This is an optimization exercise on Yosys and OpenROAD, whose aim is small area, a short achievable clock period and few clock cycles, not a production implementation.
RTL that was checked went through simulation tests only; none was proved equivalent to the original.
Some runs may be left out. An edit can pass the tests and still lose a function that they never use.
The RTL of runs 2 to 7, 12 and 13 was laid out without a check of its function.

==> design/flow/design.v <==
module ysyx_22050612_divider(
	input clk,
	input rst,
	input div_valid,
	input flush,
	input divw,
	input div_signed,
	input [63:0]dividend,
	input [63:0]divisor,
	output div_ready,
	output out_valid,
	output [63:0]quotient,
	output [63:0]remainder
);
reg quotient_signed_amend ; 
reg remainder_signed_amend;
reg divw_reg;
always @(posedge clk) begin
	if(rst || flush || out_valid) begin
		quotient_signed_amend  <= 1'b0;
		remainder_signed_amend <= 1'b0;
		divw_reg               <= 1'b0;
	end
	else if(div_valid && div_ready) begin
		if(divw) begin
			quotient_signed_amend  <= div_signed&&(dividend[31]^divisor[31]) ? 1'b1 : 1'b0;
			remainder_signed_amend <= div_signed&&dividend[31] ? 1'b1 : 1'b0;
		end
		else begin
			quotient_signed_amend  <= div_signed&&(dividend[63]^divisor[63]) ? 1'b1 : 1'b0;
			remainder_signed_amend <= div_signed&&dividend[63] ? 1'b1 : 1'b0;
		end
		divw_reg <= divw;
	end
end
wire [63:0]dividend_amend;
wire [63:0]divisor_amend;
assign dividend_amend = divw ? ((div_signed&&dividend[31]) ? {-dividend[31:0],32'b0} : {dividend[31:0],32'b0}) : ((div_signed&&dividend[63]) ? -dividend : dividend);
assign divisor_amend  = divw ? ((div_signed&& divisor[31]) ? {32'b0,-divisor[31:0]} : {32'b0,divisor[31:0]}) : ((div_signed&& divisor[63]) ? -divisor  : divisor );
reg [127:0] dividend_s;
reg [63:0]  divisor_s;
reg [8:0]   shift_times;
reg divider_working;
reg [63:0] s;
always @(posedge clk) begin
	if(rst || flush || out_valid) begin
		dividend_s   <= 128'b0;
		divisor_s    <= 64'b0;
		shift_times  <= 9'b0 ;
		divider_working <= 1'b0;
		s            <= 64'b0;
	end
	else if(div_valid && div_ready) begin
		dividend_s  <= {64'b0,dividend_amend};
		divisor_s   <= divisor_amend;
		shift_times  <= 9'b0 ;
		divider_working <= 1'b1;
		s            <= 64'b0;
	end
	else if(divider_working) begin
		if(part_sub[64]) begin
			dividend_s[127:1] <= dividend_s[126:0];
			s[63:1]     <= s[62:0];
			s[0]        <= 1'b0;
		end
		else begin
			dividend_s[127:64] <= part_sub[63:0];
			dividend_s[63:1] <= dividend_s[62:0];
			s[63:1]     <= s[62:0];
			s[0]        <= 1'b1;
		end
		shift_times <= shift_times + 1;
	end
end
wire [64:0]part_sub;
assign part_sub = dividend_s[127:63] - {1'b0,divisor_s};
assign div_ready = ~divider_working;
assign out_valid = divw_reg ? (shift_times == 9'd32) : (shift_times == 9'd64);
assign quotient  = out_valid ? (quotient_signed_amend ? -s : s) : 64'b0;
assign remainder = out_valid ? (remainder_signed_amend ? -dividend_s[127:64] : dividend_s[127:64]) : 64'b0;
endmodule
==> design/flow/run.sh <==
#!/bin/bash
# synth_recipe.tcl (not shown) runs the flow's synth.tcl, then flattens the netlist and writes it again
# the make line also repeats each setting of config.mk as NAME=value (left out here)
make -C /OpenROAD-flow-scripts/flow DESIGN_CONFIG=/design/flow/config.mk WORK_HOME=/design/flow/orfs CLKGATE_MAP_FILE= SYNTH_SCRIPT=/design/flow/synth_recipe.tcl finish
==> design/flow/config.mk <==
export PLATFORM = sky130hd
export DESIGN_NAME = ysyx_22050612_divider
export DESIGN_NICKNAME = ysyx_22050612_divider
export VERILOG_FILES = /design/flow/design.v
export SDC_FILE = /design/flow/constraint.sdc
export NUM_CORES = 4
export LEC_CHECK = 0
export CAP_MARGIN = 20
export CORE_MARGIN = 2
export CORE_UTILIZATION = 40
export SLEW_MARGIN = 20
==> design/flow/constraint.sdc <==
create_clock -name core_clock -period 10.0 [get_ports {clk}]
set_input_delay 2.0000 -clock core_clock [delete_from_list [all_inputs] [get_ports {clk}]]
set_output_delay 2.0000 -clock core_clock [all_outputs]
set_load 0.01 [all_outputs]
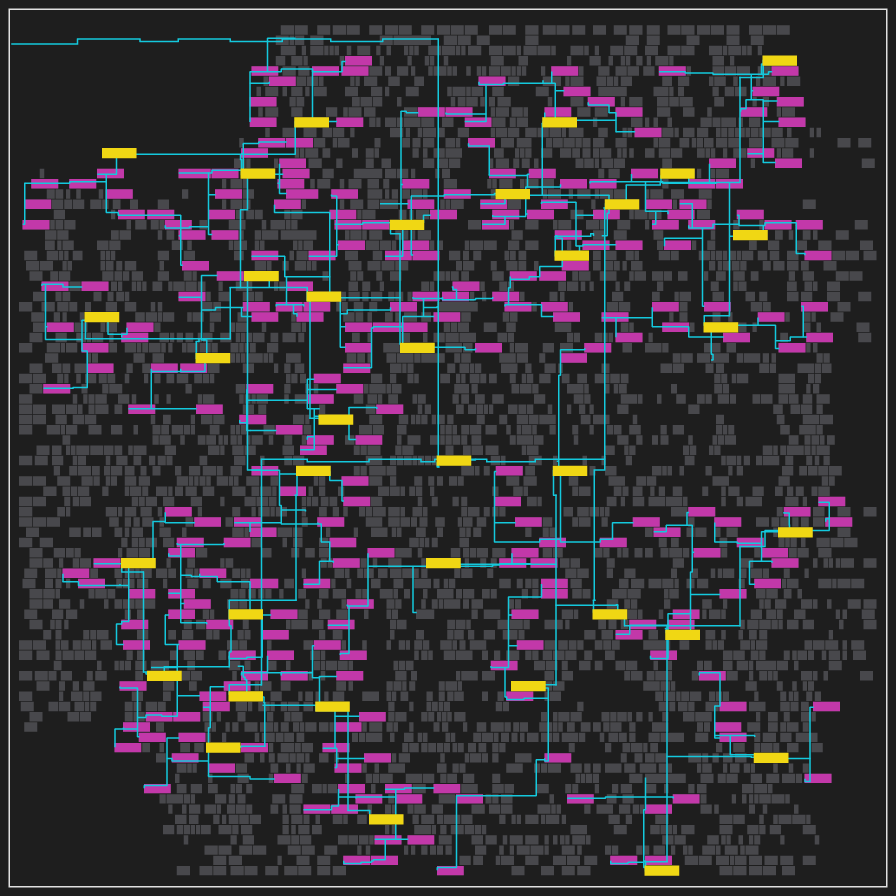
(run_1/clock_wires.png)
legend:
  yellow:
    item: clock-net drivers
    count: 35
  cyan:
    item: clock wires
    length: 4,430 um
  magenta:
    item: flip-flops
    count: 269
routed clock nets: 36
clock skew: 22.2 ps
Skew-Pair Late Insertion Delay: 560 ps

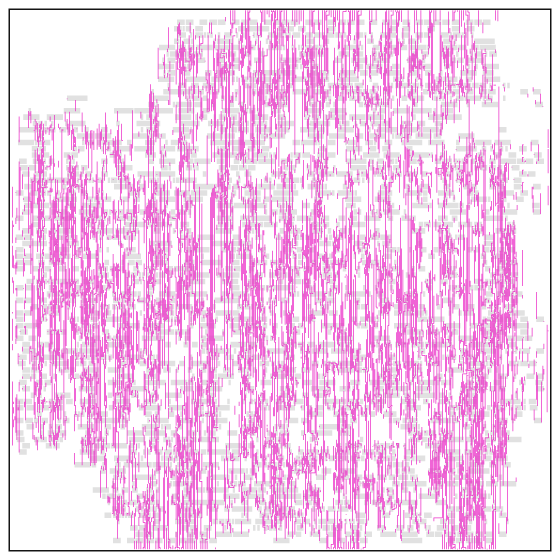
(run_1/m2.png)
Cells faint in the background.
nets with wire on the layer: 2,666
share of all routed wire: 47%
wire length on this layer: 34.8 mm
drt total wl: 73.6 mm
M2 GR Usage: 44.3%
DR vias: 21,507

==> flow_summary.ini, run 1 <==
[run_status]
status = no timing/DRC/antenna violations

[timing]
slew_headroom_pct = 27.4
tns_ps = 0
whs_ps = 473
slew_viol_final = 0
finalWorstSetupSlack_ps = 3120
fmax_mhz = 145
finalCritPeriodShare_pct = 68.8
max_slew.worst_pin.slew_ps = 1090
rsz0062_at_grt = false

[finish]
antenna_cells = 1
fillCellCount = 5156
layout_common_cells = nor2_1, dfxtp_1, clkdlybuf4s50_1, a21oi_1, xor2_1
drive_gt1_share_pct = 4.39
instances_no_fill = 3668
dominant_cells = multi-input gates
largest_register_ff_count = 128
finish.utilization_pct = 48.9
seq_share_pct = 21.5
flops_and_latches = 269
nNetsFinal = 3167
nNonClkBuffers = 295
clock_area_share_pct = 4.44

[yosys]
async_reset_ff_share_pct = 0
synth.cell_area_mm2 = 0.0209
synth_top_family_by_area = compound AO/OA/AOI/OAI gates
synth_compound_area_share_pct = 22.8
yosysTopAreaCell = dfxtp_1
synth.top_cell.area_share_pct = 25.8
synthMuxAreaShare_pct = 5.18
synth_seq_area_share_pct = 25.8
syn_nets = 3012
synthTopCellsByArea = dfxtp_1, xor2_1, nor2_1
postSynthCellCount = 2807
avgSynthCellArea_um2 = 7.44
synthXorXnorAreaFrac_pct = 14.1
synth-edff-count = 0
yosys.area_share.adder_pct = 4.29

[grt]
grt_first_pass_wirelength_mm = 114
grt_pass1_vias = 20163
antenna_found_initial = 3
grt_overflow = 0
grt_start_max_net_pins = 97

[critical_path]
ff2ff_setup_slack_ps = 4290
crit_type = reg -> out
worstSetupPathDepth = 11
crit_top_cell = or4_1
end_kind = output port
crit_buf_inv = 1
r2r_cells = 15
cp-endpoint = remainder[63]
cpLargestDelayFamily = simple AND/OR/NAND/NOR gates
cp_cell_sequence = or4_1 -> nor4_1 -> nand3_1 -> or4_1 -> or2_1 -> nor4b_2 -> nand2_1 -> o31ai_1 -> xor2_1 -> nor2_1 -> clkdlybuf4s50_1
arrival_ps = 4880

[worst_hold_path]
min_to = divisor_s[63]$_SDFFE_PP0P_
hold_depth = 2
hp-class = reg -> reg

[placement]
dp_slack_ps = 3740
dp_cells = 3604
gp_congestion = 1.01
placed_cell_area_mm2 = 0.0240

[floorplan]
fp-row-count = 83
n_tap_cell = 680
die_h_um = 232
dieArea_mm2 = 0.0540
die_x_um = 232

[route]
avgViaCountPerCell = 5.86
firstDrtPassIters = 5
wl_met3_mm = 4.31

[clocking]
post-cts-setup-buffers = 0
cts-resized-gates = 0
numClockSinks = 269
cts_tree = done
cts_root_buf = clkbuf_16
ctsHoldBuffers = 0
Testbench counts for the RTL of run 1, summed over its fixed seeds: cycles 46,344.
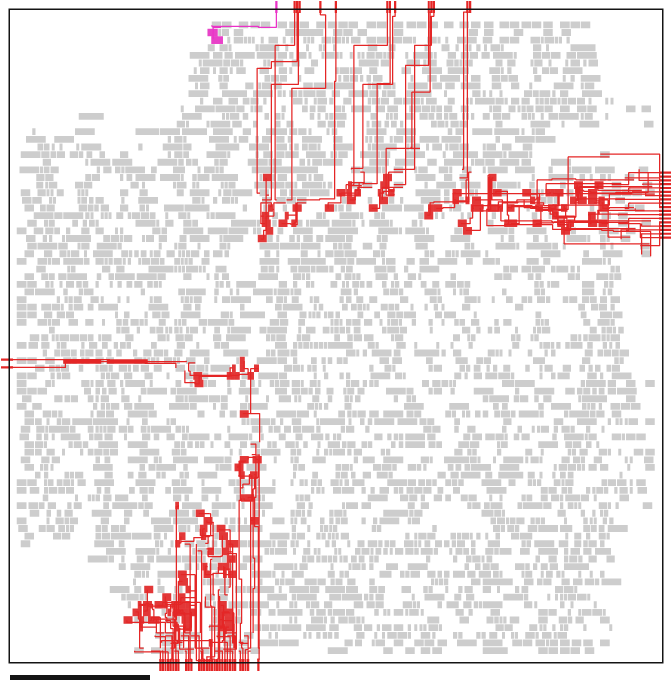
(run_1/port_trees.png)
Scale bar: 50 um.
legend:
  magenta:
    port: rst
    direction: input
    end_cells: 2
    buffers: 1
    wire: 36.5 um
  red:
    port: divisor
    direction: input
    end_cells: 141
    buffers: 64
    wire: 4,190 um

==> inputs of run 2 (changes only) <==
==> design/flow/design.v (replaced) <==
module ysyx_22050612_divider(
	input clk,
	input rst,
	input div_valid,
	input flush,
	input divw,
	input div_signed,
	input [63:0]dividend,
	input [63:0]divisor,
	output div_ready,
	output out_valid,
	output [63:0]quotient,
	output [63:0]remainder
);
reg        busy;     
reg        done;     
reg [63:0] rem;      
reg [63:0] dsr;      
reg [63:0] quo;      
reg [5:0]  cnt;      
reg        qneg, rneg;
assign div_ready = ~busy;
assign out_valid = done;
wire accept = div_valid & ~busy;
wire sa = div_signed & (divw ? dividend[31] : dividend[63]);
wire sb = div_signed & (divw ? divisor[31]  : divisor[63]);
wire [63:0] a_in = divw ? {32'b0, dividend[31:0]} : dividend;
wire [63:0] b_in = divw ? {32'b0, divisor[31:0]}  : divisor;
wire [63:0] a_neg = -a_in;
wire [63:0] b_neg = -b_in;
wire [63:0] aa = sa ? (divw ? {32'b0, a_neg[31:0]} : a_neg) : a_in;
wire [63:0] bb = sb ? (divw ? {32'b0, b_neg[31:0]} : b_neg) : b_in;
wire [63:0] xa = divw ? {32'b0, dividend[31:0] ^ {32{sa}}} : (dividend ^ {64{sa}});
wire [63:0] xb = divw ? {32'b0, divisor[31:0]  ^ {32{sb}}} : (divisor  ^ {64{sb}});
wire ma = &(~xa[63:1] | xa[62:0]);
wire mb = &(~xb[63:1] | xb[62:0]);
function [6:0] nbits(input [63:0] x);
	integer i;
	begin
		nbits = 7'd0;
		for (i = 0; i < 64; i = i + 1)
			if (x[i]) nbits = i + 1;
	end
endfunction
wire [6:0] la = nbits(xa) + {6'b0, sa & ma};
wire [6:0] lb = nbits(xb) + {6'b0, sb & mb};
wire [7:0] sh = {1'b0, la} - {1'b0, lb};
wire       bzero = ~|b_in;
wire       qzero = sh[7];    
wire [63:0] dsh  = dsr << cnt;
wire [64:0] diff = {1'b0, rem} - {1'b0, dsh};
wire        qbit = ~diff[64];
always @(posedge clk) begin
	if (rst || flush) begin
		busy <= 1'b0;
		done <= 1'b0;
	end else if (accept) begin
		busy <= ~(bzero | qzero);
		done <= bzero | qzero;
	end else begin
		busy <= busy & (cnt != 6'd0);
		done <= busy & (cnt == 6'd0);
	end
end
always @(posedge clk) begin
	if (accept) begin
		rem  <= aa;
		dsr  <= bb;
		quo  <= bzero ? (divw ? 64'h00000000FFFFFFFF : 64'hFFFFFFFFFFFFFFFF) : 64'b0;
		cnt  <= sh[5:0];
		qneg <= div_signed & (divw ? (dividend[31] ^ divisor[31]) : (dividend[63] ^ divisor[63]));
		rneg <= sa;
	end else if (busy) begin
		if (qbit) rem <= diff[63:0];
		quo <= {quo[62:0], qbit};
		cnt <= cnt - 6'd1;
	end
end
assign quotient  = qneg ? -quo : quo;
assign remainder = rneg ? -rem : rem;
endmodule
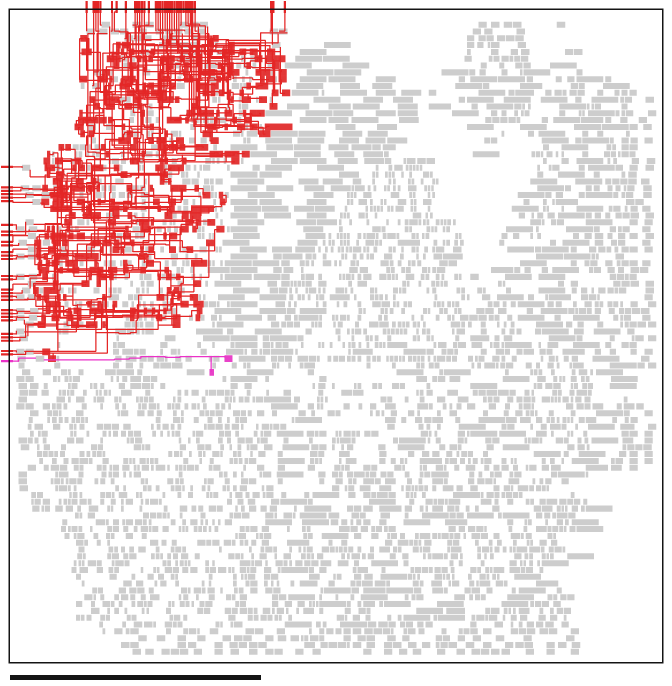
(run_2/port_trees.png)
Scale bar: 100 um.
legend:
  magenta:
    port: rst
    direction: input
    end_cells: 2
    buffers: 1
    wire: 91.8 um
  red:
    port: divisor
    direction: input
    end_cells: 406
    buffers: 64
    wire: 8,290 um
Top-Level Pins: 264
IO Port Bufs: 263

==> flow_summary.ini, run 2 <==
[clocking]
cts_root_buf = clkbuf_16
cts-resized-gates = 0
cts_tree = done
numCtsBuffers = 23
numClockSinks = 202
post-cts-setup-buffers = 0
ctsHoldBuffers = 0
cts.clk_slew.worst_paths_ps = 60
insertion_delay_ps = 570

[grt]
grt_overflow = 0
grt_util_met1_pct = 42.6
grt_use_met2_pct = 41.5
antenna_found_initial = 1
grt_first_pass_wirelength_mm = 148
grt_start_max_net_pins = 88
grt_pass1_vias = 23962

[finish]
clock_area_share_pct = 2.47
nNonClkBuffers = 298
seq_share_pct = 20.2
nNetsFinal = 3708
antenna_cells = 0
dominant_cells = multi-input gates
fillCellCount = 6569
drive_gt1_share_pct = 5.05
flops_and_latches = 202
finish.utilization_pct = 46.2
layout_common_cells = nand2_1, nor2_1, o21ai_0, clkdlybuf4s50_1, xnor2_1
multi_input_area_share_pct = 62.8
instances_no_fill = 4363

[critical_path]
crit_buf_inv = 3
r2r_cells = 20
end_kind = flip-flop
arrival_ps = 8210
cpLargestDelayFamily = compound AO/OA/AOI/OAI gates
cp-endpoint = busy$_SDFF_PP0_
r2r_start = cnt[0]$_DFFE_PP_
ff2ff_setup_slack_ps = 3370
cp_max_fo = 69
crit_type = in -> reg
cp_cell_sequence = clkdlybuf4s50_1 -> mux2_2 -> nand2_1 -> inv_2 -> buf_4 -> nand3_1 -> a32oi_1 -> o211ai_1 -> a21oi_1 -> o21ai_1 -> a211oi_1 -> a2111oi_0 -> a31o_1 -> ha_1 -> ha_1 -> ha_1 -> a21o_1 -> a21o_1 -> a21o_1 -> nand2_1 -> a21boi_0 -> o21a_1 -> o211ai_1 -> a2111oi_0
worstSetupPathDepth = 24

[timing]
whs_ps = 597
tns_ps = 0
slew_viol_final = 0
finalSetupViolations = 0
hold_viol = 0
fmax_mhz = 129
skew_ps = 19.6
slew_headroom_pct = 36.0
rsz0062_at_grt = false
finalWorstSetupSlack_ps = 2230
max_slew.worst_pin.slew_ps = 960
finalCritPeriodShare_pct = 77.7

[worst_hold_path]
hold_depth = 1
hp-class = reg -> reg
min_to = quo[15]$_DFFE_PP_

[floorplan]
die_h_um = 260
dieArea_mm2 = 0.0677
n_tap_cell = 855
die_x_um = 260
fp-row-count = 93

[route]
vias = 27128
firstDrtPassIters = 6
avgViaCountPerCell = 6.22
wl_met3_mm = 8.02
ant_nets = 0
routed_wirelength_mm = 98.5

[yosys]
synth.top_cell.area_share_pct = 22.9
synth_warnings = 1
synth.most_common_cell = nand2_1
synthXorXnorAreaFrac_pct = 9.88
yosys.area_share.adder_pct = 4.01
synthMuxAreaShare_pct = 7.46
synth_seq_area_share_pct = 23.0
yosysTopAreaCell = edfxtp_1
async_reset_ff_share_pct = 0
synthTopCellsByArea = edfxtp_1, xnor2_1, nand2_1
synth_top_family_by_area = compound AO/OA/AOI/OAI gates
avgSynthCellArea_um2 = 7.58
syn_nets = 3679
synth-edff-count = 200
postSynthCellCount = 3462
synth_compound_area_share_pct = 27.3
ys_types = 93
synth.cell_area_mm2 = 0.0262

[placement]
gp_congestion = 0.970
dp_slack_ps = 1850
placed_cell_area_mm2 = 0.0291
dp_cells = 4320

[run_status]
status = no timing/DRC/antenna violations
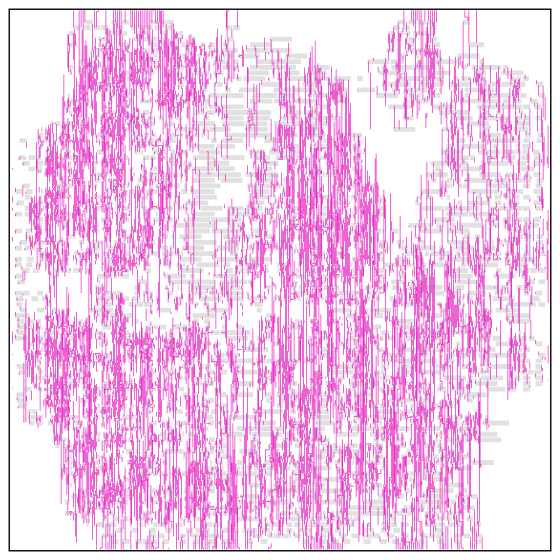
(run_2/m2.png)
Cells faint in the background.
share of all routed wire: 43%
nets with wire on the layer: 2,943
wire length on this layer: 42.2 mm
longest straight run: 91.8 um

==> inputs of run 3 (changes only) <==
--- a/design/flow/config.mk
+++ b/design/flow/config.mk
@@ -5,7 +5,9 @@
 export SDC_FILE = /design/flow/constraint.sdc
 export NUM_CORES = 4
 export LEC_CHECK = 0
+export ABC_CLOCK_PERIOD_IN_PS = 3000
 export CAP_MARGIN = 20
 export CORE_MARGIN = 2
 export CORE_UTILIZATION = 40
+export SETUP_SLACK_MARGIN = 5
 export SLEW_MARGIN = 20
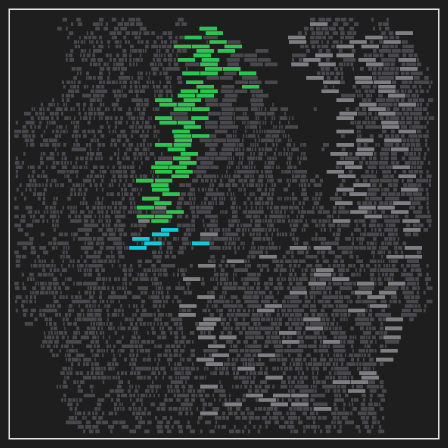
(run_3/ff_map.png)
Other sequential cells in the stronger grey, the rest of the logic in the fainter grey.
legend:
  cyan:
    netlist_name: cnt
    sequential_cells: 6
  green:
    netlist_name: dsr
    sequential_cells: 64

==> flow_summary.ini, run 3 <==
[yosys]
synth_compound_area_share_pct = 27.3
postSynthCellCount = 3462
async_reset_ff_share_pct = 0
yosysTopAreaCell = edfxtp_1
synth_warnings = 1
ys_ff_latch = 202
synth.most_common_cell = nand2_1
synthTopCellsByArea = edfxtp_1, xnor2_1, nand2_1
synth-edff-count = 200
ys.flop_type = edfxtp_1
yosys-top-cells-count = nand2_1, nor2_1, o21ai_0, clkbuf_1, xnor2_1
avgSynthCellArea_um2 = 7.58
ys_types = 93
synth_top_family_by_area = compound AO/OA/AOI/OAI gates
yosys.area_share.adder_pct = 4.01
synthMuxAreaShare_pct = 7.46
synth_seq_area_share_pct = 23.0
syn_nets = 3679
synth.top_cell.area_share_pct = 22.9
synthXorXnorAreaFrac_pct = 9.88
synth.cell_area_mm2 = 0.0262

[timing]
finalCritPeriodShare_pct = 62.0
rsz0062_at_grt = true
tns_ps = 0
slew_viol_final = 0
whs_ps = 594
skew_ps = 17.8
slew_headroom_pct = 24.0
finalSetupViolations = 0
finalWorstSetupSlack_ps = 3800
hold_viol = 0
fmax_mhz = 161
max_slew.worst_pin.slew_ps = 1140

[critical_path]
r2r-end = rem[17]$_DFFE_PP_
crit_top_cell = or3_4
ff2ff_setup_slack_ps = 4670
cp_cell_sequence = or4_1 -> or2_1 -> or3_4 -> nor4_4 -> nand3_4 -> or3_4 -> or3_4 -> or3_4 -> buf_4 -> o31ai_4 -> xnor2_1 -> buf_2
worstSetupPathDepth = 12
end_kind = output port
crit_start = rem[6]$_DFFE_PP_
cpLargestDelayFamily = simple AND/OR/NAND/NOR gates
slowest_stage = or4_1
crit_type = reg -> out
r2r_cells = 22
arrival_ps = 4200
cp_max_fo = 5
cp.required_ps = 8000
crit_buf_inv = 2
cp-endpoint = remainder[59]
r2r_start = cnt[1]$_DFFE_PP_

[route]
avgViaCountPerCell = 6.31
ant_nets = 0
firstDrtPassIters = 9
drc = 0
top_layer = met4
wl_met3_mm = 9.34
routed_wirelength_mm = 107
vias = 28720

[finish]
seqCellArea_mm2 = 0.00605
antenna_cells = 1
fin_area_mm2 = 0.0344
inv_count = 96
nNonClkBuffers = 483
instances_no_fill = 4555
multiInputGateArea_mm2 = 0.0217
dominant_cells = multi-input gates
clock_area_share_pct = 2.09
layout_common_cells = nand2_1, nor2_1, xnor2_1, edfxtp_1, a21oi_1
clkbuf_count = 34
drive_gt1_share_pct = 24.5
nNetsFinal = 3899
finish.utilization_pct = 53.2
multi_input_area_share_pct = 63.1
final_common_cell = nand2_1

[clocking]
cts-resized-gates = 948
cts.path.max_buffers = 3
post-cts-setup-buffers = 99
numClockSinks = 202
cts_root_buf = clkbuf_16
cts.htree.levels = 1
cts.clk_slew.worst_paths_ps = 70
cts_tree = done
numCtsBuffers = 23
ctsHoldBuffers = 0
insertion_delay_ps = 570

[floorplan]
dieArea_mm2 = 0.0677
die_h_um = 260
fp-row-count = 93
n_tap_cell = 855
die_x_um = 260
pin_count = 264

[grt]
grt_overflow = 0
antenna_found_initial = 3
grt_pass1_vias = 25634
grt_util_met1_pct = 44.1
grt_use_met2_pct = 44.5
grtUsageMet3_pct = 3.12
track_usage_pct = 29.7
grt_first_pass_wirelength_mm = 158
grt_start_max_net_pins = 122

[placement]
gp_congestion = 0.982
hpwlAfterDp_mm = 76.3
numPortBuffers = 263
dp_slack_ps = 1760
placed_cell_area_mm2 = 0.0294
dp_cells = 4315

[worst_hold_path]
hold_depth = 1
hp-class = reg -> reg
min_to = quo[10]$_DFFE_PP_

[run_status]
status = no timing/DRC/antenna violations
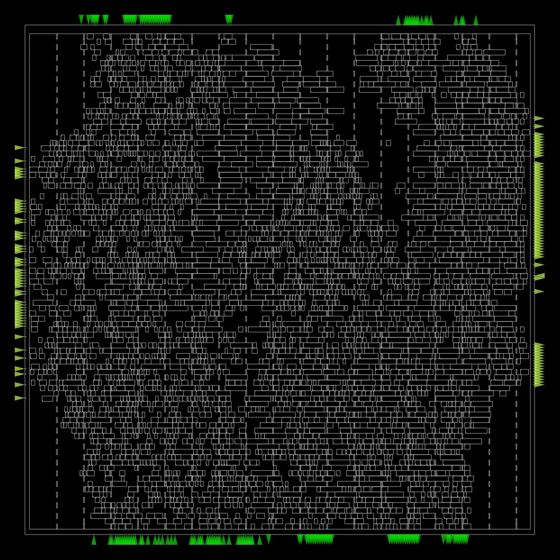
(run_3/placed.png)
Fillers: 6,193
Core Region: 0.0647 mm^2
Seq/total area: 17.6%
sequential cell count: 202

==> inputs of run 4 (changes only) <==
--- a/design/flow/design.v
+++ b/design/flow/design.v
@@ -17,7 +17,7 @@
 reg [63:0] rem;      
 reg [63:0] dsr;      
 reg [63:0] quo;      
-reg [5:0]  cnt;      
+reg [4:0]  cnt;      
 reg        qneg, rneg;
 assign div_ready = ~busy;
 assign out_valid = done;
@@ -47,9 +47,20 @@
 wire [7:0] sh = {1'b0, la} - {1'b0, lb};
 wire       bzero = ~|b_in;
 wire       qzero = sh[7];    
-wire [63:0] dsh  = dsr << cnt;
-wire [64:0] diff = {1'b0, rem} - {1'b0, dsh};
-wire        qbit = ~diff[64];
+wire [63:0] d1 = dsr << {cnt, 1'b0};
+wire [64:0] s1 = {1'b0, rem} - {1'b0, d1};
+wire [65:0] s2 = {2'b0, rem} - {1'b0, d1, 1'b0};
+wire [66:0] ta = {3'b0, rem};
+wire [66:0] tb = ~{3'b0, d1};
+wire [66:0] tc = ~{2'b0, d1, 1'b0};
+wire [66:0] cs = ta ^ tb ^ tc;
+wire [66:0] cc = (ta & tb) | (ta & tc) | (tb & tc);
+wire [66:0] s3 = cs - ~{cc[65:0], 1'b1};
+wire ge1 = ~s1[64];
+wire ge2 = ~s2[65];
+wire ge3 = ~s3[66];
+wire [1:0] qd = ge3 ? 2'd3 : ge2 ? 2'd2 : ge1 ? 2'd1 : 2'd0;
+wire [63:0] rnext = ge3 ? s3[63:0] : ge2 ? s2[63:0] : ge1 ? s1[63:0] : rem;
 always @(posedge clk) begin
 	if (rst || flush) begin
 		busy <= 1'b0;
@@ -58,8 +69,8 @@
 		busy <= ~(bzero | qzero);
 		done <= bzero | qzero;
 	end else begin
-		busy <= busy & (cnt != 6'd0);
-		done <= busy & (cnt == 6'd0);
+		busy <= busy & (cnt != 5'd0);
+		done <= busy & (cnt == 5'd0);
 	end
 end
 always @(posedge clk) begin
@@ -67,13 +78,13 @@
 		rem  <= aa;
 		dsr  <= bb;
 		quo  <= bzero ? (divw ? 64'h00000000FFFFFFFF : 64'hFFFFFFFFFFFFFFFF) : 64'b0;
-		cnt  <= sh[5:0];
+		cnt  <= sh[5:1];
 		qneg <= div_signed & (divw ? (dividend[31] ^ divisor[31]) : (dividend[63] ^ divisor[63]));
 		rneg <= sa;
 	end else if (busy) begin
-		if (qbit) rem <= diff[63:0];
-		quo <= {quo[62:0], qbit};
-		cnt <= cnt - 6'd1;
+		rem <= rnext;
+		quo <= {quo[61:0], qd};
+		cnt <= cnt - 5'd1;
 	end
 end
 assign quotient  = qneg ? -quo : quo;
--- a/design/flow/config.mk
+++ b/design/flow/config.mk
@@ -5,9 +5,7 @@
 export SDC_FILE = /design/flow/constraint.sdc
 export NUM_CORES = 4
 export LEC_CHECK = 0
-export ABC_CLOCK_PERIOD_IN_PS = 3000
 export CAP_MARGIN = 20
 export CORE_MARGIN = 2
 export CORE_UTILIZATION = 40
-export SETUP_SLACK_MARGIN = 5
 export SLEW_MARGIN = 20
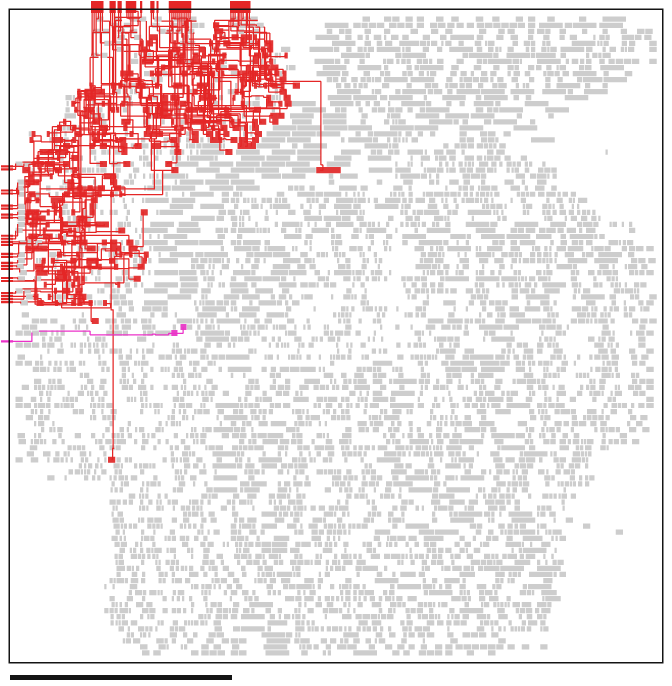
(run_4/port_trees.png)
Scale bar: 100 um.
legend:
  red:
    port: divisor
    direction: input
    end_cells: 404
    buffers: 65
    wire: 7,660 um
  magenta:
    port: rst
    direction: input
    end_cells: 2
    buffers: 1
    wire: 84.0 um

==> flow_summary.ini, run 4 <==
[floorplan]
die_h_um = 294
initial_core_util_pct = 40.3
pin_count = 264
n_tap_cell = 1080
dieArea_mm2 = 0.0863
die_x_um = 294
core_mm2 = 0.0834
fp-row-count = 106

[grt]
track_usage_pct = 30.6
grt_pass1_vias = 32554
grt_overflow = 0
grt_start_max_net_pins = 81
gr-max-usage-layer = met2
grt_util_met1_pct = 43.6
antenna_found_initial = 10
grtUsageMet3_pct = 4.96
grt_first_pass_wirelength_mm = 206
grt_use_met2_pct = 47.4

[clocking]
ctsHoldBuffers = 0
numClockSinks = 201
cts.htree.levels = 1
cts-resized-gates = 0
cts.path.max_buffers = 3
insertion_delay_ps = 590
numCtsBuffers = 24
cts.clk_slew.worst_paths_ps = 60
cts_root_buf = clkbuf_16
post-cts-setup-buffers = 0
cts_tree = done

[route]
drc = 0
top_layer = met5
wl_met3_mm = 12.6
vias = 35641
avgViaCountPerCell = 6.42
first_iter_violations = 3901
routed_wirelength_mm = 137
post_drt_wl_per_cell_um = 24.7
ant_nets = 0
wl_met2_mm = 60.4
firstDrtPassIters = 5
wl_met1_mm = 59.8

[yosys]
postSynthCellCount = 4410
synth.top_cell.area_share_pct = 17.8
synth.cell_area_mm2 = 0.0336
syn_nets = 4817
ys_ff_latch = 201
synthXorXnorAreaFrac_pct = 10.6
synth_seq_area_share_pct = 17.9
synthMuxAreaShare_pct = 5.15
synth.most_common_cell = nand2_1
yosys.area_share.adder_pct = 11.7
yosysTopAreaCell = edfxtp_1
async_reset_ff_share_pct = 0
avgSynthCellArea_um2 = 7.62
yosys.area_share.simple_pct = 20.5
synth_compound_area_share_pct = 29.2
synth_top_family_by_area = compound AO/OA/AOI/OAI gates
ys.flop_type = edfxtp_1
synth-edff-count = 199
ys_types = 88
synth_warnings = 1
yosys-top-cells-count = nand2_1, nor2_1, a21oi_1, o21ai_0, xnor2_1
synthTopCellsByArea = edfxtp_1, ha_1, xnor2_1

[critical_path]
crit_buf_inv = 1
slowest_stage = or4_1
worstSetupPathDepth = 12
crit_start = rem[6]$_DFFE_PP_
cp_cell_sequence = or4_1 -> or3_1 -> or4_1 -> or4_1 -> or4_1 -> or4_1 -> or4_1 -> o31ai_2 -> a21boi_2 -> o21ai_1 -> xnor2_1 -> clkdlybuf4s50_1
cp.required_ps = 8000
arrival_ps = 6360
crit_type = reg -> out
cp_max_fo = 8
crit_top_cell = or4_1
critPathMaxStageDelay_ps = 680
r2r_cells = 20
crit_path_start_kind = flip-flop
r2r-end = rem[18]$_DFFE_PP_
r2r_start = cnt[1]$_DFFE_PP_
ff2ff_setup_slack_ps = 2000
cpLargestDelayFamily = simple AND/OR/NAND/NOR gates
cp-endpoint = remainder[62]
end_kind = output port

[finish]
buffer_area_share_pct = 8.09
multiInputGateArea_mm2 = 0.0260
finish.utilization_pct = 45.2
fin_area_mm2 = 0.0377
nNetsFinal = 4858
multi_input_area_share_pct = 68.8
dominant_cells = multi-input gates
areaGrowthSynthToFinish_pct = 12.2
layout_common_cells = nand2_1, nor2_1, a21oi_1, o21ai_0, xnor2_1
final_common_cell = nand2_1
clkbuf_count = 25
inv_count = 142
nNonClkBuffers = 315
multiInputCombCellCount = 3767
drive_gt1_share_pct = 4.70
instances_no_fill = 5552
top_regs = dsr (64), quo (64), rem (64)
seqCellArea_mm2 = 0.00602
clock_area_share_pct = 2.11
flops_and_latches = 201
antenna_cells = 3
seq_share_pct = 15.9
fillCellCount = 8497

[timing]
max_slew.worst_pin.slew_ps = 1180
fmax_mhz = 120
slew_viol_final = 0
finalWorstSetupSlack_ps = 1640
skew_ps = 24.1
hold_viol = 0
finalCritPeriodShare_pct = 83.6
finalSetupViolations = 0
tns_ps = 0
rsz0062_at_grt = false
whs_ps = 605
period_minus_slack_ps = 8360
slew_headroom_pct = 19.1

[placement]
numPortBuffers = 263
dp_cells = 5504
gp_congestion = 1.03
hpwlAfterDp_mm = 109
dp_slack_ps = 1700
placed_cell_area_mm2 = 0.0369

[flow_run]
maxCapViolCount = 0

[worst_hold_path]
hp-class = reg -> reg
hold_depth = 1
min_to = quo[20]$_DFFE_PP_
hold_start = quo[18]$_DFFE_PP_

[run_status]
status = no timing/DRC/antenna violations
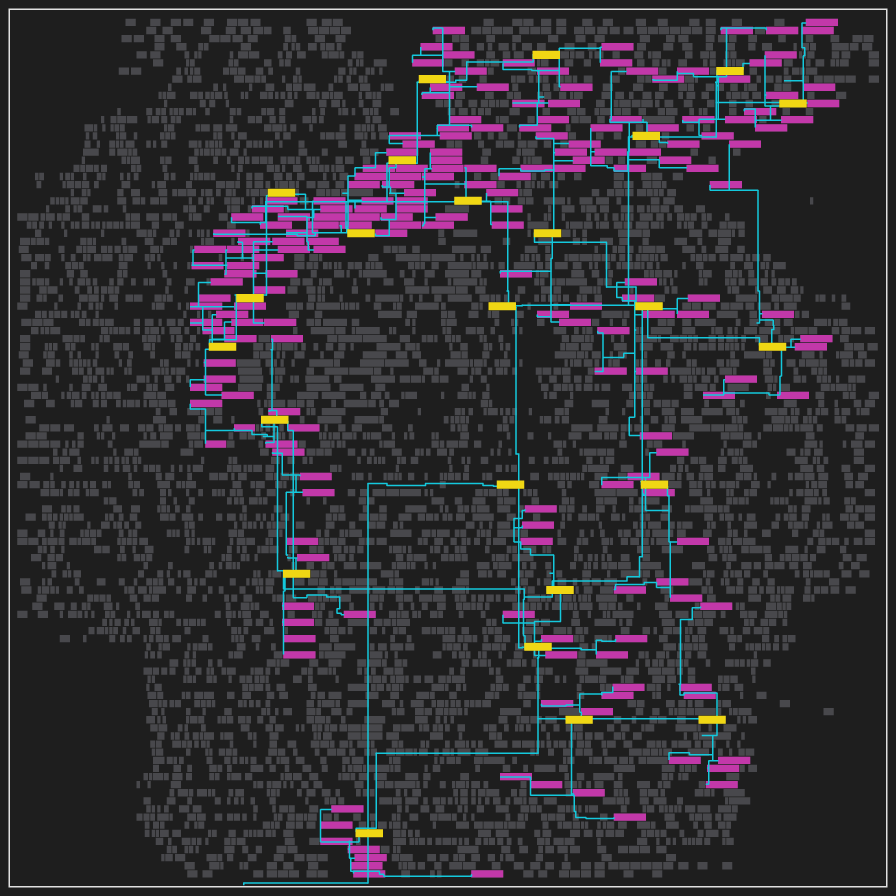
(run_4/clock_wires.png)
legend:
  magenta:
    item: flip-flops
    count: 201
  cyan:
    item: clock wires
    length: 3,730 um
  yellow:
    item: clock-net drivers
    count: 24
routed clock nets: 25

==> inputs of run 5 (changes only) <==
==> design/flow/design.v (replaced) <==
module ysyx_22050612_divider(
	input clk,
	input rst,
	input div_valid,
	input flush,
	input divw,
	input div_signed,
	input [63:0]dividend,
	input [63:0]divisor,
	output div_ready,
	output out_valid,
	output [63:0]quotient,
	output [63:0]remainder
);
reg        v1;
reg [63:0] xa1, xb1;    
reg        sa1, sb1;    
reg        w1, z1;      
reg        busy;        
reg        done;        
reg [63:0] rem;         
reg [63:0] dsr;         
reg [63:0] quo;         
reg [4:0]  cnt;         
reg        qneg, rneg;
wire go = v1 & ~busy;   
assign div_ready = ~v1 | go;
assign out_valid = done;
wire accept = div_valid & div_ready;
wire sa = div_signed & (divw ? dividend[31] : dividend[63]);
wire sb = div_signed & (divw ? divisor[31]  : divisor[63]);
wire [63:0] xa = divw ? {32'b0, dividend[31:0] ^ {32{sa}}} : (dividend ^ {64{sa}});
wire [63:0] xb = divw ? {32'b0, divisor[31:0]  ^ {32{sb}}} : (divisor  ^ {64{sb}});
wire        bz = divw ? ~|divisor[31:0] : ~|divisor;
always @(posedge clk) begin
	if (rst || flush) v1 <= 1'b0;
	else              v1 <= accept | (v1 & ~go);
end
always @(posedge clk) begin
	if (accept) begin
		xa1 <= xa;
		xb1 <= xb;
		sa1 <= sa;
		sb1 <= sb;
		w1  <= divw;
		z1  <= bz;
	end
end
function [6:0] nbits(input [63:0] x);
	integer i;
	begin
		nbits = 7'd0;
		for (i = 0; i < 64; i = i + 1)
			if (x[i]) nbits = i + 1;
	end
endfunction
wire ma = &(~xa1[63:1] | xa1[62:0]);
wire mb = &(~xb1[63:1] | xb1[62:0]);
wire [6:0] la = nbits(xa1) + {6'b0, sa1 & ma};
wire [6:0] lb = nbits(xb1) + {6'b0, sb1 & mb};
wire [7:0] sh = {1'b0, la} - {1'b0, lb};
wire       qzero = sh[7];    
wire [63:0] aa = xa1 + {63'b0, sa1};
wire [63:0] bb = xb1 + {63'b0, sb1};
wire [64:0] s1 = {1'b0, rem} - {1'b0, dsr};
wire [65:0] s2 = {2'b0, rem} - {1'b0, dsr, 1'b0};
wire [66:0] ta = {3'b0, rem};
wire [66:0] tb = ~{3'b0, dsr};
wire [66:0] tc = ~{2'b0, dsr, 1'b0};
wire [66:0] cs = ta ^ tb ^ tc;
wire [66:0] cc = (ta & tb) | (ta & tc) | (tb & tc);
wire [66:0] s3 = cs - ~{cc[65:0], 1'b1};
wire ge1 = ~s1[64];
wire ge2 = ~s2[65];
wire ge3 = ~s3[66];
wire [1:0] qd = ge3 ? 2'd3 : ge2 ? 2'd2 : ge1 ? 2'd1 : 2'd0;
wire [63:0] rnext = ge3 ? s3[63:0] : ge2 ? s2[63:0] : ge1 ? s1[63:0] : rem;
always @(posedge clk) begin
	if (rst || flush) begin
		busy <= 1'b0;
		done <= 1'b0;
	end else if (go) begin
		busy <= ~(z1 | qzero);
		done <= z1 | qzero;
	end else begin
		busy <= busy & (cnt != 5'd0);
		done <= busy & (cnt == 5'd0);
	end
end
always @(posedge clk) begin
	if (go) begin
		rem  <= aa;
		dsr  <= bb << {sh[5:1], 1'b0};
		quo  <= z1 ? (w1 ? 64'h00000000FFFFFFFF : 64'hFFFFFFFFFFFFFFFF) : 64'b0;
		cnt  <= sh[5:1];
		qneg <= sa1 ^ sb1;
		rneg <= sa1;
	end else if (busy) begin
		rem <= rnext;
		dsr <= dsr >> 2;
		quo <= {quo[61:0], qd};
		cnt <= cnt - 5'd1;
	end
end
assign quotient  = qneg ? -quo : quo;
assign remainder = rneg ? -rem : rem;
endmodule
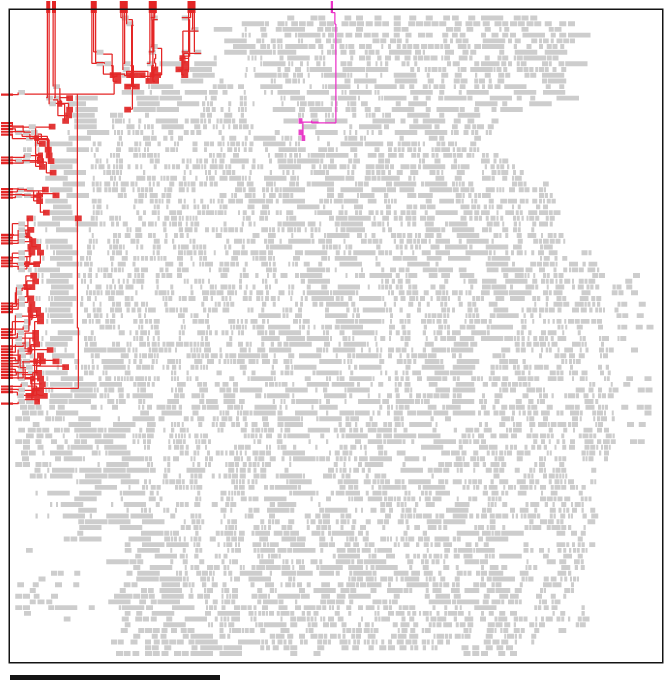
(run_5/port_trees.png)
Scale bar: 100 um.
legend:
  red:
    port: divisor
    direction: input
    end_cells: 81
    buffers: 64
    wire: 1,880 um
  magenta:
    port: rst
    direction: input
    end_cells: 3
    buffers: 1
    wire: 84.0 um

==> flow_summary.ini, run 5 <==
[run_status]
status = no timing/DRC/antenna violations

[yosys]
synth_seq_area_share_pct = 26.7
postSynthCellCount = 4611
ys_types = 88
synth_warnings = 1
synthMuxAreaShare_pct = 3.28
synth-edff-count = 331
ys.flop_type = edfxtp_1
synth.cell_area_mm2 = 0.0374
synthXorXnorAreaFrac_pct = 11.3
synth.top_cell.area_share_pct = 26.6
yosys-top-cells-count = nand2_1, nor2_1, a21oi_1, xnor2_1, edfxtp_1
ys_ff_latch = 334
async_reset_ff_share_pct = 0
synth_compound_area_share_pct = 23.8
yosysTopAreaCell = edfxtp_1
avgSynthCellArea_um2 = 8.11
synthTopCellsByArea = edfxtp_1, xnor2_1, ha_1
synth.most_common_cell = nand2_1
yosys.area_share.simple_pct = 19.8

[clocking]
cts.htree.levels = 2
cts.clk_slew.worst_paths_ps = 60
post-cts-setup-buffers = 0
insertion_delay_ps = 580
cts.path.max_buffers = 3
numCtsBuffers = 40
cts_tree = done
cts-resized-gates = 0
ctsHoldBuffers = 0
numClockSinks = 334

[floorplan]
core_mm2 = 0.0930
dieArea_mm2 = 0.0960
n_tap_cell = 1254
initial_core_util_pct = 40.2
die_x_um = 310
die_h_um = 310
fp-row-count = 112

[timing]
whs_ps = 600
slew_viol_final = 0
period_minus_slack_ps = 7640
finalCritPeriodShare_pct = 76.4
max_slew.worst_pin.slew_ps = 1020
fmax_mhz = 131
skew_ps = 18.4

[finish]
fin_area_mm2 = 0.0422
fillCellCount = 9388
flops_and_latches = 334
areaGrowthSynthToFinish_pct = 12.9
seqCellArea_mm2 = 0.0100
multiInputCombCellCount = 3836
multiInputGateArea_mm2 = 0.0259
antenna_cells = 0
layout_common_cells = nand2_1, nor2_1, a21oi_1, xnor2_1, edfxtp_1
nNonClkBuffers = 294
dominant_cells = multi-input gates
final_common_cell = nand2_1
inv_count = 165
buffer_area_share_pct = 6.80
clock_area_share_pct = 3.05
multi_input_area_share_pct = 61.3
finish.utilization_pct = 45.4
seq_share_pct = 23.7

[grt]
grt_first_pass_wirelength_mm = 202
antenna_found_initial = 2
grt_util_met1_pct = 38.8
grtUsageMet3_pct = 4.41
grt_pass1_vias = 32836
track_usage_pct = 27.2
grt_overflow = 0
gr-max-usage-layer = met2

[placement]
dp_cells = 5883
gp_congestion = 0.986
hpwlAfterDp_mm = 107
dp_slack_ps = 3040
numPortBuffers = 263

[critical_path]
end_kind = output port
arrival_ps = 5640
crit_path_start_kind = flip-flop
cpLargestDelayFamily = simple AND/OR/NAND/NOR gates
crit_type = reg -> out
critPathMaxStageDelay_ps = 720
cp_max_fo = 6
slowest_stage = nor3_1
cp_cell_sequence = or4_4 -> nor3_1 -> nand4_1 -> or4_1 -> nand2b_1 -> nor3_1 -> nand3_1 -> or4_1 -> o41ai_1 -> xnor2_1 -> clkdlybuf4s50_1
r2r_cells = 21
crit_start = rem[8]$_DFFE_PP_
cp-endpoint = remainder[62]
r2r_start = xb1[2]$_DFFE_PP_
worstSetupPathDepth = 11
r2r-end = dsr[61]$_DFFE_PP_
ff2ff_setup_slack_ps = 3040
cp.required_ps = 8000

[route]
first_iter_violations = 3807
avgViaCountPerCell = 6.04
wl_met1_mm = 60.3
ant_nets = 0
post_drt_wl_per_cell_um = 22.6
vias = 35955
firstDrtPassIters = 6
top_layer = met5
drc = 0

[worst_hold_path]
hold_start = busy$_SDFF_PP0_
hp-class = reg -> reg

[flow_run]
maxCapViolCount = 0
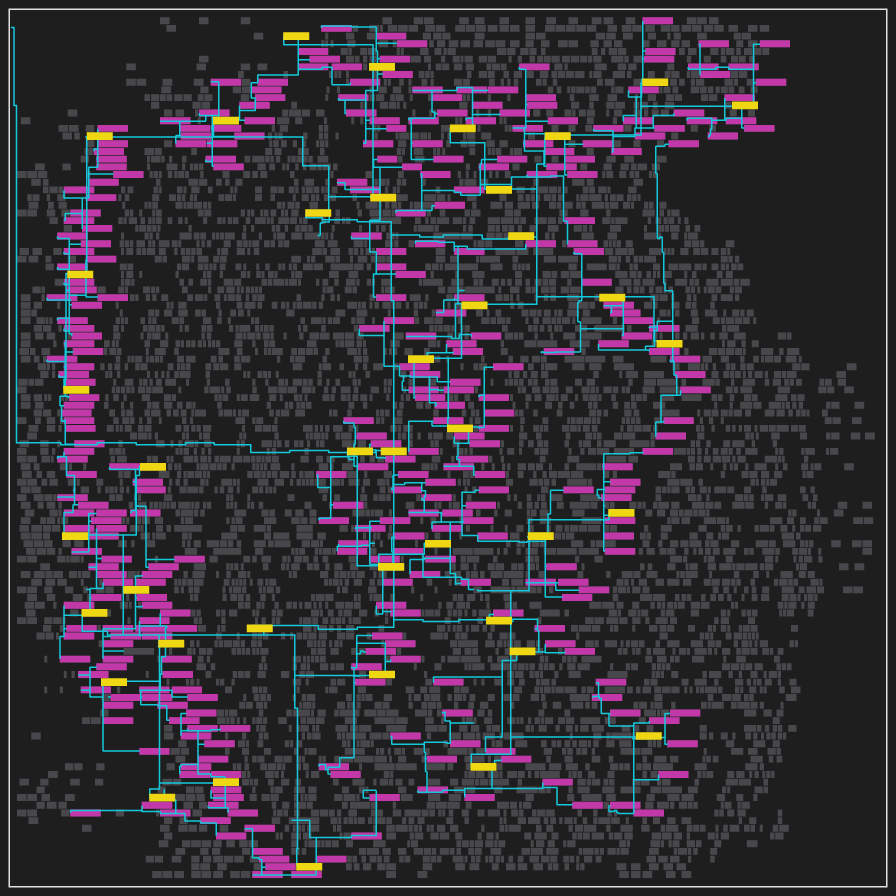
(run_5/clock_wires.png)
legend:
  cyan:
    item: clock wires
    length: 5,450 um
  magenta:
    item: flip-flops
    count: 334
  yellow:
    item: clock-net drivers
    count: 40
flops lie: widely spread

==> inputs of run 6 (changes only) <==
==> design/flow/design.v (replaced) <==
module ysyx_22050612_divider(
	input clk,
	input rst,
	input div_valid,
	input flush,
	input divw,
	input div_signed,
	input [63:0]dividend,
	input [63:0]divisor,
	output div_ready,
	output out_valid,
	output [63:0]quotient,
	output [63:0]remainder
);
reg        v1;
reg [63:0] xa1, xb1;    
reg        sa1, sb1;    
reg        w1, z1;      
reg        busy;        
reg        done;        
reg [63:0] rem;         
reg [63:0] dsr;         
reg [63:0] quo;         
reg [63:0] quom;        
reg [4:0]  cnt;         
reg        qneg, rneg;
wire go = v1 & ~busy;   
wire load1 = ~v1 | go;  
assign div_ready = load1;
assign out_valid = done;
wire sa = div_signed & (divw ? dividend[31] : dividend[63]);
wire sb = div_signed & (divw ? divisor[31]  : divisor[63]);
wire [63:0] xa = divw ? {32'b0, dividend[31:0] ^ {32{sa}}} : (dividend ^ {64{sa}});
wire [63:0] xb = divw ? {32'b0, divisor[31:0]  ^ {32{sb}}} : (divisor  ^ {64{sb}});
wire        bz = divw ? ~|divisor[31:0] : ~|divisor;
always @(posedge clk) begin
	if (rst || flush) v1 <= 1'b0;
	else              v1 <= (div_valid & load1) | (v1 & ~go);
end
always @(posedge clk) begin
	if (load1) begin
		xa1 <= xa;
		xb1 <= xb;
		sa1 <= sa;
		sb1 <= sb;
		w1  <= divw;
		z1  <= bz;
	end
end
function [6:0] nbits(input [63:0] x);
	integer i;
	begin
		nbits = 7'd0;
		for (i = 0; i < 64; i = i + 1)
			if (x[i]) nbits = i + 1;
	end
endfunction
wire ma = &(~xa1[63:1] | xa1[62:0]);
wire mb = &(~xb1[63:1] | xb1[62:0]);
wire [6:0] la = nbits(xa1) + {6'b0, sa1 & ma};
wire [6:0] lb = nbits(xb1) + {6'b0, sb1 & mb};
wire [7:0] sh = {1'b0, la} - {1'b0, lb};
wire       qzero = sh[7];    
wire [63:0] bb = xb1 + {63'b0, sb1};
wire [63:0] qz = w1 ? 64'h00000000FFFFFFFF : 64'hFFFFFFFFFFFFFFFF;
function is_m1(input [66:0] a, input [66:0] b);
	begin
		is_m1 = ~(a[0] ^ b[0]) & (&((a[66:1] ^ b[66:1]) ^ (a[65:0] & b[65:0])));
	end
endfunction
wire [66:0] ta = {{3{rneg & rem[63]}}, rem};
wire [66:0] t1 = ~{3'b0, dsr};
wire [66:0] t2 = ~{2'b0, dsr, 1'b0};
wire [66:0] s1 = ta - {3'b0, dsr};
wire [66:0] s2 = ta - {2'b0, dsr, 1'b0};
wire [66:0] cs = ta ^ t1 ^ t2;
wire [66:0] cc = {(ta[65:0] & t1[65:0]) | (ta[65:0] & t2[65:0]) | (t1[65:0] & t2[65:0]), 1'b1};
wire [66:0] s3 = cs - ~cc;
wire ge1 = ~s1[66] | (rneg & is_m1(ta, t1));
wire ge2 = ~s2[66] | (rneg & is_m1(ta, t2));
wire ge3 = ~s3[66] | (rneg & is_m1(cs, cc));
wire [1:0] qd = ge3 ? 2'd3 : ge2 ? 2'd2 : ge1 ? 2'd1 : 2'd0;
wire [63:0] rnext = ge3 ? s3[63:0] : ge2 ? s2[63:0] : ge1 ? s1[63:0] : rem;
always @(posedge clk) begin
	if (rst || flush) begin
		busy <= 1'b0;
		done <= 1'b0;
	end else if (go) begin
		busy <= ~(z1 | qzero);
		done <= z1 | qzero;
	end else begin
		busy <= busy & (cnt != 5'd0);
		done <= busy & (cnt == 5'd0);
	end
end
always @(posedge clk) begin
	if (go) begin
		rem  <= xa1;
		dsr  <= bb << {sh[5:1], 1'b0};
		quo  <= z1 ? qz : 64'b0;
		quom <= z1 ? {qz[63:1], 1'b0} : 64'hFFFFFFFFFFFFFFFF;
		cnt  <= sh[5:1];
		qneg <= sa1 ^ sb1;
		rneg <= sa1;
	end else if (busy) begin
		rem  <= rnext;
		dsr  <= dsr >> 2;
		quo  <= {quo[61:0], qd};
		quom <= (qd != 2'd0) ? {quo[61:0], qd - 2'd1} : {quom[61:0], 2'b11};
		cnt  <= cnt - 5'd1;
	end
end
assign quotient  = qneg ? ~quom : quo;
assign remainder = rneg ? ~rem : rem;
endmodule
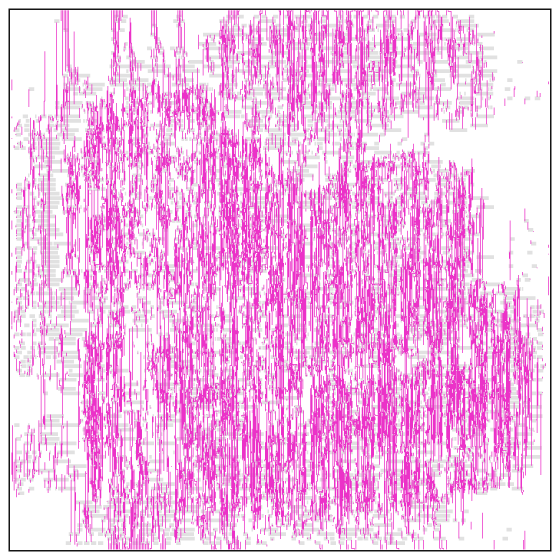
(run_6/m2.png)
Cells faint in the background.
main direction: vertical
longest straight run: 116 um
DR vias: 36,343
drt total wl: 159 mm
M2 GR Usage: 45.0%

==> flow_summary.ini, run 6 <==
[run_status]
status = no timing/DRC/antenna violations

[clocking]
cts_tree = done
cts.clk_slew.worst_paths_ps = 60
cts.path.max_buffers = 3
ctsHoldBuffers = 0
numClockSinks = 398
post-cts-setup-buffers = 0
insertion_delay_ps = 660

[route]
post_drt_wl_per_cell_um = 25.9
avgViaCountPerCell = 5.94
firstDrtPassIters = 6
ant_nets = 0

[yosys]
synth-edff-count = 395
avgSynthCellArea_um2 = 8.90
ys.flop_type = edfxtp_1
synth.cell_area_mm2 = 0.0408
synthMuxAreaShare_pct = 4.17
synthTopCellsByArea = edfxtp_1, fa_1, ha_1
ys_ff_latch = 398
yosysTopAreaCell = edfxtp_1
synth_seq_area_share_pct = 29.2
synthXorXnorAreaFrac_pct = 8.79
synth.most_common_cell = nand2_1
synth.top_cell.area_share_pct = 29.0
synth_warnings = 1
yosys.area_share.simple_pct = 16.3
yosys-top-cells-count = nand2_1, nor2_1, edfxtp_1, inv_1, a21oi_1

[placement]
hpwlAfterDp_mm = 127
dp_slack_ps = 1690
numPortBuffers = 263
gp_congestion = 1.02

[timing]
fmax_mhz = 128
skew_ps = 30.0
period_minus_slack_ps = 7830
finalCritPeriodShare_pct = 78.3
max_slew.worst_pin.slew_ps = 1270

[critical_path]
r2r_cells = 21
ff2ff_setup_slack_ps = 2170
cp_cell_sequence = or2_2 -> a21boi_0 -> o31ai_1 -> a21boi_0 -> o31ai_1 -> a21boi_0 -> nor3b_1 -> o41ai_1 -> nor2_1 -> ha_1 -> inv_1 -> fa_4 -> clkinv_1 -> a21oi_1 -> o21ai_0 -> o21ai_1 -> nor2_1 -> a21oi_1 -> nor2_1 -> a211oi_1 -> o21ai_0
cp-endpoint = dsr[58]$_DFFE_PP_
cp.required_ps = 10350
arrival_ps = 8180
crit_start = xa1[2]$_DFFE_PN_
r2r-end = dsr[58]$_DFFE_PP_
cpLargestDelayFamily = compound AO/OA/AOI/OAI gates

[grt]
antenna_found_initial = 9
grt_util_met1_pct = 40.5
gr-max-usage-layer = met2
track_usage_pct = 29.9

[finish]
antenna_cells = 6
seqCellArea_mm2 = 0.0119
flops_and_latches = 398
fillCellCount = 9965
multi_input_area_share_pct = 57.8
multiInputGateArea_mm2 = 0.0268
layout_common_cells = nand2_1, nor2_1, edfxtp_1, inv_1, a21oi_1
inv_count = 353
nNonClkBuffers = 301
multiInputCombCellCount = 3608
dominant_cells = multi-input gates
buffer_area_share_pct = 6.36

[floorplan]
core_mm2 = 0.101
die_h_um = 324
fp-row-count = 117
dieArea_mm2 = 0.105
die_x_um = 324

[flow_run]
maxCapViolCount = 0

[worst_hold_path]
hp-class = reg -> reg
hold_start = quo[6]$_DFFE_PP_
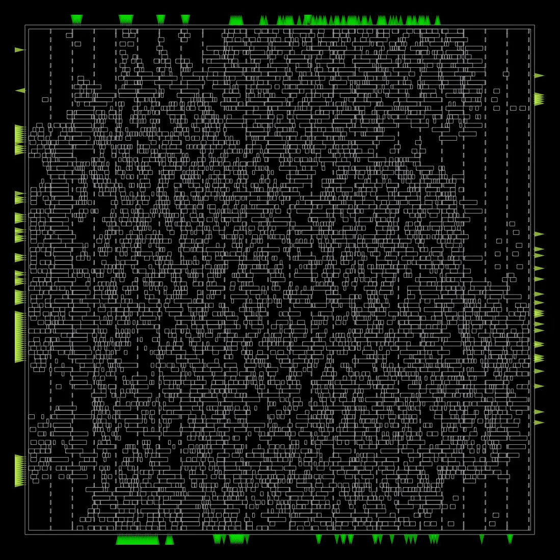
(run_6/placed.png)
tap cells: 1,368
Layout Utilization: 45.7%

==> inputs of run 7 (changes only) <==
--- a/design/flow/design.v
+++ b/design/flow/design.v
@@ -48,11 +48,36 @@
 	end
 end
 function [6:0] nbits(input [63:0] x);
+	reg [31:0] v1; reg [4:0] p1 [0:31];
+	reg [15:0] v2; reg [4:0] p2 [0:15];
+	reg [7:0]  v3; reg [4:0] p3 [0:7];
+	reg [3:0]  v4; reg [4:0] p4 [0:3];
+	reg [1:0]  v5; reg [4:0] p5 [0:1];
+	reg [5:0]  p;
 	integer i;
 	begin
-		nbits = 7'd0;
-		for (i = 0; i < 64; i = i + 1)
-			if (x[i]) nbits = i + 1;
+		for (i = 0; i < 32; i = i + 1) begin
+			v1[i] = x[2*i+1] | x[2*i];
+			p1[i] = {4'b0, x[2*i+1]};
+		end
+		for (i = 0; i < 16; i = i + 1) begin
+			v2[i] = v1[2*i+1] | v1[2*i];
+			p2[i] = v1[2*i+1] ? {3'b0, 1'b1, p1[2*i+1][0]} : {3'b0, 1'b0, p1[2*i][0]};
+		end
+		for (i = 0; i < 8; i = i + 1) begin
+			v3[i] = v2[2*i+1] | v2[2*i];
+			p3[i] = v2[2*i+1] ? {2'b0, 1'b1, p2[2*i+1][1:0]} : {2'b0, 1'b0, p2[2*i][1:0]};
+		end
+		for (i = 0; i < 4; i = i + 1) begin
+			v4[i] = v3[2*i+1] | v3[2*i];
+			p4[i] = v3[2*i+1] ? {1'b0, 1'b1, p3[2*i+1][2:0]} : {1'b0, 1'b0, p3[2*i][2:0]};
+		end
+		for (i = 0; i < 2; i = i + 1) begin
+			v5[i] = v4[2*i+1] | v4[2*i];
+			p5[i] = v4[2*i+1] ? {1'b1, p4[2*i+1][3:0]} : {1'b0, p4[2*i][3:0]};
+		end
+		p = v5[1] ? {1'b1, p5[1]} : {1'b0, p5[0]};
+		nbits = (v5[1] | v5[0]) ? {1'b0, p} + 7'd1 : 7'd0;
 	end
 endfunction
 wire ma = &(~xa1[63:1] | xa1[62:0]);
--- a/design/flow/config.mk
+++ b/design/flow/config.mk
@@ -8,4 +8,5 @@
 export CAP_MARGIN = 20
 export CORE_MARGIN = 2
 export CORE_UTILIZATION = 40
+export SETUP_SLACK_MARGIN = 5
 export SLEW_MARGIN = 20
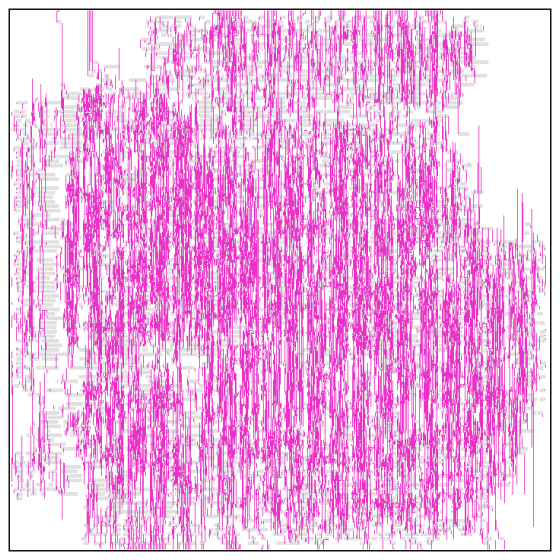
(run_7/m2.png)
Cells faint in the background.
longest straight run: 117 um
share of all routed wire: 44%
drt total wl: 182 mm
DR vias: 40,121
M2 GR Usage: 50.8%

==> flow_summary.ini, run 7 <==
[critical_path]
critPathMaxStageDelay_ps = 860
slowest_stage = fa_4
end_kind = flip-flop
r2r_start = xa1[27]$_DFFE_PN_
r2r-end = dsr[61]$_DFFE_PP_
cp_max_fo = 7
crit_buf_inv = 3
crit_path_start_kind = flip-flop
r2r_cells = 21
ff2ff_setup_slack_ps = 4480
cp.required_ps = 10390
cpLargestDelayFamily = compound AO/OA/AOI/OAI gates
crit_type = reg -> reg
crit_start = xa1[27]$_DFFE_PN_
cp_cell_sequence = nor4_4 -> nand4b_1 -> buf_4 -> a21oi_2 -> o32ai_4 -> a2111o_1 -> ha_4 -> nor2b_4 -> ha_4 -> inv_2 -> fa_4 -> buf_12 -> mux2_4 -> o21ai_4 -> nor2_2 -> a31oi_4 -> mux2i_4 -> mux2i_4 -> o22ai_1 -> a221oi_1 -> o21ai_1
cp-endpoint = dsr[61]$_DFFE_PP_
arrival_ps = 5920
worstSetupPathDepth = 21

[finish]
nNetsFinal = 5906
flops_and_latches = 398
antenna_cells = 3
instances_no_fill = 6722
multiInputCombCellCount = 3651
buffer_area_share_pct = 13.7
multi_input_area_share_pct = 54.6
multiInputGateArea_mm2 = 0.0298
drive_gt1_share_pct = 19.6
seq_share_pct = 21.8
fillCellCount = 9565
nNonClkBuffers = 718
seqCellArea_mm2 = 0.0119
layout_common_cells = nand2_1, inv_1, nor2_1, edfxtp_1, buf_4
dominant_cells = multi-input gates
finish.utilization_pct = 52.8
inv_count = 484

[yosys]
synthMuxAreaShare_pct = 4.00
avgSynthCellArea_um2 = 8.73
synth.top_cell.area_share_pct = 28.5
yosysTopAreaCell = edfxtp_1
syn_nets = 5374
ys.flop_type = edfxtp_1
postSynthCellCount = 4770
synthXorXnorAreaFrac_pct = 9.48
yosys.area_share.adder_pct = 18.6
yosys.area_share.simple_pct = 16.1
synth_warnings = 11
ys_ff_latch = 398
synth.cell_area_mm2 = 0.0417
async_reset_ff_share_pct = 0
synth_compound_area_share_pct = 16.5
synth.most_common_cell = nand2_1
synthTopCellsByArea = edfxtp_1, fa_1, ha_1
synth_seq_area_share_pct = 28.6
synth_top_family_by_area = adder cells
yosys-top-cells-count = nand2_1, inv_1, nor2_1, edfxtp_1, a21oi_1
synth-edff-count = 395

[clocking]
post-cts-setup-buffers = 260
cts-resized-gates = 479
cts.htree.levels = 2
cts_root_buf = clkbuf_16
ctsHoldBuffers = 0
cts.path.max_buffers = 3
numCtsBuffers = 49
numClockSinks = 398
insertion_delay_ps = 670
cts_tree = done
cts.clk_slew.worst_paths_ps = 70

[grt]
track_usage_pct = 32.8
grt_overflow = 0
grt_pass1_vias = 38193
grt_start_max_net_pins = 117
grt_util_met1_pct = 42.9
grtUsageMet3_pct = 7.41
grt_first_pass_wirelength_mm = 259
antenna_found_initial = 18
gr-max-usage-layer = met2

[run_status]
status = no timing/DRC/antenna violations

[floorplan]
die_h_um = 327
core_mm2 = 0.103
die_x_um = 327
dieArea_mm2 = 0.107
n_tap_cell = 1380
fp-row-count = 118
initial_core_util_pct = 40.3
pin_count = 264

[timing]
skew_ps = 43.3
tns_ps = 0
slew_viol_final = 0
rsz0062_at_grt = true
finalWorstSetupSlack_ps = 4480
finalCritPeriodShare_pct = 55.2
period_minus_slack_ps = 5520
finalSetupViolations = 0
whs_ps = 570
max_slew.worst_pin.slew_ps = 1140
fmax_mhz = 181
slew_headroom_pct = 24.0

[placement]
gp_congestion = 1.03
hpwlAfterDp_mm = 135
numPortBuffers = 263
dp_slack_ps = 2590
placed_cell_area_mm2 = 0.0456

[route]
firstDrtPassIters = 7
avgViaCountPerCell = 5.97
post_drt_wl_per_cell_um = 27.1
top_layer = met5
ant_nets = 0
first_iter_violations = 4764
wl_met1_mm = 72.4
drc = 0

[worst_hold_path]
hold_depth = 2
hold_start = quo[12]$_DFFE_PP_
hp-class = reg -> reg

[flow_run]
maxCapViolCount = 0
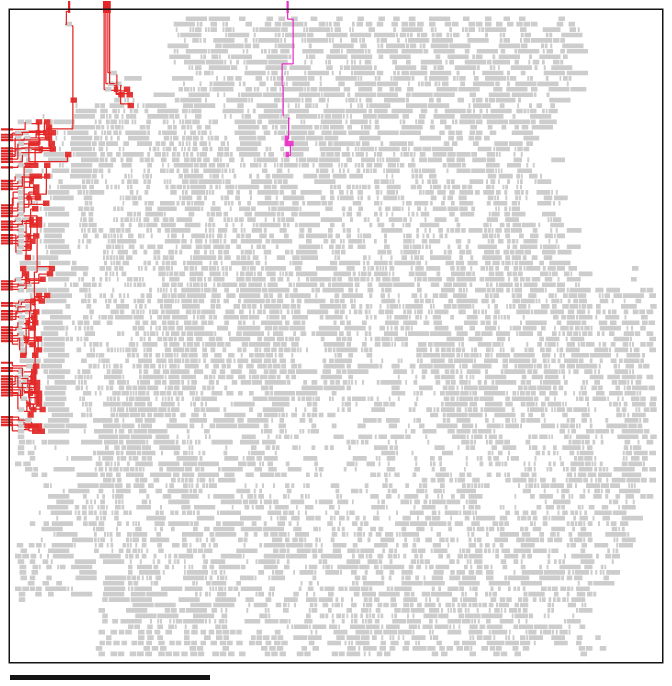
(run_7/port_trees.png)
Scale bar: 100 um.
legend:
  red:
    port: divisor
    direction: input
    end_cells: 81
    buffers: 64
    wire: 1,540 um
  magenta:
    port: rst
    direction: input
    end_cells: 3
    buffers: 1
    wire: 88.0 um

==> inputs of run 8 (changes only) <==
--- a/design/flow/design.v
+++ b/design/flow/design.v
@@ -16,6 +16,7 @@
 reg [63:0] xa1, xb1;    
 reg        sa1, sb1;    
 reg        w1, z1;      
+reg [6:0]  la1, lb1;    
 reg        busy;        
 reg        done;        
 reg [63:0] rem;         
@@ -33,20 +34,6 @@
 wire [63:0] xa = divw ? {32'b0, dividend[31:0] ^ {32{sa}}} : (dividend ^ {64{sa}});
 wire [63:0] xb = divw ? {32'b0, divisor[31:0]  ^ {32{sb}}} : (divisor  ^ {64{sb}});
 wire        bz = divw ? ~|divisor[31:0] : ~|divisor;
-always @(posedge clk) begin
-	if (rst || flush) v1 <= 1'b0;
-	else              v1 <= (div_valid & load1) | (v1 & ~go);
-end
-always @(posedge clk) begin
-	if (load1) begin
-		xa1 <= xa;
-		xb1 <= xb;
-		sa1 <= sa;
-		sb1 <= sb;
-		w1  <= divw;
-		z1  <= bz;
-	end
-end
 function [6:0] nbits(input [63:0] x);
 	reg [31:0] v1; reg [4:0] p1 [0:31];
 	reg [15:0] v2; reg [4:0] p2 [0:15];
@@ -80,11 +67,27 @@
 		nbits = (v5[1] | v5[0]) ? {1'b0, p} + 7'd1 : 7'd0;
 	end
 endfunction
-wire ma = &(~xa1[63:1] | xa1[62:0]);
-wire mb = &(~xb1[63:1] | xb1[62:0]);
-wire [6:0] la = nbits(xa1) + {6'b0, sa1 & ma};
-wire [6:0] lb = nbits(xb1) + {6'b0, sb1 & mb};
-wire [7:0] sh = {1'b0, la} - {1'b0, lb};
+wire ma = &(~xa[63:1] | xa[62:0]);
+wire mb = &(~xb[63:1] | xb[62:0]);
+wire [6:0] la = nbits(xa) + {6'b0, sa & ma};
+wire [6:0] lb = nbits(xb) + {6'b0, sb & mb};
+always @(posedge clk) begin
+	if (rst || flush) v1 <= 1'b0;
+	else              v1 <= (div_valid & load1) | (v1 & ~go);
+end
+always @(posedge clk) begin
+	if (load1) begin
+		xa1 <= xa;
+		xb1 <= xb;
+		sa1 <= sa;
+		sb1 <= sb;
+		w1  <= divw;
+		z1  <= bz;
+		la1 <= la;
+		lb1 <= lb;
+	end
+end
+wire [7:0] sh = {1'b0, la1} - {1'b0, lb1};
 wire       qzero = sh[7];    
 wire [63:0] bb = xb1 + {63'b0, sb1};
 wire [63:0] qz = w1 ? 64'h00000000FFFFFFFF : 64'hFFFFFFFFFFFFFFFF;
--- a/design/flow/config.mk
+++ b/design/flow/config.mk
@@ -5,6 +5,7 @@
 export SDC_FILE = /design/flow/constraint.sdc
 export NUM_CORES = 4
 export LEC_CHECK = 0
+export ABC_AREA = 1
 export CAP_MARGIN = 20
 export CORE_MARGIN = 2
 export CORE_UTILIZATION = 40
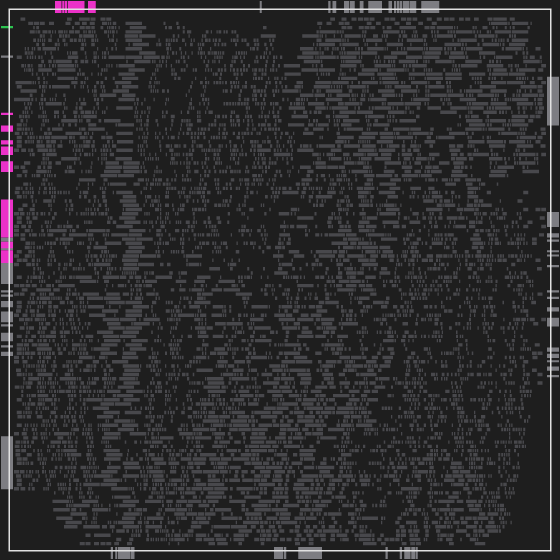
(run_8/pinout.png)
Pins as bars across the die edge, other pins in grey.
legend:
  green:
    port: clk
    pins: 1
    direction: input
    edge: left
  magenta:
    port: divisor
    pins: 64
    direction: input
    edge: 42 left, 22 top
all pins by edge: 100 left, 68 top, 52 right, 44 bottom

==> flow_summary.ini, run 8 <==
[run_status]
status = no timing/DRC/antenna violations

[yosys]
synthXorXnorAreaFrac_pct = 4.98
synth-edff-count = 409
yosys.area_share.adder_pct = 16.5
ys_ff_latch = 412
avgSynthCellArea_um2 = 7.00
ys.flop_type = edfxtp_1
synth_top_family_by_area = simple AND/OR/NAND/NOR gates
synth_seq_area_share_pct = 26.2
synthTopCellsByArea = edfxtp_1, nand2_1, fa_1
synth_compound_area_share_pct = 12.7
synth_warnings = 11
synth.cell_area_mm2 = 0.0471
yosysTopAreaCell = edfxtp_1
postSynthCellCount = 6735
async_reset_ff_share_pct = 0
synth.most_common_cell = nand2_1
syn_nets = 7339
synth.top_cell.area_share_pct = 26.1

[critical_path]
end_kind = flip-flop
critPathMaxStageDelay_ps = 570
crit_buf_inv = 3
ff2ff_setup_slack_ps = 4980
r2r_cells = 17
crit_start = dsr[17]$_DFFE_PP_
cp_max_fo = 66
crit_type = reg -> reg
arrival_ps = 5440
cpLargestDelayFamily = simple AND/OR/NAND/NOR gates
cp_cell_sequence = clkinvlp_4 -> fa_2 -> ha_4 -> nand2_1 -> nor2_2 -> inv_1 -> nor3_4 -> nand4_1 -> nor2_1 -> nand2_1 -> nand3b_1 -> nor2_1 -> nor2_4 -> buf_8 -> o211ai_1 -> nand3_1 -> nand2_1
cp-endpoint = rem[16]$_DFFE_PP_
r2r_start = dsr[17]$_DFFE_PP_
cp.required_ps = 10410

[clocking]
cts_tree = done
numClockSinks = 412
post-cts-setup-buffers = 115
cts.htree.levels = 2
cts.path.max_buffers = 3
insertion_delay_ps = 660
numCtsBuffers = 51
cts-resized-gates = 181
cts.clk_slew.worst_paths_ps = 60

[flow_run]
maxCapViolCount = 0

[floorplan]
core_mm2 = 0.117
dieArea_mm2 = 0.121
die_x_um = 347
pin_count = 264
die_h_um = 347
n_tap_cell = 1524
initial_core_util_pct = 40.4

[finish]
multiInputGateArea_mm2 = 0.0309
multi_input_area_share_pct = 55.2
flops_and_latches = 412
nNetsFinal = 7679
nNonClkBuffers = 499
seqCellArea_mm2 = 0.0123
inv_count = 1016
dominant_cells = multi-input gates
buffer_area_share_pct = 9.16
finish.utilization_pct = 48.1
antenna_cells = 5

[grt]
grt_pass1_vias = 47005
grtUsageMet3_pct = 10.7
grt_first_pass_wirelength_mm = 319
gr-max-usage-layer = met2
grt_overflow = 0
grt_use_met2_pct = 53.1

[timing]
skew_ps = 50.7
finalSetupViolations = 0
finalCritPeriodShare_pct = 50.2
slew_viol_final = 0
finalWorstSetupSlack_ps = 4980
fmax_mhz = 199
max_slew.worst_pin.slew_ps = 1170
whs_ps = 513
slew_headroom_pct = 21.4
tns_ps = 0

[worst_hold_path]
hp-class = reg -> reg
hold_start = xa1[13]$_DFFE_PN_
min_to = rem[13]$_DFFE_PP_

[route]
firstDrtPassIters = 6
wl_met1_mm = 94.7
first_iter_violations = 5826
top_layer = met5
drc = 0
ant_nets = 0
routed_wirelength_mm = 223
vias = 49586
post_drt_wl_per_cell_um = 25.8

[placement]
gp_congestion = 1.09
placed_cell_area_mm2 = 0.0511
numPortBuffers = 263
Testbench counts for the RTL of run 8, summed over its fixed seeds: cycles 3,811.
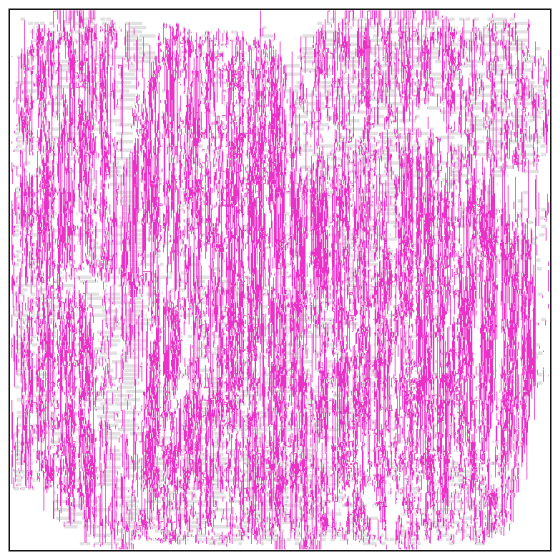
(run_8/m2.png)
Cells faint in the background.
share of all routed wire: 42%
main direction: vertical
longest straight run: 108 um
nets with wire on the layer: 6,434

==> inputs of run 9 (changes only) <==
--- a/design/flow/config.mk
+++ b/design/flow/config.mk
@@ -5,7 +5,6 @@
 export SDC_FILE = /design/flow/constraint.sdc
 export NUM_CORES = 4
 export LEC_CHECK = 0
-export ABC_AREA = 1
 export CAP_MARGIN = 20
 export CORE_MARGIN = 2
 export CORE_UTILIZATION = 40
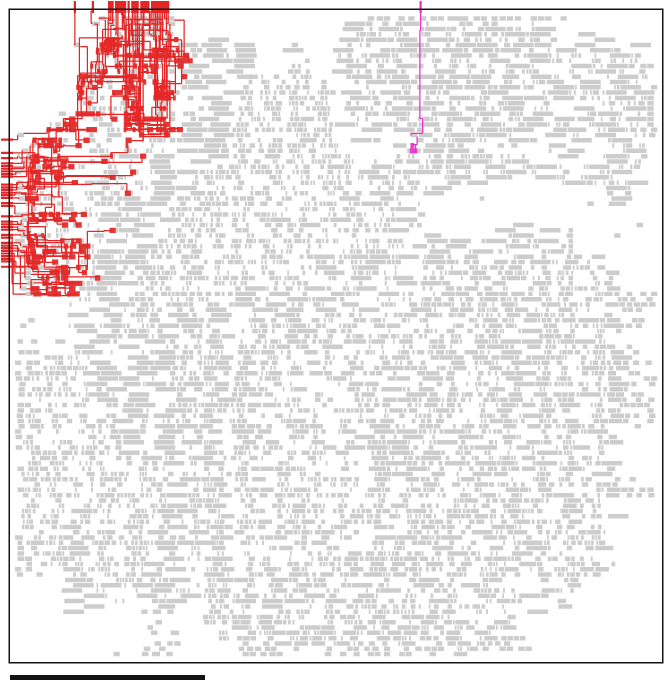
(run_9/port_trees.png)
Scale bar: 100 um.
legend:
  red:
    port: divisor
    direction: input
    end_cells: 251
    buffers: 64
    wire: 4,800 um
  magenta:
    port: rst
    direction: input
    end_cells: 3
    buffers: 1
    wire: 83.9 um

==> flow_summary.ini, run 9 <==
[yosys]
async_reset_ff_share_pct = 0
ys_ff_latch = 412
synthXorXnorAreaFrac_pct = 8.86
yosys.area_share.adder_pct = 17.7
synth_warnings = 11
synth.most_common_cell = nand2_1
postSynthCellCount = 4970
synth.top_cell.area_share_pct = 28.1
avgSynthCellArea_um2 = 8.81
syn_nets = 5574
yosysTopAreaCell = edfxtp_1
ys.flop_type = edfxtp_1
synth_seq_area_share_pct = 28.2

[finish]
multi_input_area_share_pct = 57.2
nNetsFinal = 5806
nNonClkBuffers = 425
dominant_cells = multi-input gates

[critical_path]
cp_max_fo = 6
ff2ff_setup_slack_ps = 4930
r2r_cells = 19
arrival_ps = 5430
cp-endpoint = quom[23]$_SDFFCE_PP1P_
r2r_start = dsr[36]$_DFFE_PP_
cpLargestDelayFamily = simple AND/OR/NAND/NOR gates
end_kind = flip-flop
crit_type = reg -> reg
crit_buf_inv = 5
crit_start = dsr[36]$_DFFE_PP_
critPathMaxStageDelay_ps = 570
cp_cell_sequence = clkinvlp_4 -> fa_1 -> ha_2 -> inv_2 -> fa_2 -> nor4b_2 -> nand4_1 -> nor4_2 -> nand4_1 -> nand3_2 -> mux2i_4 -> nor2_4 -> buf_6 -> nor2_4 -> ha_4 -> buf_12 -> clkbuf_16 -> mux2i_1 -> nand2_1

[floorplan]
die_x_um = 335
dieArea_mm2 = 0.112
initial_core_util_pct = 40.3
die_h_um = 335
core_mm2 = 0.109
pin_count = 264

[route]
drc = 0
routed_wirelength_mm = 171
post_drt_wl_per_cell_um = 25.7
wl_met1_mm = 74.1
first_iter_violations = 4560
firstDrtPassIters = 6

[clocking]
cts-resized-gates = 122
insertion_delay_ps = 670
post-cts-setup-buffers = 27
cts.htree.levels = 2
cts.path.max_buffers = 3
numCtsBuffers = 51

[grt]
grtUsageMet3_pct = 5.56
gr-max-usage-layer = met2
grt_pass1_vias = 37383
grt_overflow = 0
grt_use_met2_pct = 45.3

[timing]
finalSetupViolations = 0
fmax_mhz = 197
finalWorstSetupSlack_ps = 4930
skew_ps = 41.1
tns_ps = 0

[placement]
gp_congestion = 1.00
numPortBuffers = 263
placed_cell_area_mm2 = 0.0476

[run_status]
status = no timing/DRC/antenna violations

[worst_hold_path]
hold_start = xa1[47]$_DFFE_PN_
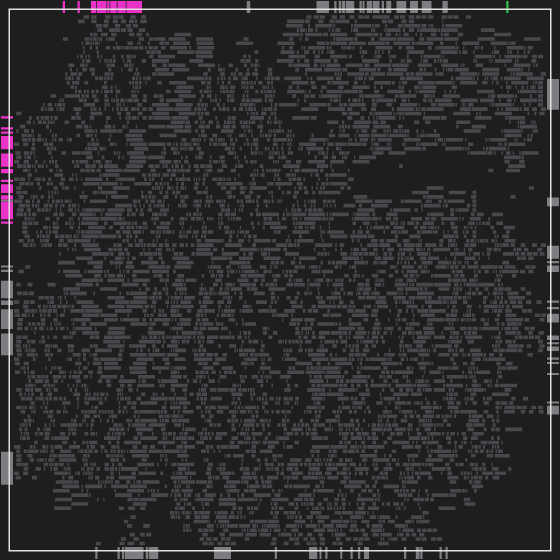
(run_9/pinout.png)
Pins as bars across the die edge, other pins in grey.
legend:
  green:
    port: clk
    pins: 1
    direction: input
    edge: top
  magenta:
    port: divisor
    pins: 64
    direction: input
    edge: 33 left, 31 top

==> inputs of run 10 (changes only) <==
==> design/flow/flow/run.sh (new file) <==
#!/bin/bash
set -euo pipefail
export SETUP_SLACK_MARGIN=6.5
bash standard.sh > standard.log 2>&1
==> design/flow/standard.sh (new file) <==
#!/bin/bash
# synth_recipe.tcl (not shown) runs the flow's synth.tcl, then flattens the netlist and writes it again
# the make line also repeats each setting of config.mk as NAME=value (left out here)
make -C /OpenROAD-flow-scripts/flow DESIGN_CONFIG=/design/flow/config.mk WORK_HOME=/design/flow/orfs CLKGATE_MAP_FILE= SYNTH_SCRIPT=/design/flow/synth_recipe.tcl "${@:-finish}"
--- a/design/flow/config.mk
+++ b/design/flow/config.mk
@@ -8,5 +8,4 @@
 export CAP_MARGIN = 20
 export CORE_MARGIN = 2
 export CORE_UTILIZATION = 40
-export SETUP_SLACK_MARGIN = 5
 export SLEW_MARGIN = 20
removed: design/flow/run.sh
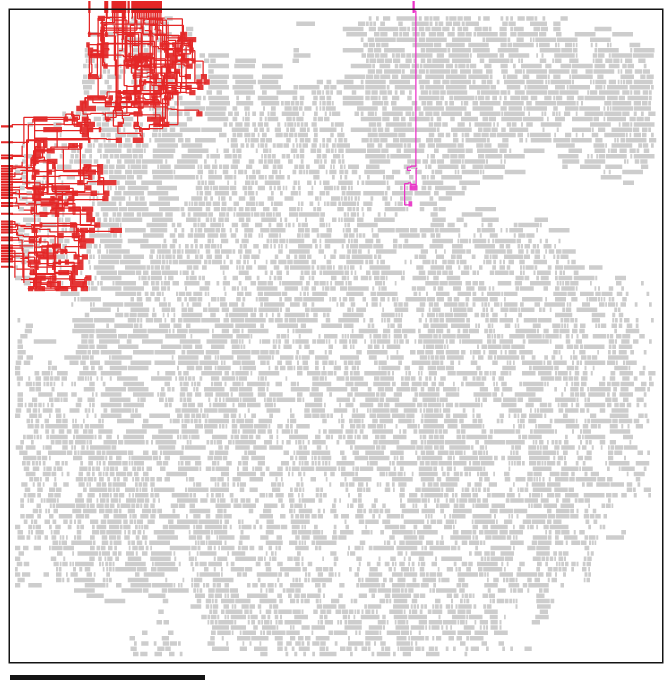
(run_10/port_trees.png)
Scale bar: 100 um.
legend:
  red:
    port: divisor
    direction: input
    end_cells: 252
    buffers: 64
    wire: 5,170 um
  magenta:
    port: rst
    direction: input
    end_cells: 3
    buffers: 1
    wire: 122 um

==> flow_summary.ini, run 10 <==
[run_status]
status = no timing/DRC/antenna violations

[critical_path]
crit_type = reg -> reg
critPathMaxStageDelay_ps = 680
r2r_cells = 18
cp_cell_sequence = fa_1 -> ha_1 -> inv_1 -> fa_1 -> nor4_2 -> nand4_1 -> nor4_2 -> nand4_1 -> nand3_1 -> nand2_2 -> nor2_4 -> buf_12 -> nor2_4 -> ha_4 -> buf_12 -> buf_16 -> mux2i_1 -> nand2_1
cp-endpoint = quom[27]$_SDFFCE_PP1P_
worstSetupPathDepth = 18
cpLargestDelayFamily = simple AND/OR/NAND/NOR gates
cp_max_fo = 8
end_kind = flip-flop
crit_buf_inv = 4
r2r_start = rem[59]$_DFFE_PP_
ff2ff_setup_slack_ps = 4910
crit_start = rem[59]$_DFFE_PP_
arrival_ps = 5420

[timing]
fmax_mhz = 196
rsz0062_at_grt = true
slew_viol_final = 0
finalSetupViolations = 0
tns_ps = 0
skew_ps = 28.6
finalWorstSetupSlack_ps = 4910

[finish]
clkbuf_count = 57
nNetsFinal = 6215
drive_gt1_share_pct = 28.3
clock_area_share_pct = 2.94
dominant_cells = multi-input gates
nNonClkBuffers = 824
inv_count = 459
final_common_cell = nand2_1
seq_share_pct = 20.7
multiInputGateArea_mm2 = 0.0332
buffer_area_share_pct = 14.7
multi_input_area_share_pct = 55.5
fillCellCount = 9664
fin_area_mm2 = 0.0598
multiInputCombCellCount = 3863

[yosys]
ys_ff_latch = 412
yosys-top-cells-count = nand2_1, nor2_1, inv_1, edfxtp_1, xnor2_1
synth_warnings = 11
synth-edff-count = 409
synth_seq_area_share_pct = 28.2
yosysTopAreaCell = edfxtp_1
async_reset_ff_share_pct = 0
postSynthCellCount = 4970
avgSynthCellArea_um2 = 8.81
synth.cell_area_mm2 = 0.0438
yosys.area_share.simple_pct = 17.7
syn_nets = 5574
synth_top_family_by_area = adder cells
synth.top_cell.area_share_pct = 28.1
ys.flop_type = edfxtp_1
synth.most_common_cell = nand2_1
yosys.area_share.adder_pct = 17.7
synthXorXnorAreaFrac_pct = 8.86

[worst_hold_path]
hp-class = reg -> reg
min_to = rem[53]$_DFFE_PP_
hold_start = xa1[53]$_DFFE_PN_

[route]
wl_met2_mm = 86.1
firstDrtPassIters = 8
routed_wirelength_mm = 196
wl_met1_mm = 78.1
drc = 0
post_drt_wl_per_cell_um = 27.7
vias = 43680
first_iter_violations = 5718

[floorplan]
die_x_um = 335
die_h_um = 335
initial_core_util_pct = 40.3
core_mm2 = 0.109
n_tap_cell = 1414
pin_count = 264
dieArea_mm2 = 0.112

[clocking]
cts.htree.levels = 2
insertion_delay_ps = 640
post-cts-setup-buffers = 342
cts-resized-gates = 1598
numClockSinks = 412
cts_tree = done
numCtsBuffers = 51
cts.path.max_buffers = 3
cts_root_buf = clkbuf_16
cts.clk_slew.worst_paths_ps = 60

[placement]
numPortBuffers = 263
placed_cell_area_mm2 = 0.0480
gp_congestion = 1.01
dp_slack_ps = 2950

[grt]
grt_overflow = 0
grt_use_met2_pct = 51.7
grtUsageMet3_pct = 6.66
grt_start_max_net_pins = 99
grt_pass1_vias = 41707
gr-max-usage-layer = met2
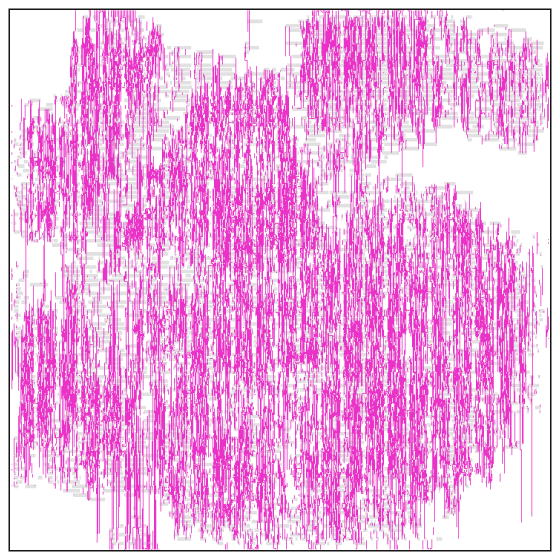
(run_10/m2.png)
Cells faint in the background.
longest straight run: 131 um
share of all routed wire: 44%
nets with wire on the layer: 5,383
main direction: vertical
wire length on this layer: 86.1 mm

==> inputs of run 11 (changes only) <==
==> design/flow/design.v (replaced) <==
module ysyx_22050612_divider(
	input clk,
	input rst,
	input div_valid,
	input flush,
	input divw,
	input div_signed,
	input [63:0]dividend,
	input [63:0]divisor,
	output div_ready,
	output out_valid,
	output [63:0]quotient,
	output [63:0]remainder
);
localparam S_IDLE = 2'd0, S_NORM = 2'd1, S_ITER = 2'd2, S_DONE = 2'd3;
reg [1:0]  st;
reg [63:0] rem;      
reg [63:0] dsr;      
reg [63:0] quo;      
reg [5:0]  cnt;      
reg        qneg, rneg, wmode;
assign div_ready = (st == S_IDLE) | (st == S_DONE);
assign out_valid = (st == S_DONE);
wire accept = div_valid & div_ready;
wire sa = div_signed & (divw ? dividend[31] : dividend[63]);
wire sb = div_signed & (divw ? divisor[31]  : divisor[63]);
wire [63:0] a_in = divw ? {32'b0, dividend[31:0]} : dividend;
wire [63:0] b_in = divw ? {32'b0, divisor[31:0]}  : divisor;
wire [63:0] a_neg = -a_in;
wire [63:0] b_neg = -b_in;
wire [63:0] aa = sa ? (divw ? {32'b0, a_neg[31:0]} : a_neg) : a_in;
wire [63:0] bb = sb ? (divw ? {32'b0, b_neg[31:0]} : b_neg) : b_in;
function [6:0] nbits(input [63:0] x);
	integer i;
	begin
		nbits = 7'd0;
		for (i = 0; i < 64; i = i + 1)
			if (x[i]) nbits = i + 1;
	end
endfunction
wire [6:0] la = nbits(rem);
wire [6:0] lb = nbits(dsr);
wire [6:0] sh = la - lb;
wire       bzero = (lb == 7'd0);
wire       qzero = (lb > la);
wire [64:0] diff = {1'b0, rem} - {1'b0, dsr};
wire        qbit = ~diff[64];
always @(posedge clk) begin
	if (rst || flush) begin
		st <= S_IDLE;
	end else begin
		case (st)
			S_IDLE, S_DONE: st <= accept ? S_NORM : S_IDLE;
			S_NORM: st <= (bzero | qzero) ? S_DONE : S_ITER;
			S_ITER: st <= (cnt == 6'd0) ? S_DONE : S_ITER;
		endcase
	end
end
always @(posedge clk) begin
	case (st)
		S_IDLE, S_DONE: if (accept) begin
			rem   <= aa;
			dsr   <= bb;
			qneg  <= div_signed & (divw ? (dividend[31] ^ divisor[31]) : (dividend[63] ^ divisor[63]));
			rneg  <= sa;
			wmode <= divw;
		end
		S_NORM: begin
			quo <= bzero ? (wmode ? 64'h00000000FFFFFFFF : 64'hFFFFFFFFFFFFFFFF) : 64'b0;
			dsr <= dsr << sh[5:0];
			cnt <= sh[5:0];
		end
		S_ITER: begin
			if (qbit) rem <= diff[63:0];
			quo <= {quo[62:0], qbit};
			dsr <= dsr >> 1;
			cnt <= cnt - 6'd1;
		end
	endcase
end
assign quotient  = qneg ? -quo : quo;
assign remainder = rneg ? -rem : rem;
endmodule
==> design/flow/run.sh (new file) <==
#!/bin/bash
# synth_recipe.tcl (not shown) runs the flow's synth.tcl, then flattens the netlist and writes it again
# the make line also repeats each setting of config.mk as NAME=value (left out here)
make -C /OpenROAD-flow-scripts/flow DESIGN_CONFIG=/design/flow/config.mk WORK_HOME=/design/flow/orfs CLKGATE_MAP_FILE= SYNTH_SCRIPT=/design/flow/synth_recipe.tcl finish
removed: design/flow/flow/run.sh
removed: design/flow/standard.sh
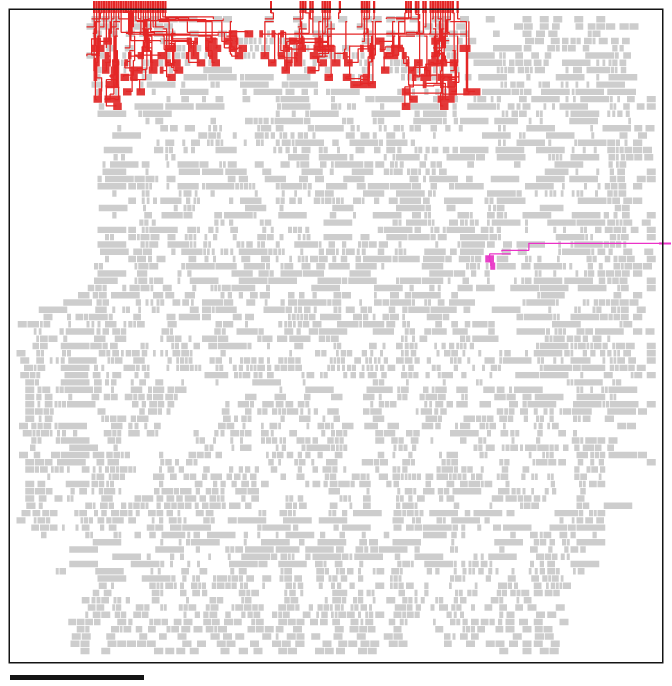
(run_11/port_trees.png)
Scale bar: 50 um.
legend:
  magenta:
    port: rst
    direction: input
    end_cells: 2
    buffers: 1
    wire: 75.9 um
  red:
    port: divisor
    direction: input
    end_cells: 134
    buffers: 64
    wire: 2,430 um

==> flow_summary.ini, run 11 <==
[run_status]
status = no timing/DRC/antenna violations

[yosys]
synth.top_cell.area_share_pct = 26.2
yosysTopAreaCell = edfxtp_1
avgSynthCellArea_um2 = 8.11
ys_types = 88
syn_nets = 3069
synth_top_family_by_area = compound AO/OA/AOI/OAI gates
synth_warnings = 1
yosys.area_share.adder_pct = 4.84
async_reset_ff_share_pct = 0
ys_ff_latch = 203
synthTopCellsByArea = edfxtp_1, xnor2_1, nand2_1
synthXorXnorAreaFrac_pct = 11.8
yosys.area_share.simple_pct = 20.0
synthMuxAreaShare_pct = 9.48
yosys-top-cells-count = nand2_1, a21oi_1, nor2_1, xnor2_1, edfxtp_1
synth_seq_area_share_pct = 26.3
synth-edff-count = 201
synth_compound_area_share_pct = 22.7
postSynthCellCount = 2847
ys.flop_type = edfxtp_1
synth.most_common_cell = nand2_1
synth.cell_area_mm2 = 0.0231

[critical_path]
cp_max_fo = 38
arrival_ps = 7320
r2r_start = rem[3]$_DFFE_PP_
slowest_stage = fa_4
cpLargestDelayFamily = compound AO/OA/AOI/OAI gates
ff2ff_setup_slack_ps = 2990
worstSetupPathDepth = 20
crit_start = rem[3]$_DFFE_PP_
crit_path_start_kind = flip-flop
crit_type = reg -> reg
cp.required_ps = 10310
cp_cell_sequence = nor2_1 -> o21ai_0 -> a211oi_1 -> o31ai_1 -> a211oi_1 -> o31ai_1 -> a211oi_1 -> o31ai_1 -> a21boi_0 -> o311ai_0 -> fa_4 -> buf_4 -> mux4_2 -> mux2i_1 -> mux2_2 -> nor2_1 -> a21oi_1 -> a21oi_1 -> a221oi_1 -> nor2_1
crit_buf_inv = 1
cp-endpoint = dsr[54]$_DFFE_PP_
critPathMaxStageDelay_ps = 1360
end_kind = flip-flop
r2r_cells = 20

[timing]
whs_ps = 597
finalCritPeriodShare_pct = 70.1
finalWorstSetupSlack_ps = 2990
finalSetupViolations = 0
tns_ps = 0
rsz0062_at_grt = false
fmax_mhz = 143
slew_viol_final = 0
hold_viol = 0

[clocking]
cts.clk_slew.worst_paths_ps = 60
cts-resized-gates = 0
numCtsBuffers = 26
numClockSinks = 203
post-cts-setup-buffers = 0
cts.htree.levels = 1
cts_root_buf = clkbuf_16
ctsHoldBuffers = 0
cts.path.max_buffers = 3
cts_tree = done

[worst_hold_path]
hp-class = reg -> reg
hold_depth = 2
hold_start = quo[59]$_DFFE_PN_
min_to = quo[60]$_DFFE_PN_

[grt]
grt_start_max_net_pins = 99
grtUsageMet3_pct = 4.69
grt_overflow = 0
grt_util_met1_pct = 35.1
grt_use_met2_pct = 46.8
antenna_found_initial = 0
grt_pass1_vias = 22126
gr-max-usage-layer = met2

[finish]
multi_input_area_share_pct = 58.8
top_regs = dsr (64), quo (64), rem (64)
nNonClkBuffers = 298
multiInputGateArea_mm2 = 0.0160
multiInputCombCellCount = 2356
seqCellArea_mm2 = 0.00608
instances_no_fill = 3796
layout_common_cells = nand2_1, clkdlybuf4s50_1, a21oi_1, nor2_1, xnor2_1
drive_gt1_share_pct = 6.47
clock_area_share_pct = 3.07
antenna_cells = 0
inv_count = 126
finish.utilization_pct = 47.6
seq_share_pct = 22.3
nNetsFinal = 3233
buffer_area_share_pct = 10.6
clkbuf_count = 31
flops_and_latches = 203
final_common_cell = nand2_1
fin_area_mm2 = 0.0273
fillCellCount = 5619
dominant_cells = multi-input gates

[floorplan]
initial_core_util_pct = 40.2
die_x_um = 244
pin_count = 264
n_tap_cell = 765
die_h_um = 244
dieArea_mm2 = 0.0596
core_mm2 = 0.0574

[route]
top_layer = met4
wl_met3_mm = 6.85
firstDrtPassIters = 6
avgViaCountPerCell = 6.17
vias = 23430
wl_met1_mm = 34.6
drc = 0
post_drt_wl_per_cell_um = 22.8
wl_met2_mm = 40.8
routed_wirelength_mm = 86.6
ant_nets = 0
first_iter_violations = 2158

[placement]
placed_cell_area_mm2 = 0.0264
dp_slack_ps = 2960
dp_cells = 3748
gp_congestion = 0.968
numPortBuffers = 263

[flow_run]
maxCapViolCount = 0
Testbench counts for the RTL of run 11, summed over its fixed seeds: cycles 7,233.
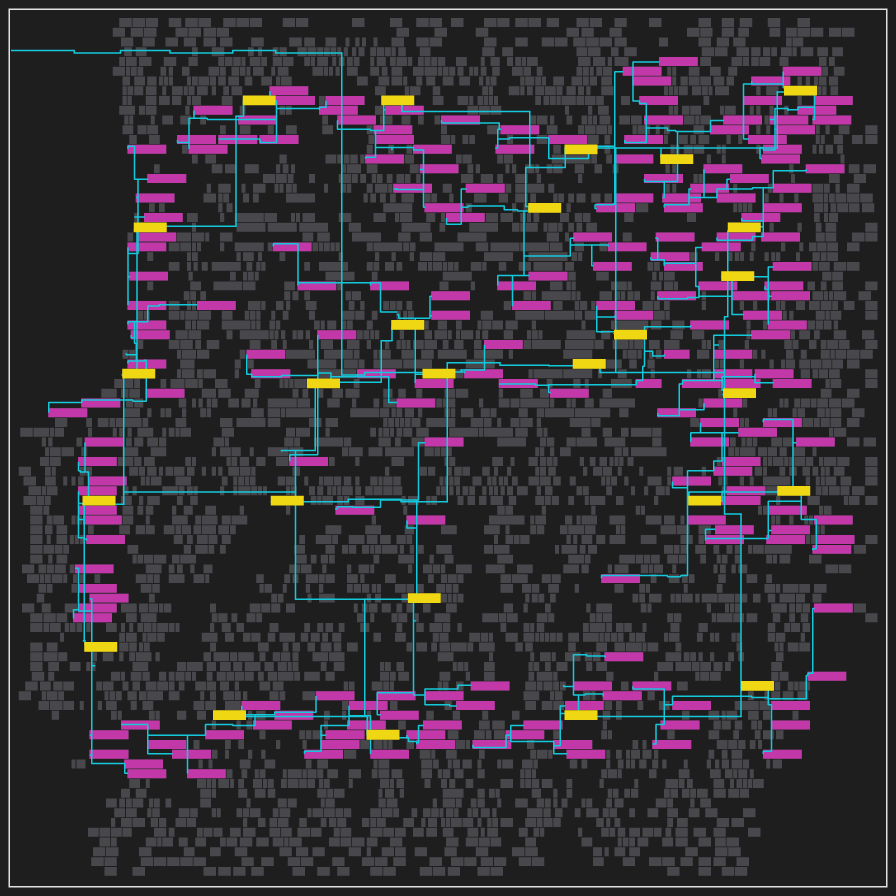
(run_11/clock_wires.png)
legend:
  magenta:
    item: flip-flops
    count: 203
  cyan:
    item: clock wires
    length: 3,520 um
  yellow:
    item: clock-net drivers
    count: 26
flops lie: widely spread
routed clock nets: 27
Skew-Pair Late Insertion Delay: 570 ps
clock skew: 15.2 ps

==> run 12: a larger rewrite; changed files in full <==
==> design/flow/design.v <==
module ysyx_22050612_divider(
	input clk,
	input rst,
	input div_valid,
	input flush,
	input divw,
	input div_signed,
	input [63:0]dividend,
	input [63:0]divisor,
	output div_ready,
	output out_valid,
	output [63:0]quotient,
	output [63:0]remainder
);
reg        v1;
reg [63:0] xa1, xb1;    
reg        sa1, sb1;    
reg        w1, z1;      
reg [7:0]  la1, lb1;    
reg        busy;        
reg        done;        
reg        fixr;        
reg [63:0] rem;         
reg [63:0] dsr;         
reg [63:0] quo;         
reg [63:0] qal;         
reg [4:0]  cnt;         
reg        qneg, rneg;
wire go = v1 & ~busy;   
wire load1 = ~v1 | go;  
assign div_ready = load1;
assign out_valid = done;
wire sa = div_signed & (divw ? dividend[31] : dividend[63]);
wire sb = div_signed & (divw ? divisor[31]  : divisor[63]);
wire [63:0] xa = divw ? {32'b0, dividend[31:0] ^ {32{sa}}} : (dividend ^ {64{sa}});
wire [63:0] xb = divw ? {32'b0, divisor[31:0]  ^ {32{sb}}} : (divisor  ^ {64{sb}});
wire        bz = divw ? ~|divisor[31:0] : ~|divisor;
function [5:0] lead(input [31:0] x);
	reg [15:0] v1; reg [3:0] p1 [0:15];
	reg [7:0]  v2; reg [3:0] p2 [0:7];
	reg [3:0]  v3; reg [3:0] p3 [0:3];
	reg [1:0]  v4; reg [3:0] p4 [0:1];
	integer i;
	begin
		for (i = 0; i < 16; i = i + 1) begin
			v1[i] = x[2*i+1] | x[2*i];
			p1[i] = {3'b0, x[2*i+1]};
		end
		for (i = 0; i < 8; i = i + 1) begin
			v2[i] = v1[2*i+1] | v1[2*i];
			p2[i] = v1[2*i+1] ? {2'b0, 1'b1, p1[2*i+1][0]} : {2'b0, 1'b0, p1[2*i][0]};
		end
		for (i = 0; i < 4; i = i + 1) begin
			v3[i] = v2[2*i+1] | v2[2*i];
			p3[i] = v2[2*i+1] ? {1'b0, 1'b1, p2[2*i+1][1:0]} : {1'b0, 1'b0, p2[2*i][1:0]};
		end
		for (i = 0; i < 2; i = i + 1) begin
			v4[i] = v3[2*i+1] | v3[2*i];
			p4[i] = v3[2*i+1] ? {1'b1, p3[2*i+1][2:0]} : {1'b0, p3[2*i][2:0]};
		end
		lead = {v4[1] | v4[0], v4[1] ? {1'b1, p4[1]} : {1'b0, p4[0]}};
	end
endfunction
function [7:0] maglead(input [63:0] x, input s, input w);
	reg [5:0] ph, pl, nh, nl;
	reg [6:0] lp, ln;
	reg       m32, m64;
	begin
		ph = lead(x[63:32]);
		pl = lead(x[31:0]);
		nh = lead(~x[63:32]);
		nl = lead(~x[31:0]);
		lp = (!w && ph[5]) ? {1'b1, 1'b1, ph[4:0]} : {pl[5], 1'b0, pl[4:0]};
		ln = (!w && nh[5]) ? {1'b1, 1'b1, nh[4:0]} : {nl[5], 1'b0, nl[4:0]};
		m32 = &(x[31:1] | ~x[30:0]);
		m64 = m32 & (&(x[63:32] | ~x[62:31]));
		maglead = s ? {ln, w ? m32 : m64} : {lp, 1'b0};
	end
endfunction
wire [7:0] la = maglead(dividend, sa, divw);
wire [7:0] lb = maglead(divisor,  sb, divw);
always @(posedge clk) begin
	if (rst || flush) v1 <= 1'b0;
	else              v1 <= (div_valid & load1) | (v1 & ~go);
end
always @(posedge clk) begin
	if (load1) begin
		xa1 <= xa;
		xb1 <= xb;
		sa1 <= sa;
		sb1 <= sb;
		w1  <= divw;
		z1  <= bz;
		la1 <= la;
		lb1 <= lb;
	end
end
wire [7:0]  sh = {2'b0, la1[6:1]} - {2'b0, lb1[6:1]}
               + {7'b0, la1[0] & la1[7]} - {7'b0, lb1[0] & lb1[7]};
wire        qzero = ~(la1[7] | sa1) | sh[7];
wire [63:0] bb = xb1 + {63'b0, sb1};
wire [63:0] qz = w1 ? 64'h00000000FFFFFFFF : 64'hFFFFFFFFFFFFFFFF;
wire [66:0] ta = {3'b0, rem};
wire [66:0] t1 = ~{3'b0, dsr};
wire [66:0] t2 = ~{2'b0, dsr, 1'b0};
wire [66:0] s1 = ta - {3'b0, dsr};
wire [66:0] s2 = ta - {2'b0, dsr, 1'b0};
wire [66:0] cs = ta ^ t1 ^ t2;
wire [66:0] cc = {(ta[65:0] & t1[65:0]) | (ta[65:0] & t2[65:0]) | (t1[65:0] & t2[65:0]), 1'b1};
wire [66:0] s3 = cs - ~cc;
wire ge1 = ~s1[66];
wire ge2 = ~s2[66];
wire ge3 = ~s3[66];
wire [1:0] qd  = {ge2, ge3 | (ge1 & ~ge2)};
wire [1:0] qdm = {ge3, ge2 & ~ge3};           
wire [1:0] qdp = {ge1, ~ge1 | (ge2 & ~ge3)};  
wire [63:0] rnext = ge3 ? s3[63:0] : ge2 ? s2[63:0] : ge1 ? s1[63:0] : rem;
wire last = (cnt == 5'd0);
always @(posedge clk) begin
	if (rst || flush) begin
		busy <= 1'b0;
		done <= 1'b0;
	end else if (go) begin
		busy <= ~(z1 | qzero);
		done <= z1 | qzero;
	end else begin
		busy <= busy & ~last;
		done <= busy & last;
	end
end
always @(posedge clk) begin
	if (go) begin
		rem  <= xa1;
		dsr  <= bb << {sh[5:1], 1'b0};
		quo  <= z1 ? qz : 64'b0;
		qal  <= (sa1 ^ sb1) ? (z1 ? {qz[63:1], 1'b0} : 64'hFFFFFFFFFFFFFFFF) : 64'd1;
		cnt  <= sh[5:1];
		qneg <= sa1 ^ sb1;
		rneg <= sa1;
		fixr <= 1'b0;
	end else if (busy) begin
		fixr <= rneg & exact;
		rem  <= rnext;
		dsr  <= dsr >> 2;
		quo  <= {quo[61:0], qd};
		if (qneg) qal <= ge1 ? {quo[61:0], qdm} : {qal[61:0], 2'b11};
		else      qal <= ge3 ? {qal[61:0], 2'b00} : {quo[61:0], qdp};
		cnt  <= cnt - 5'd1;
	end
end
wire [63:0] ep = rem ^ ~{dsr[61:0], 2'b00};
wire [63:0] eg = rem & ~{dsr[61:0], 2'b00};
wire e4 = ~ep[0] & (&(ep[63:1] ^ eg[62:0])) & ~|dsr[63:62];
wire exact = (&s1) | (&s2) | (&s3) | e4;
wire fix = fixr;
assign quotient  = qneg ? ~(fix ? quo : qal) : (fix ? qal : quo);
assign remainder = rneg ? (fix ? 64'b0 : ~rem) : rem;
endmodule
==> design/flow/config.mk <==
export PLATFORM = sky130hd
export DESIGN_NAME = ysyx_22050612_divider
export DESIGN_NICKNAME = ysyx_22050612_divider
export VERILOG_FILES = /design/flow/design.v
export SDC_FILE = /design/flow/constraint.sdc
export NUM_CORES = 4
export LEC_CHECK = 0
export CAP_MARGIN = 20
export CORE_MARGIN = 2
export CORE_UTILIZATION = 40
export SETUP_SLACK_MARGIN = 5
export SLEW_MARGIN = 20
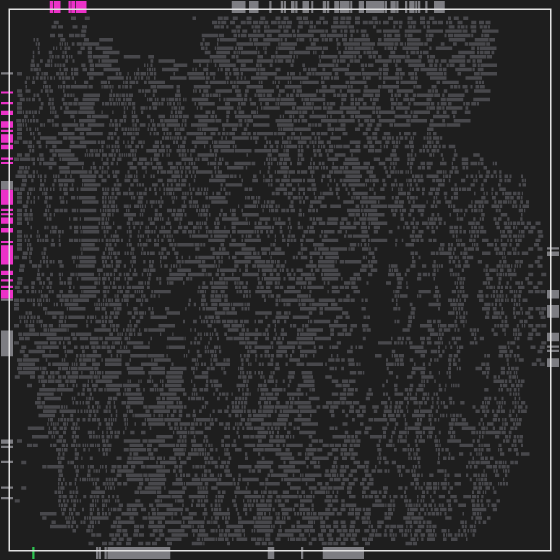
(run_12/pinout.png)
Pins as bars across the die edge, other pins in grey.
legend:
  green:
    port: clk
    pins: 1
    direction: input
    edge: bottom
  magenta:
    port: divisor
    pins: 64
    direction: input
    edge: 48 left, 16 top
all pins by edge: 89 top, 80 bottom, 72 left, 23 right
Die Ht: 344 um
die span in x: 344 um

==> flow_summary.ini, run 12 <==
[clocking]
cts.clk_slew.worst_paths_ps = 60
post-cts-setup-buffers = 41
cts.path.max_buffers = 3
numCtsBuffers = 52
numClockSinks = 415
cts-resized-gates = 147
cts_tree = done
cts_root_buf = clkbuf_16
ctsHoldBuffers = 0
cts.htree.levels = 2
insertion_delay_ps = 660

[grt]
grt_use_met2_pct = 51.5
antenna_found_initial = 8
grt_overflow = 0
grt_pass1_vias = 43200
track_usage_pct = 33.5
grt_first_pass_wirelength_mm = 295
gr-max-usage-layer = met2
grt_start_max_net_pins = 135
grtUsageMet3_pct = 5.42
grt_util_met1_pct = 46.5

[critical_path]
cp_max_fo = 6
crit_path_start_kind = flip-flop
worstSetupPathDepth = 15
cp_cell_sequence = inv_1 -> fa_1 -> ha_1 -> a21o_1 -> a21oi_1 -> o21bai_1 -> a21o_1 -> a21oi_2 -> o2111a_1 -> nand4_1 -> nor4_4 -> nand4_1 -> nor4_4 -> a32oi_1 -> a22oi_1
cp.required_ps = 10550
crit_start = dsr[58]$_DFFE_PP_
r2r-end = fixr$_SDFFE_PP0P_
slowest_stage = a21oi_2
critPathMaxStageDelay_ps = 560
r2r_cells = 15
ff2ff_setup_slack_ps = 4940
cpLargestDelayFamily = compound AO/OA/AOI/OAI gates
arrival_ps = 5610
crit_buf_inv = 1
r2r_start = dsr[58]$_DFFE_PP_
cp-endpoint = fixr$_SDFFE_PP0P_
end_kind = flip-flop
crit_type = reg -> reg

[finish]
fillCellCount = 11267
clkbuf_count = 60
buffer_area_share_pct = 8.11
layout_common_cells = nand2_1, a21oi_1, nor2_1, edfxtp_1, o21ai_0
multiInputGateArea_mm2 = 0.0327
seqCellArea_mm2 = 0.0124
flops_and_latches = 415
nNetsFinal = 6276
instances_no_fill = 7362
inv_count = 204
nNonClkBuffers = 432
antenna_cells = 5
seq_share_pct = 23.0
areaGrowthSynthToFinish_pct = 16.7
multiInputCombCellCount = 4697
multi_input_area_share_pct = 60.6
drive_gt1_share_pct = 10.0
dominant_cells = multi-input gates
clock_area_share_pct = 3.08
final_common_cell = nand2_1
fin_area_mm2 = 0.0540
finish.utilization_pct = 47.1

[run_status]
status = no timing/DRC/antenna violations

[floorplan]
pin_count = 264
core_mm2 = 0.115
fp-row-count = 124
initial_core_util_pct = 40.4
n_tap_cell = 1512
dieArea_mm2 = 0.118

[route]
wl_met2_mm = 91.3
post_drt_wl_per_cell_um = 28.2
first_iter_violations = 5524
avgViaCountPerCell = 6.41
routed_wirelength_mm = 208
wl_met3_mm = 18.7
firstDrtPassIters = 6
vias = 47199
top_layer = met5
wl_met1_mm = 87.1
ant_nets = 0
drc = 0

[timing]
hold_viol = 0
slew_headroom_pct = 25.8
max_slew.worst_pin.slew_ps = 1110
tns_ps = 0
period_minus_slack_ps = 5060
finalSetupViolations = 0
whs_ps = 526
skew_ps = 34.9
slew_viol_final = 0
finalCritPeriodShare_pct = 50.6
fmax_mhz = 198
finalWorstSetupSlack_ps = 4940
rsz0062_at_grt = true

[yosys]
synthXorXnorAreaFrac_pct = 6.75
synth.most_common_cell = nand2_1
yosysTopAreaCell = edfxtp_1
synth.cell_area_mm2 = 0.0462
synth_top_family_by_area = compound AO/OA/AOI/OAI gates
yosys.area_share.simple_pct = 19.7
synth-edff-count = 411
ys.flop_type = edfxtp_1
syn_nets = 6174
synthTopCellsByArea = edfxtp_1, ha_1, a21oi_1
postSynthCellCount = 5700
ys_ff_latch = 415
synth_seq_area_share_pct = 26.9
synth_compound_area_share_pct = 24.0
synth.top_cell.area_share_pct = 26.7
yosys.area_share.adder_pct = 10.3
yosys-top-cells-count = nand2_1, a21oi_1, nor2_1, edfxtp_1, o21ai_0
synth_warnings = 33
ys_types = 91
avgSynthCellArea_um2 = 8.11
async_reset_ff_share_pct = 0
synthMuxAreaShare_pct = 7.47

[worst_hold_path]
hold_depth = 2
hp-class = reg -> reg
hold_start = v1$_SDFF_PP0_
min_to = v1$_SDFF_PP0_

[placement]
hpwlAfterDp_mm = 161
gp_congestion = 1.08
dp_cells = 7140
numPortBuffers = 263
placed_cell_area_mm2 = 0.0499
dp_slack_ps = 3540

[flow_run]
maxCapViolCount = 0
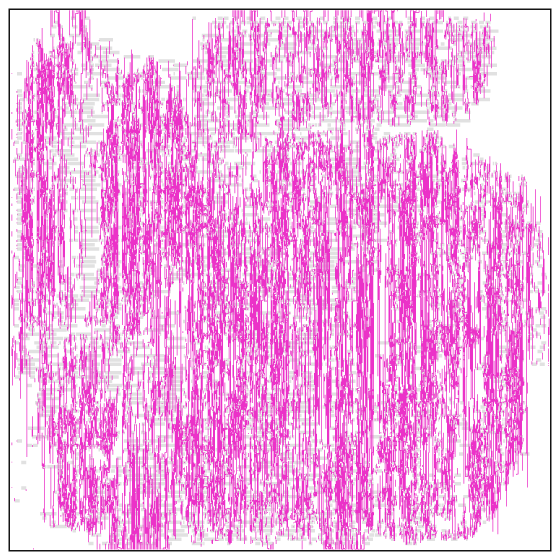
(run_12/m2.png)
Cells faint in the background.
main direction: vertical
longest straight run: 135 um
wire length on this layer: 91.3 mm

==> inputs of run 13 (changes only) <==
--- a/design/flow/design.v
+++ b/design/flow/design.v
@@ -135,17 +135,21 @@
 		quo  <= z1 ? qz : 64'b0;
 		qal  <= (sa1 ^ sb1) ? (z1 ? {qz[63:1], 1'b0} : 64'hFFFFFFFFFFFFFFFF) : 64'd1;
 		cnt  <= sh[5:1];
-		qneg <= sa1 ^ sb1;
-		rneg <= sa1;
 		fixr <= 1'b0;
-	end else if (busy) begin
-		fixr <= rneg & exact;
+	end else begin
 		rem  <= rnext;
 		dsr  <= dsr >> 2;
 		quo  <= {quo[61:0], qd};
 		if (qneg) qal <= ge1 ? {quo[61:0], qdm} : {qal[61:0], 2'b11};
 		else      qal <= ge3 ? {qal[61:0], 2'b00} : {quo[61:0], qdp};
 		cnt  <= cnt - 5'd1;
+		fixr <= rneg & exact;
+	end
+end
+always @(posedge clk) begin
+	if (go) begin
+		qneg <= sa1 ^ sb1;
+		rneg <= sa1;
 	end
 end
 wire [63:0] ep = rem ^ ~{dsr[61:0], 2'b00};
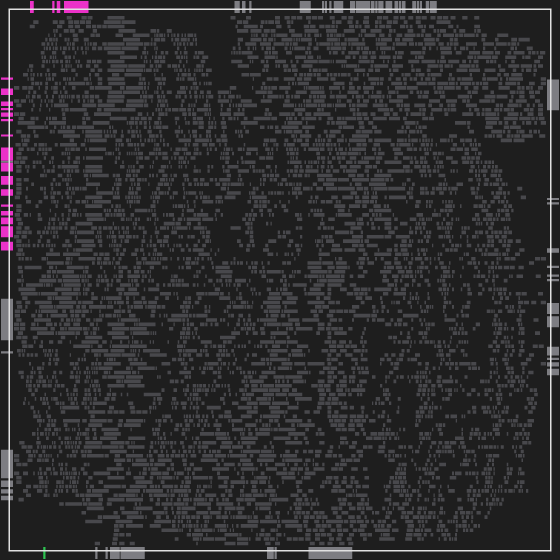
(run_13/pinout.png)
Pins as bars across the die edge, other pins in grey.
legend:
  magenta:
    port: divisor
    pins: 64
    direction: input
    edge: 43 left, 21 top
  green:
    port: clk
    pins: 1
    direction: input
    edge: bottom
Die Ht: 335 um
die span in x: 335 um

==> flow_summary.ini, run 13 <==
[yosys]
synth_warnings = 33
synth-edff-count = 214
synthXorXnorAreaFrac_pct = 7.52
synth_seq_area_share_pct = 23.8
synth_compound_area_share_pct = 25.0
synth.most_common_cell = nand2_1
ys_types = 102
ys_ff_latch = 415
synth.cell_area_mm2 = 0.0439
synth_top_family_by_area = compound AO/OA/AOI/OAI gates
synth.top_cell.area_share_pct = 14.6
synthTopCellsByArea = edfxtp_1, dfxtp_1, ha_1
yosys.area_share.simple_pct = 20.5
syn_nets = 6117
postSynthCellCount = 5643
synthMuxAreaShare_pct = 7.21
yosysTopAreaCell = edfxtp_1

[worst_hold_path]
hold_depth = 2
min_to = quo[21]$_DFF_P_
hp-class = reg -> reg
hold_start = quo[19]$_DFF_P_

[floorplan]
core_mm2 = 0.109
dieArea_mm2 = 0.112
pin_count = 264
initial_core_util_pct = 40.3

[placement]
gp_congestion = 1.08
numPortBuffers = 263

[route]
routed_wirelength_mm = 204
ant_nets = 0
drc = 0
wl_met1_mm = 85.7
post_drt_wl_per_cell_um = 28.4
vias = 46032
firstDrtPassIters = 6

[critical_path]
end_kind = flip-flop
cp_max_fo = 11
crit_type = reg -> reg
crit_buf_inv = 0
r2r_cells = 13
crit_start = rem[33]$_DFFE_PP_
r2r_start = rem[33]$_DFFE_PP_
cpLargestDelayFamily = compound AO/OA/AOI/OAI gates
cp.required_ps = 10580
crit_path_start_kind = flip-flop
cp_cell_sequence = ha_1 -> a21oi_1 -> o21ai_0 -> a22o_1 -> o21ai_0 -> a21oi_1 -> o21ai_0 -> nand4b_1 -> nor4_2 -> nand4_1 -> nor4_2 -> a41oi_1 -> a31oi_1
r2r-end = fixr$_SDFF_PP0_
slowest_stage = o21ai_0
cp-endpoint = fixr$_SDFF_PP0_

[grt]
grtUsageMet3_pct = 8.93
grt_pass1_vias = 42211
grt_first_pass_wirelength_mm = 289
antenna_found_initial = 15
track_usage_pct = 34.6
gr-max-usage-layer = met2
grt_start_max_net_pins = 132
grt_overflow = 0

[clocking]
cts_tree = done
cts.path.max_buffers = 3
ctsHoldBuffers = 0
numClockSinks = 415
cts.clk_slew.worst_paths_ps = 70
post-cts-setup-buffers = 13
numCtsBuffers = 52
cts.htree.levels = 2
insertion_delay_ps = 650
cts-resized-gates = 79

[timing]
fmax_mhz = 181
skew_ps = 21.8
hold_viol = 0
slew_viol_final = 0
slew_headroom_pct = 26.1
whs_ps = 474

[run_status]
status = no timing/DRC/antenna violations

[finish]
nNetsFinal = 6216
dominant_cells = multi-input gates
final_common_cell = nand2_1
fin_area_mm2 = 0.0511
areaGrowthSynthToFinish_pct = 16.5
antenna_cells = 3
nNonClkBuffers = 418
clkbuf_count = 69
fillCellCount = 10778
inv_count = 198
layout_common_cells = nand2_1, a21oi_1, nor2_1, o21ai_0, clkdlybuf4s50_1
multiInputCombCellCount = 4657
multi_input_area_share_pct = 63.1

[flow_run]
maxCapViolCount = 0
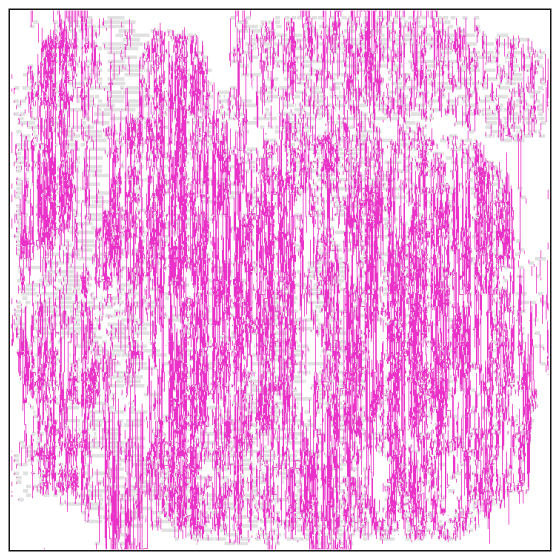
(run_13/m2.png)
Cells faint in the background.
nets with wire on the layer: 5,244
wire length on this layer: 86.1 mm
share of all routed wire: 42%
main direction: vertical


==> notes/layouts.md <==
Pictures saved along the way, in no particular order.

M2 wires.
Cells faint in the background.
Plate I
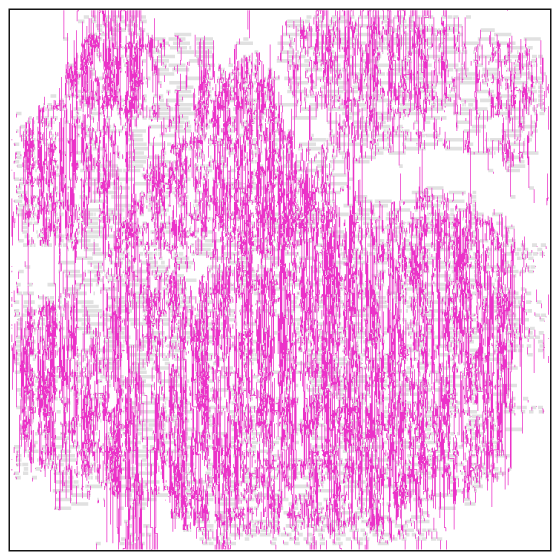
Plate II
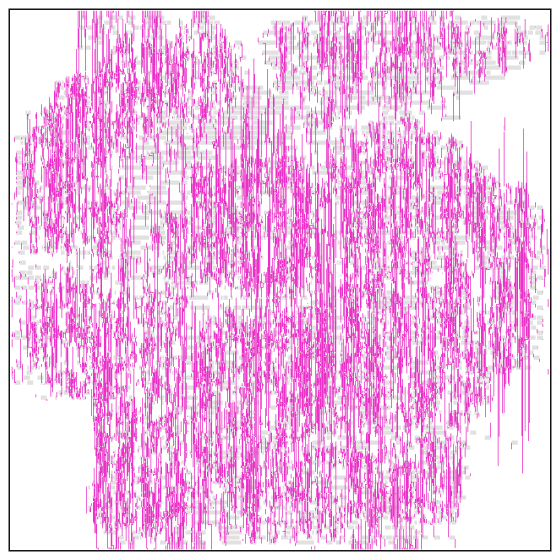
Plate III
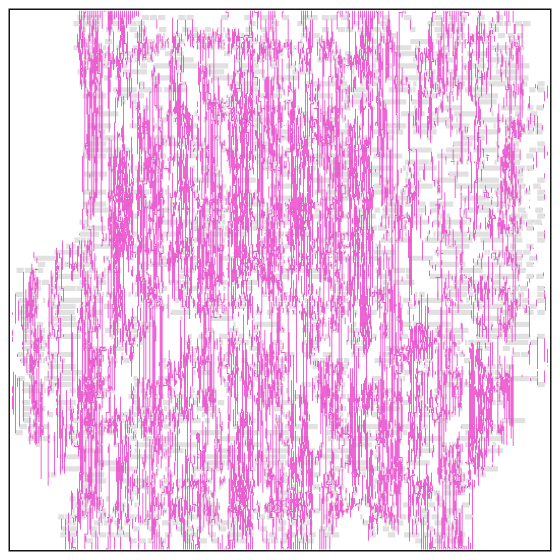
Plate IV
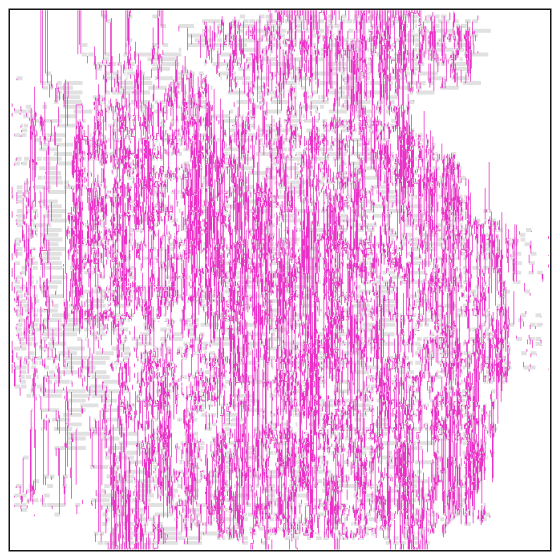
Plate V
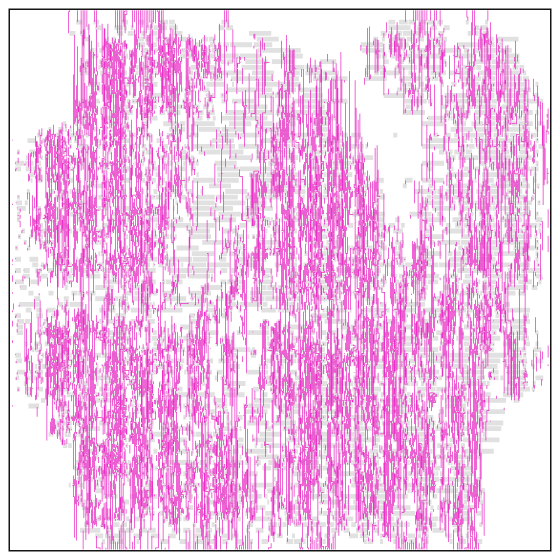
- run 11 = Plate III
- run 5 = Plate IV
- run 4 = Plate II
- run 3 = Plate V
- run 9 = Plate I

Key to Plate IV:
wire length on this layer: 58.8 mm
nets with wire on the layer: 4,185
main direction: vertical
longest straight run: 111 um
share of all routed wire: 44%


==> notes/layouts.md <==
Pictures saved along the way, in no particular order.

Sequential cells coloured by netlist name.
Other sequential cells in the stronger grey, the rest of the logic in the fainter grey.
picture 1
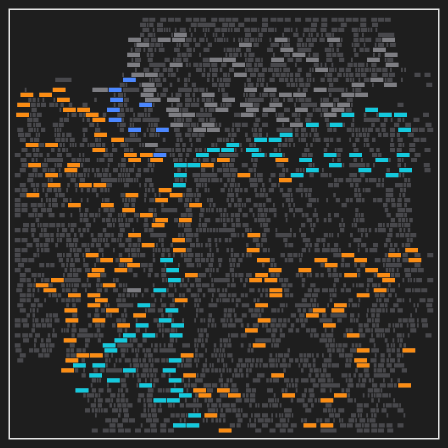
picture 2
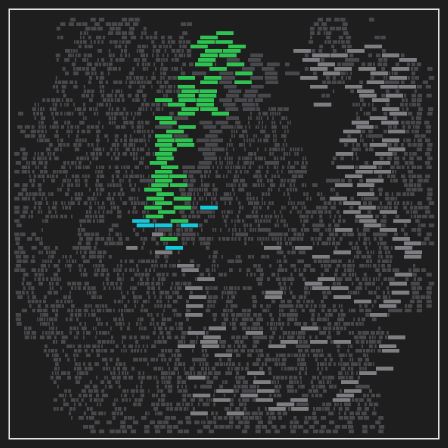
picture 3
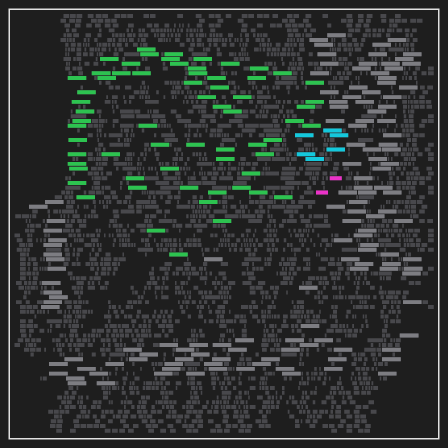
- most sequential cells: picture 1
| from | picture |
|---|---|
| run 11 | picture 3 |
| run 2 | picture 2 |
| run 1 | picture 1 |

-- afterwards: timing with drivers on the ports --
The flow's constraints put no driver on any port. The routed layouts listed below were extracted and timed again, unchanged, in two steps. Step 1 (the two cells are an assumption about what drives the block):
set clk [get_ports {clk}]
set_driving_cell -lib_cell sky130_fd_sc_hd__clkbuf_16 $clk
set_driving_cell -lib_cell sky130_fd_sc_hd__buf_2 [delete_from_list [all_inputs] $clk]
Step 2, shift: input delay + t, output delay - t, t = (earliest + latest rising clock arrival at the registers) / 2. This alone moves slack from input paths to output paths. Three values: ideal ports, drivers, drivers and shift; two values: the first two.
run	shift t [ns]	slack for setup (ns)	slew at the worst register clock pin (ns)	worst data-port slew with drivers (ns)	pins driven straight from the clock port
run 1	0.611	3.117 / 3.055 / 3.666	0.06 / 0.06	0.09	1
run 2	0.613	2.235 / 2.270 / 1.657	0.06 / 0.06	0.09	1
run 3	0.614	3.804 / 3.746 / 3.293	0.07 / 0.07	0.18	1
run 4	0.642	1.642 / 1.581 / 1.639	0.07 / 0.07	0.10	1
run 5	0.638	2.360 / 2.294 / 2.932	0.07 / 0.07	0.07	1
run 6	0.716	2.166 / 2.166 / 2.166	0.06 / 0.06	0.07	1
run 7	0.722	4.477 / 4.477 / 4.477	0.07 / 0.07	0.07	1
run 8	0.718	4.975 / 4.975 / 4.264	0.08 / 0.08	0.09	1
run 9	0.724	4.929 / 4.929 / 4.421	0.07 / 0.07	0.11	1
run 10	0.699	4.910 / 4.910 / 4.637	0.07 / 0.07	0.19	1
run 11	0.621	2.990 / 2.990 / 2.990	0.07 / 0.07	0.07	1
run 12	0.720	4.940 / 4.940 / 4.509	0.07 / 0.07	0.09	1
run 13	0.718	4.460 / 4.460 / 4.460	0.07 / 0.07	0.09	1
After both steps setup and hold are still met in every run listed. The setup slack of run 8, which loses most, moves by 0.000 ns with the drivers and by -0.711 ns with both steps.
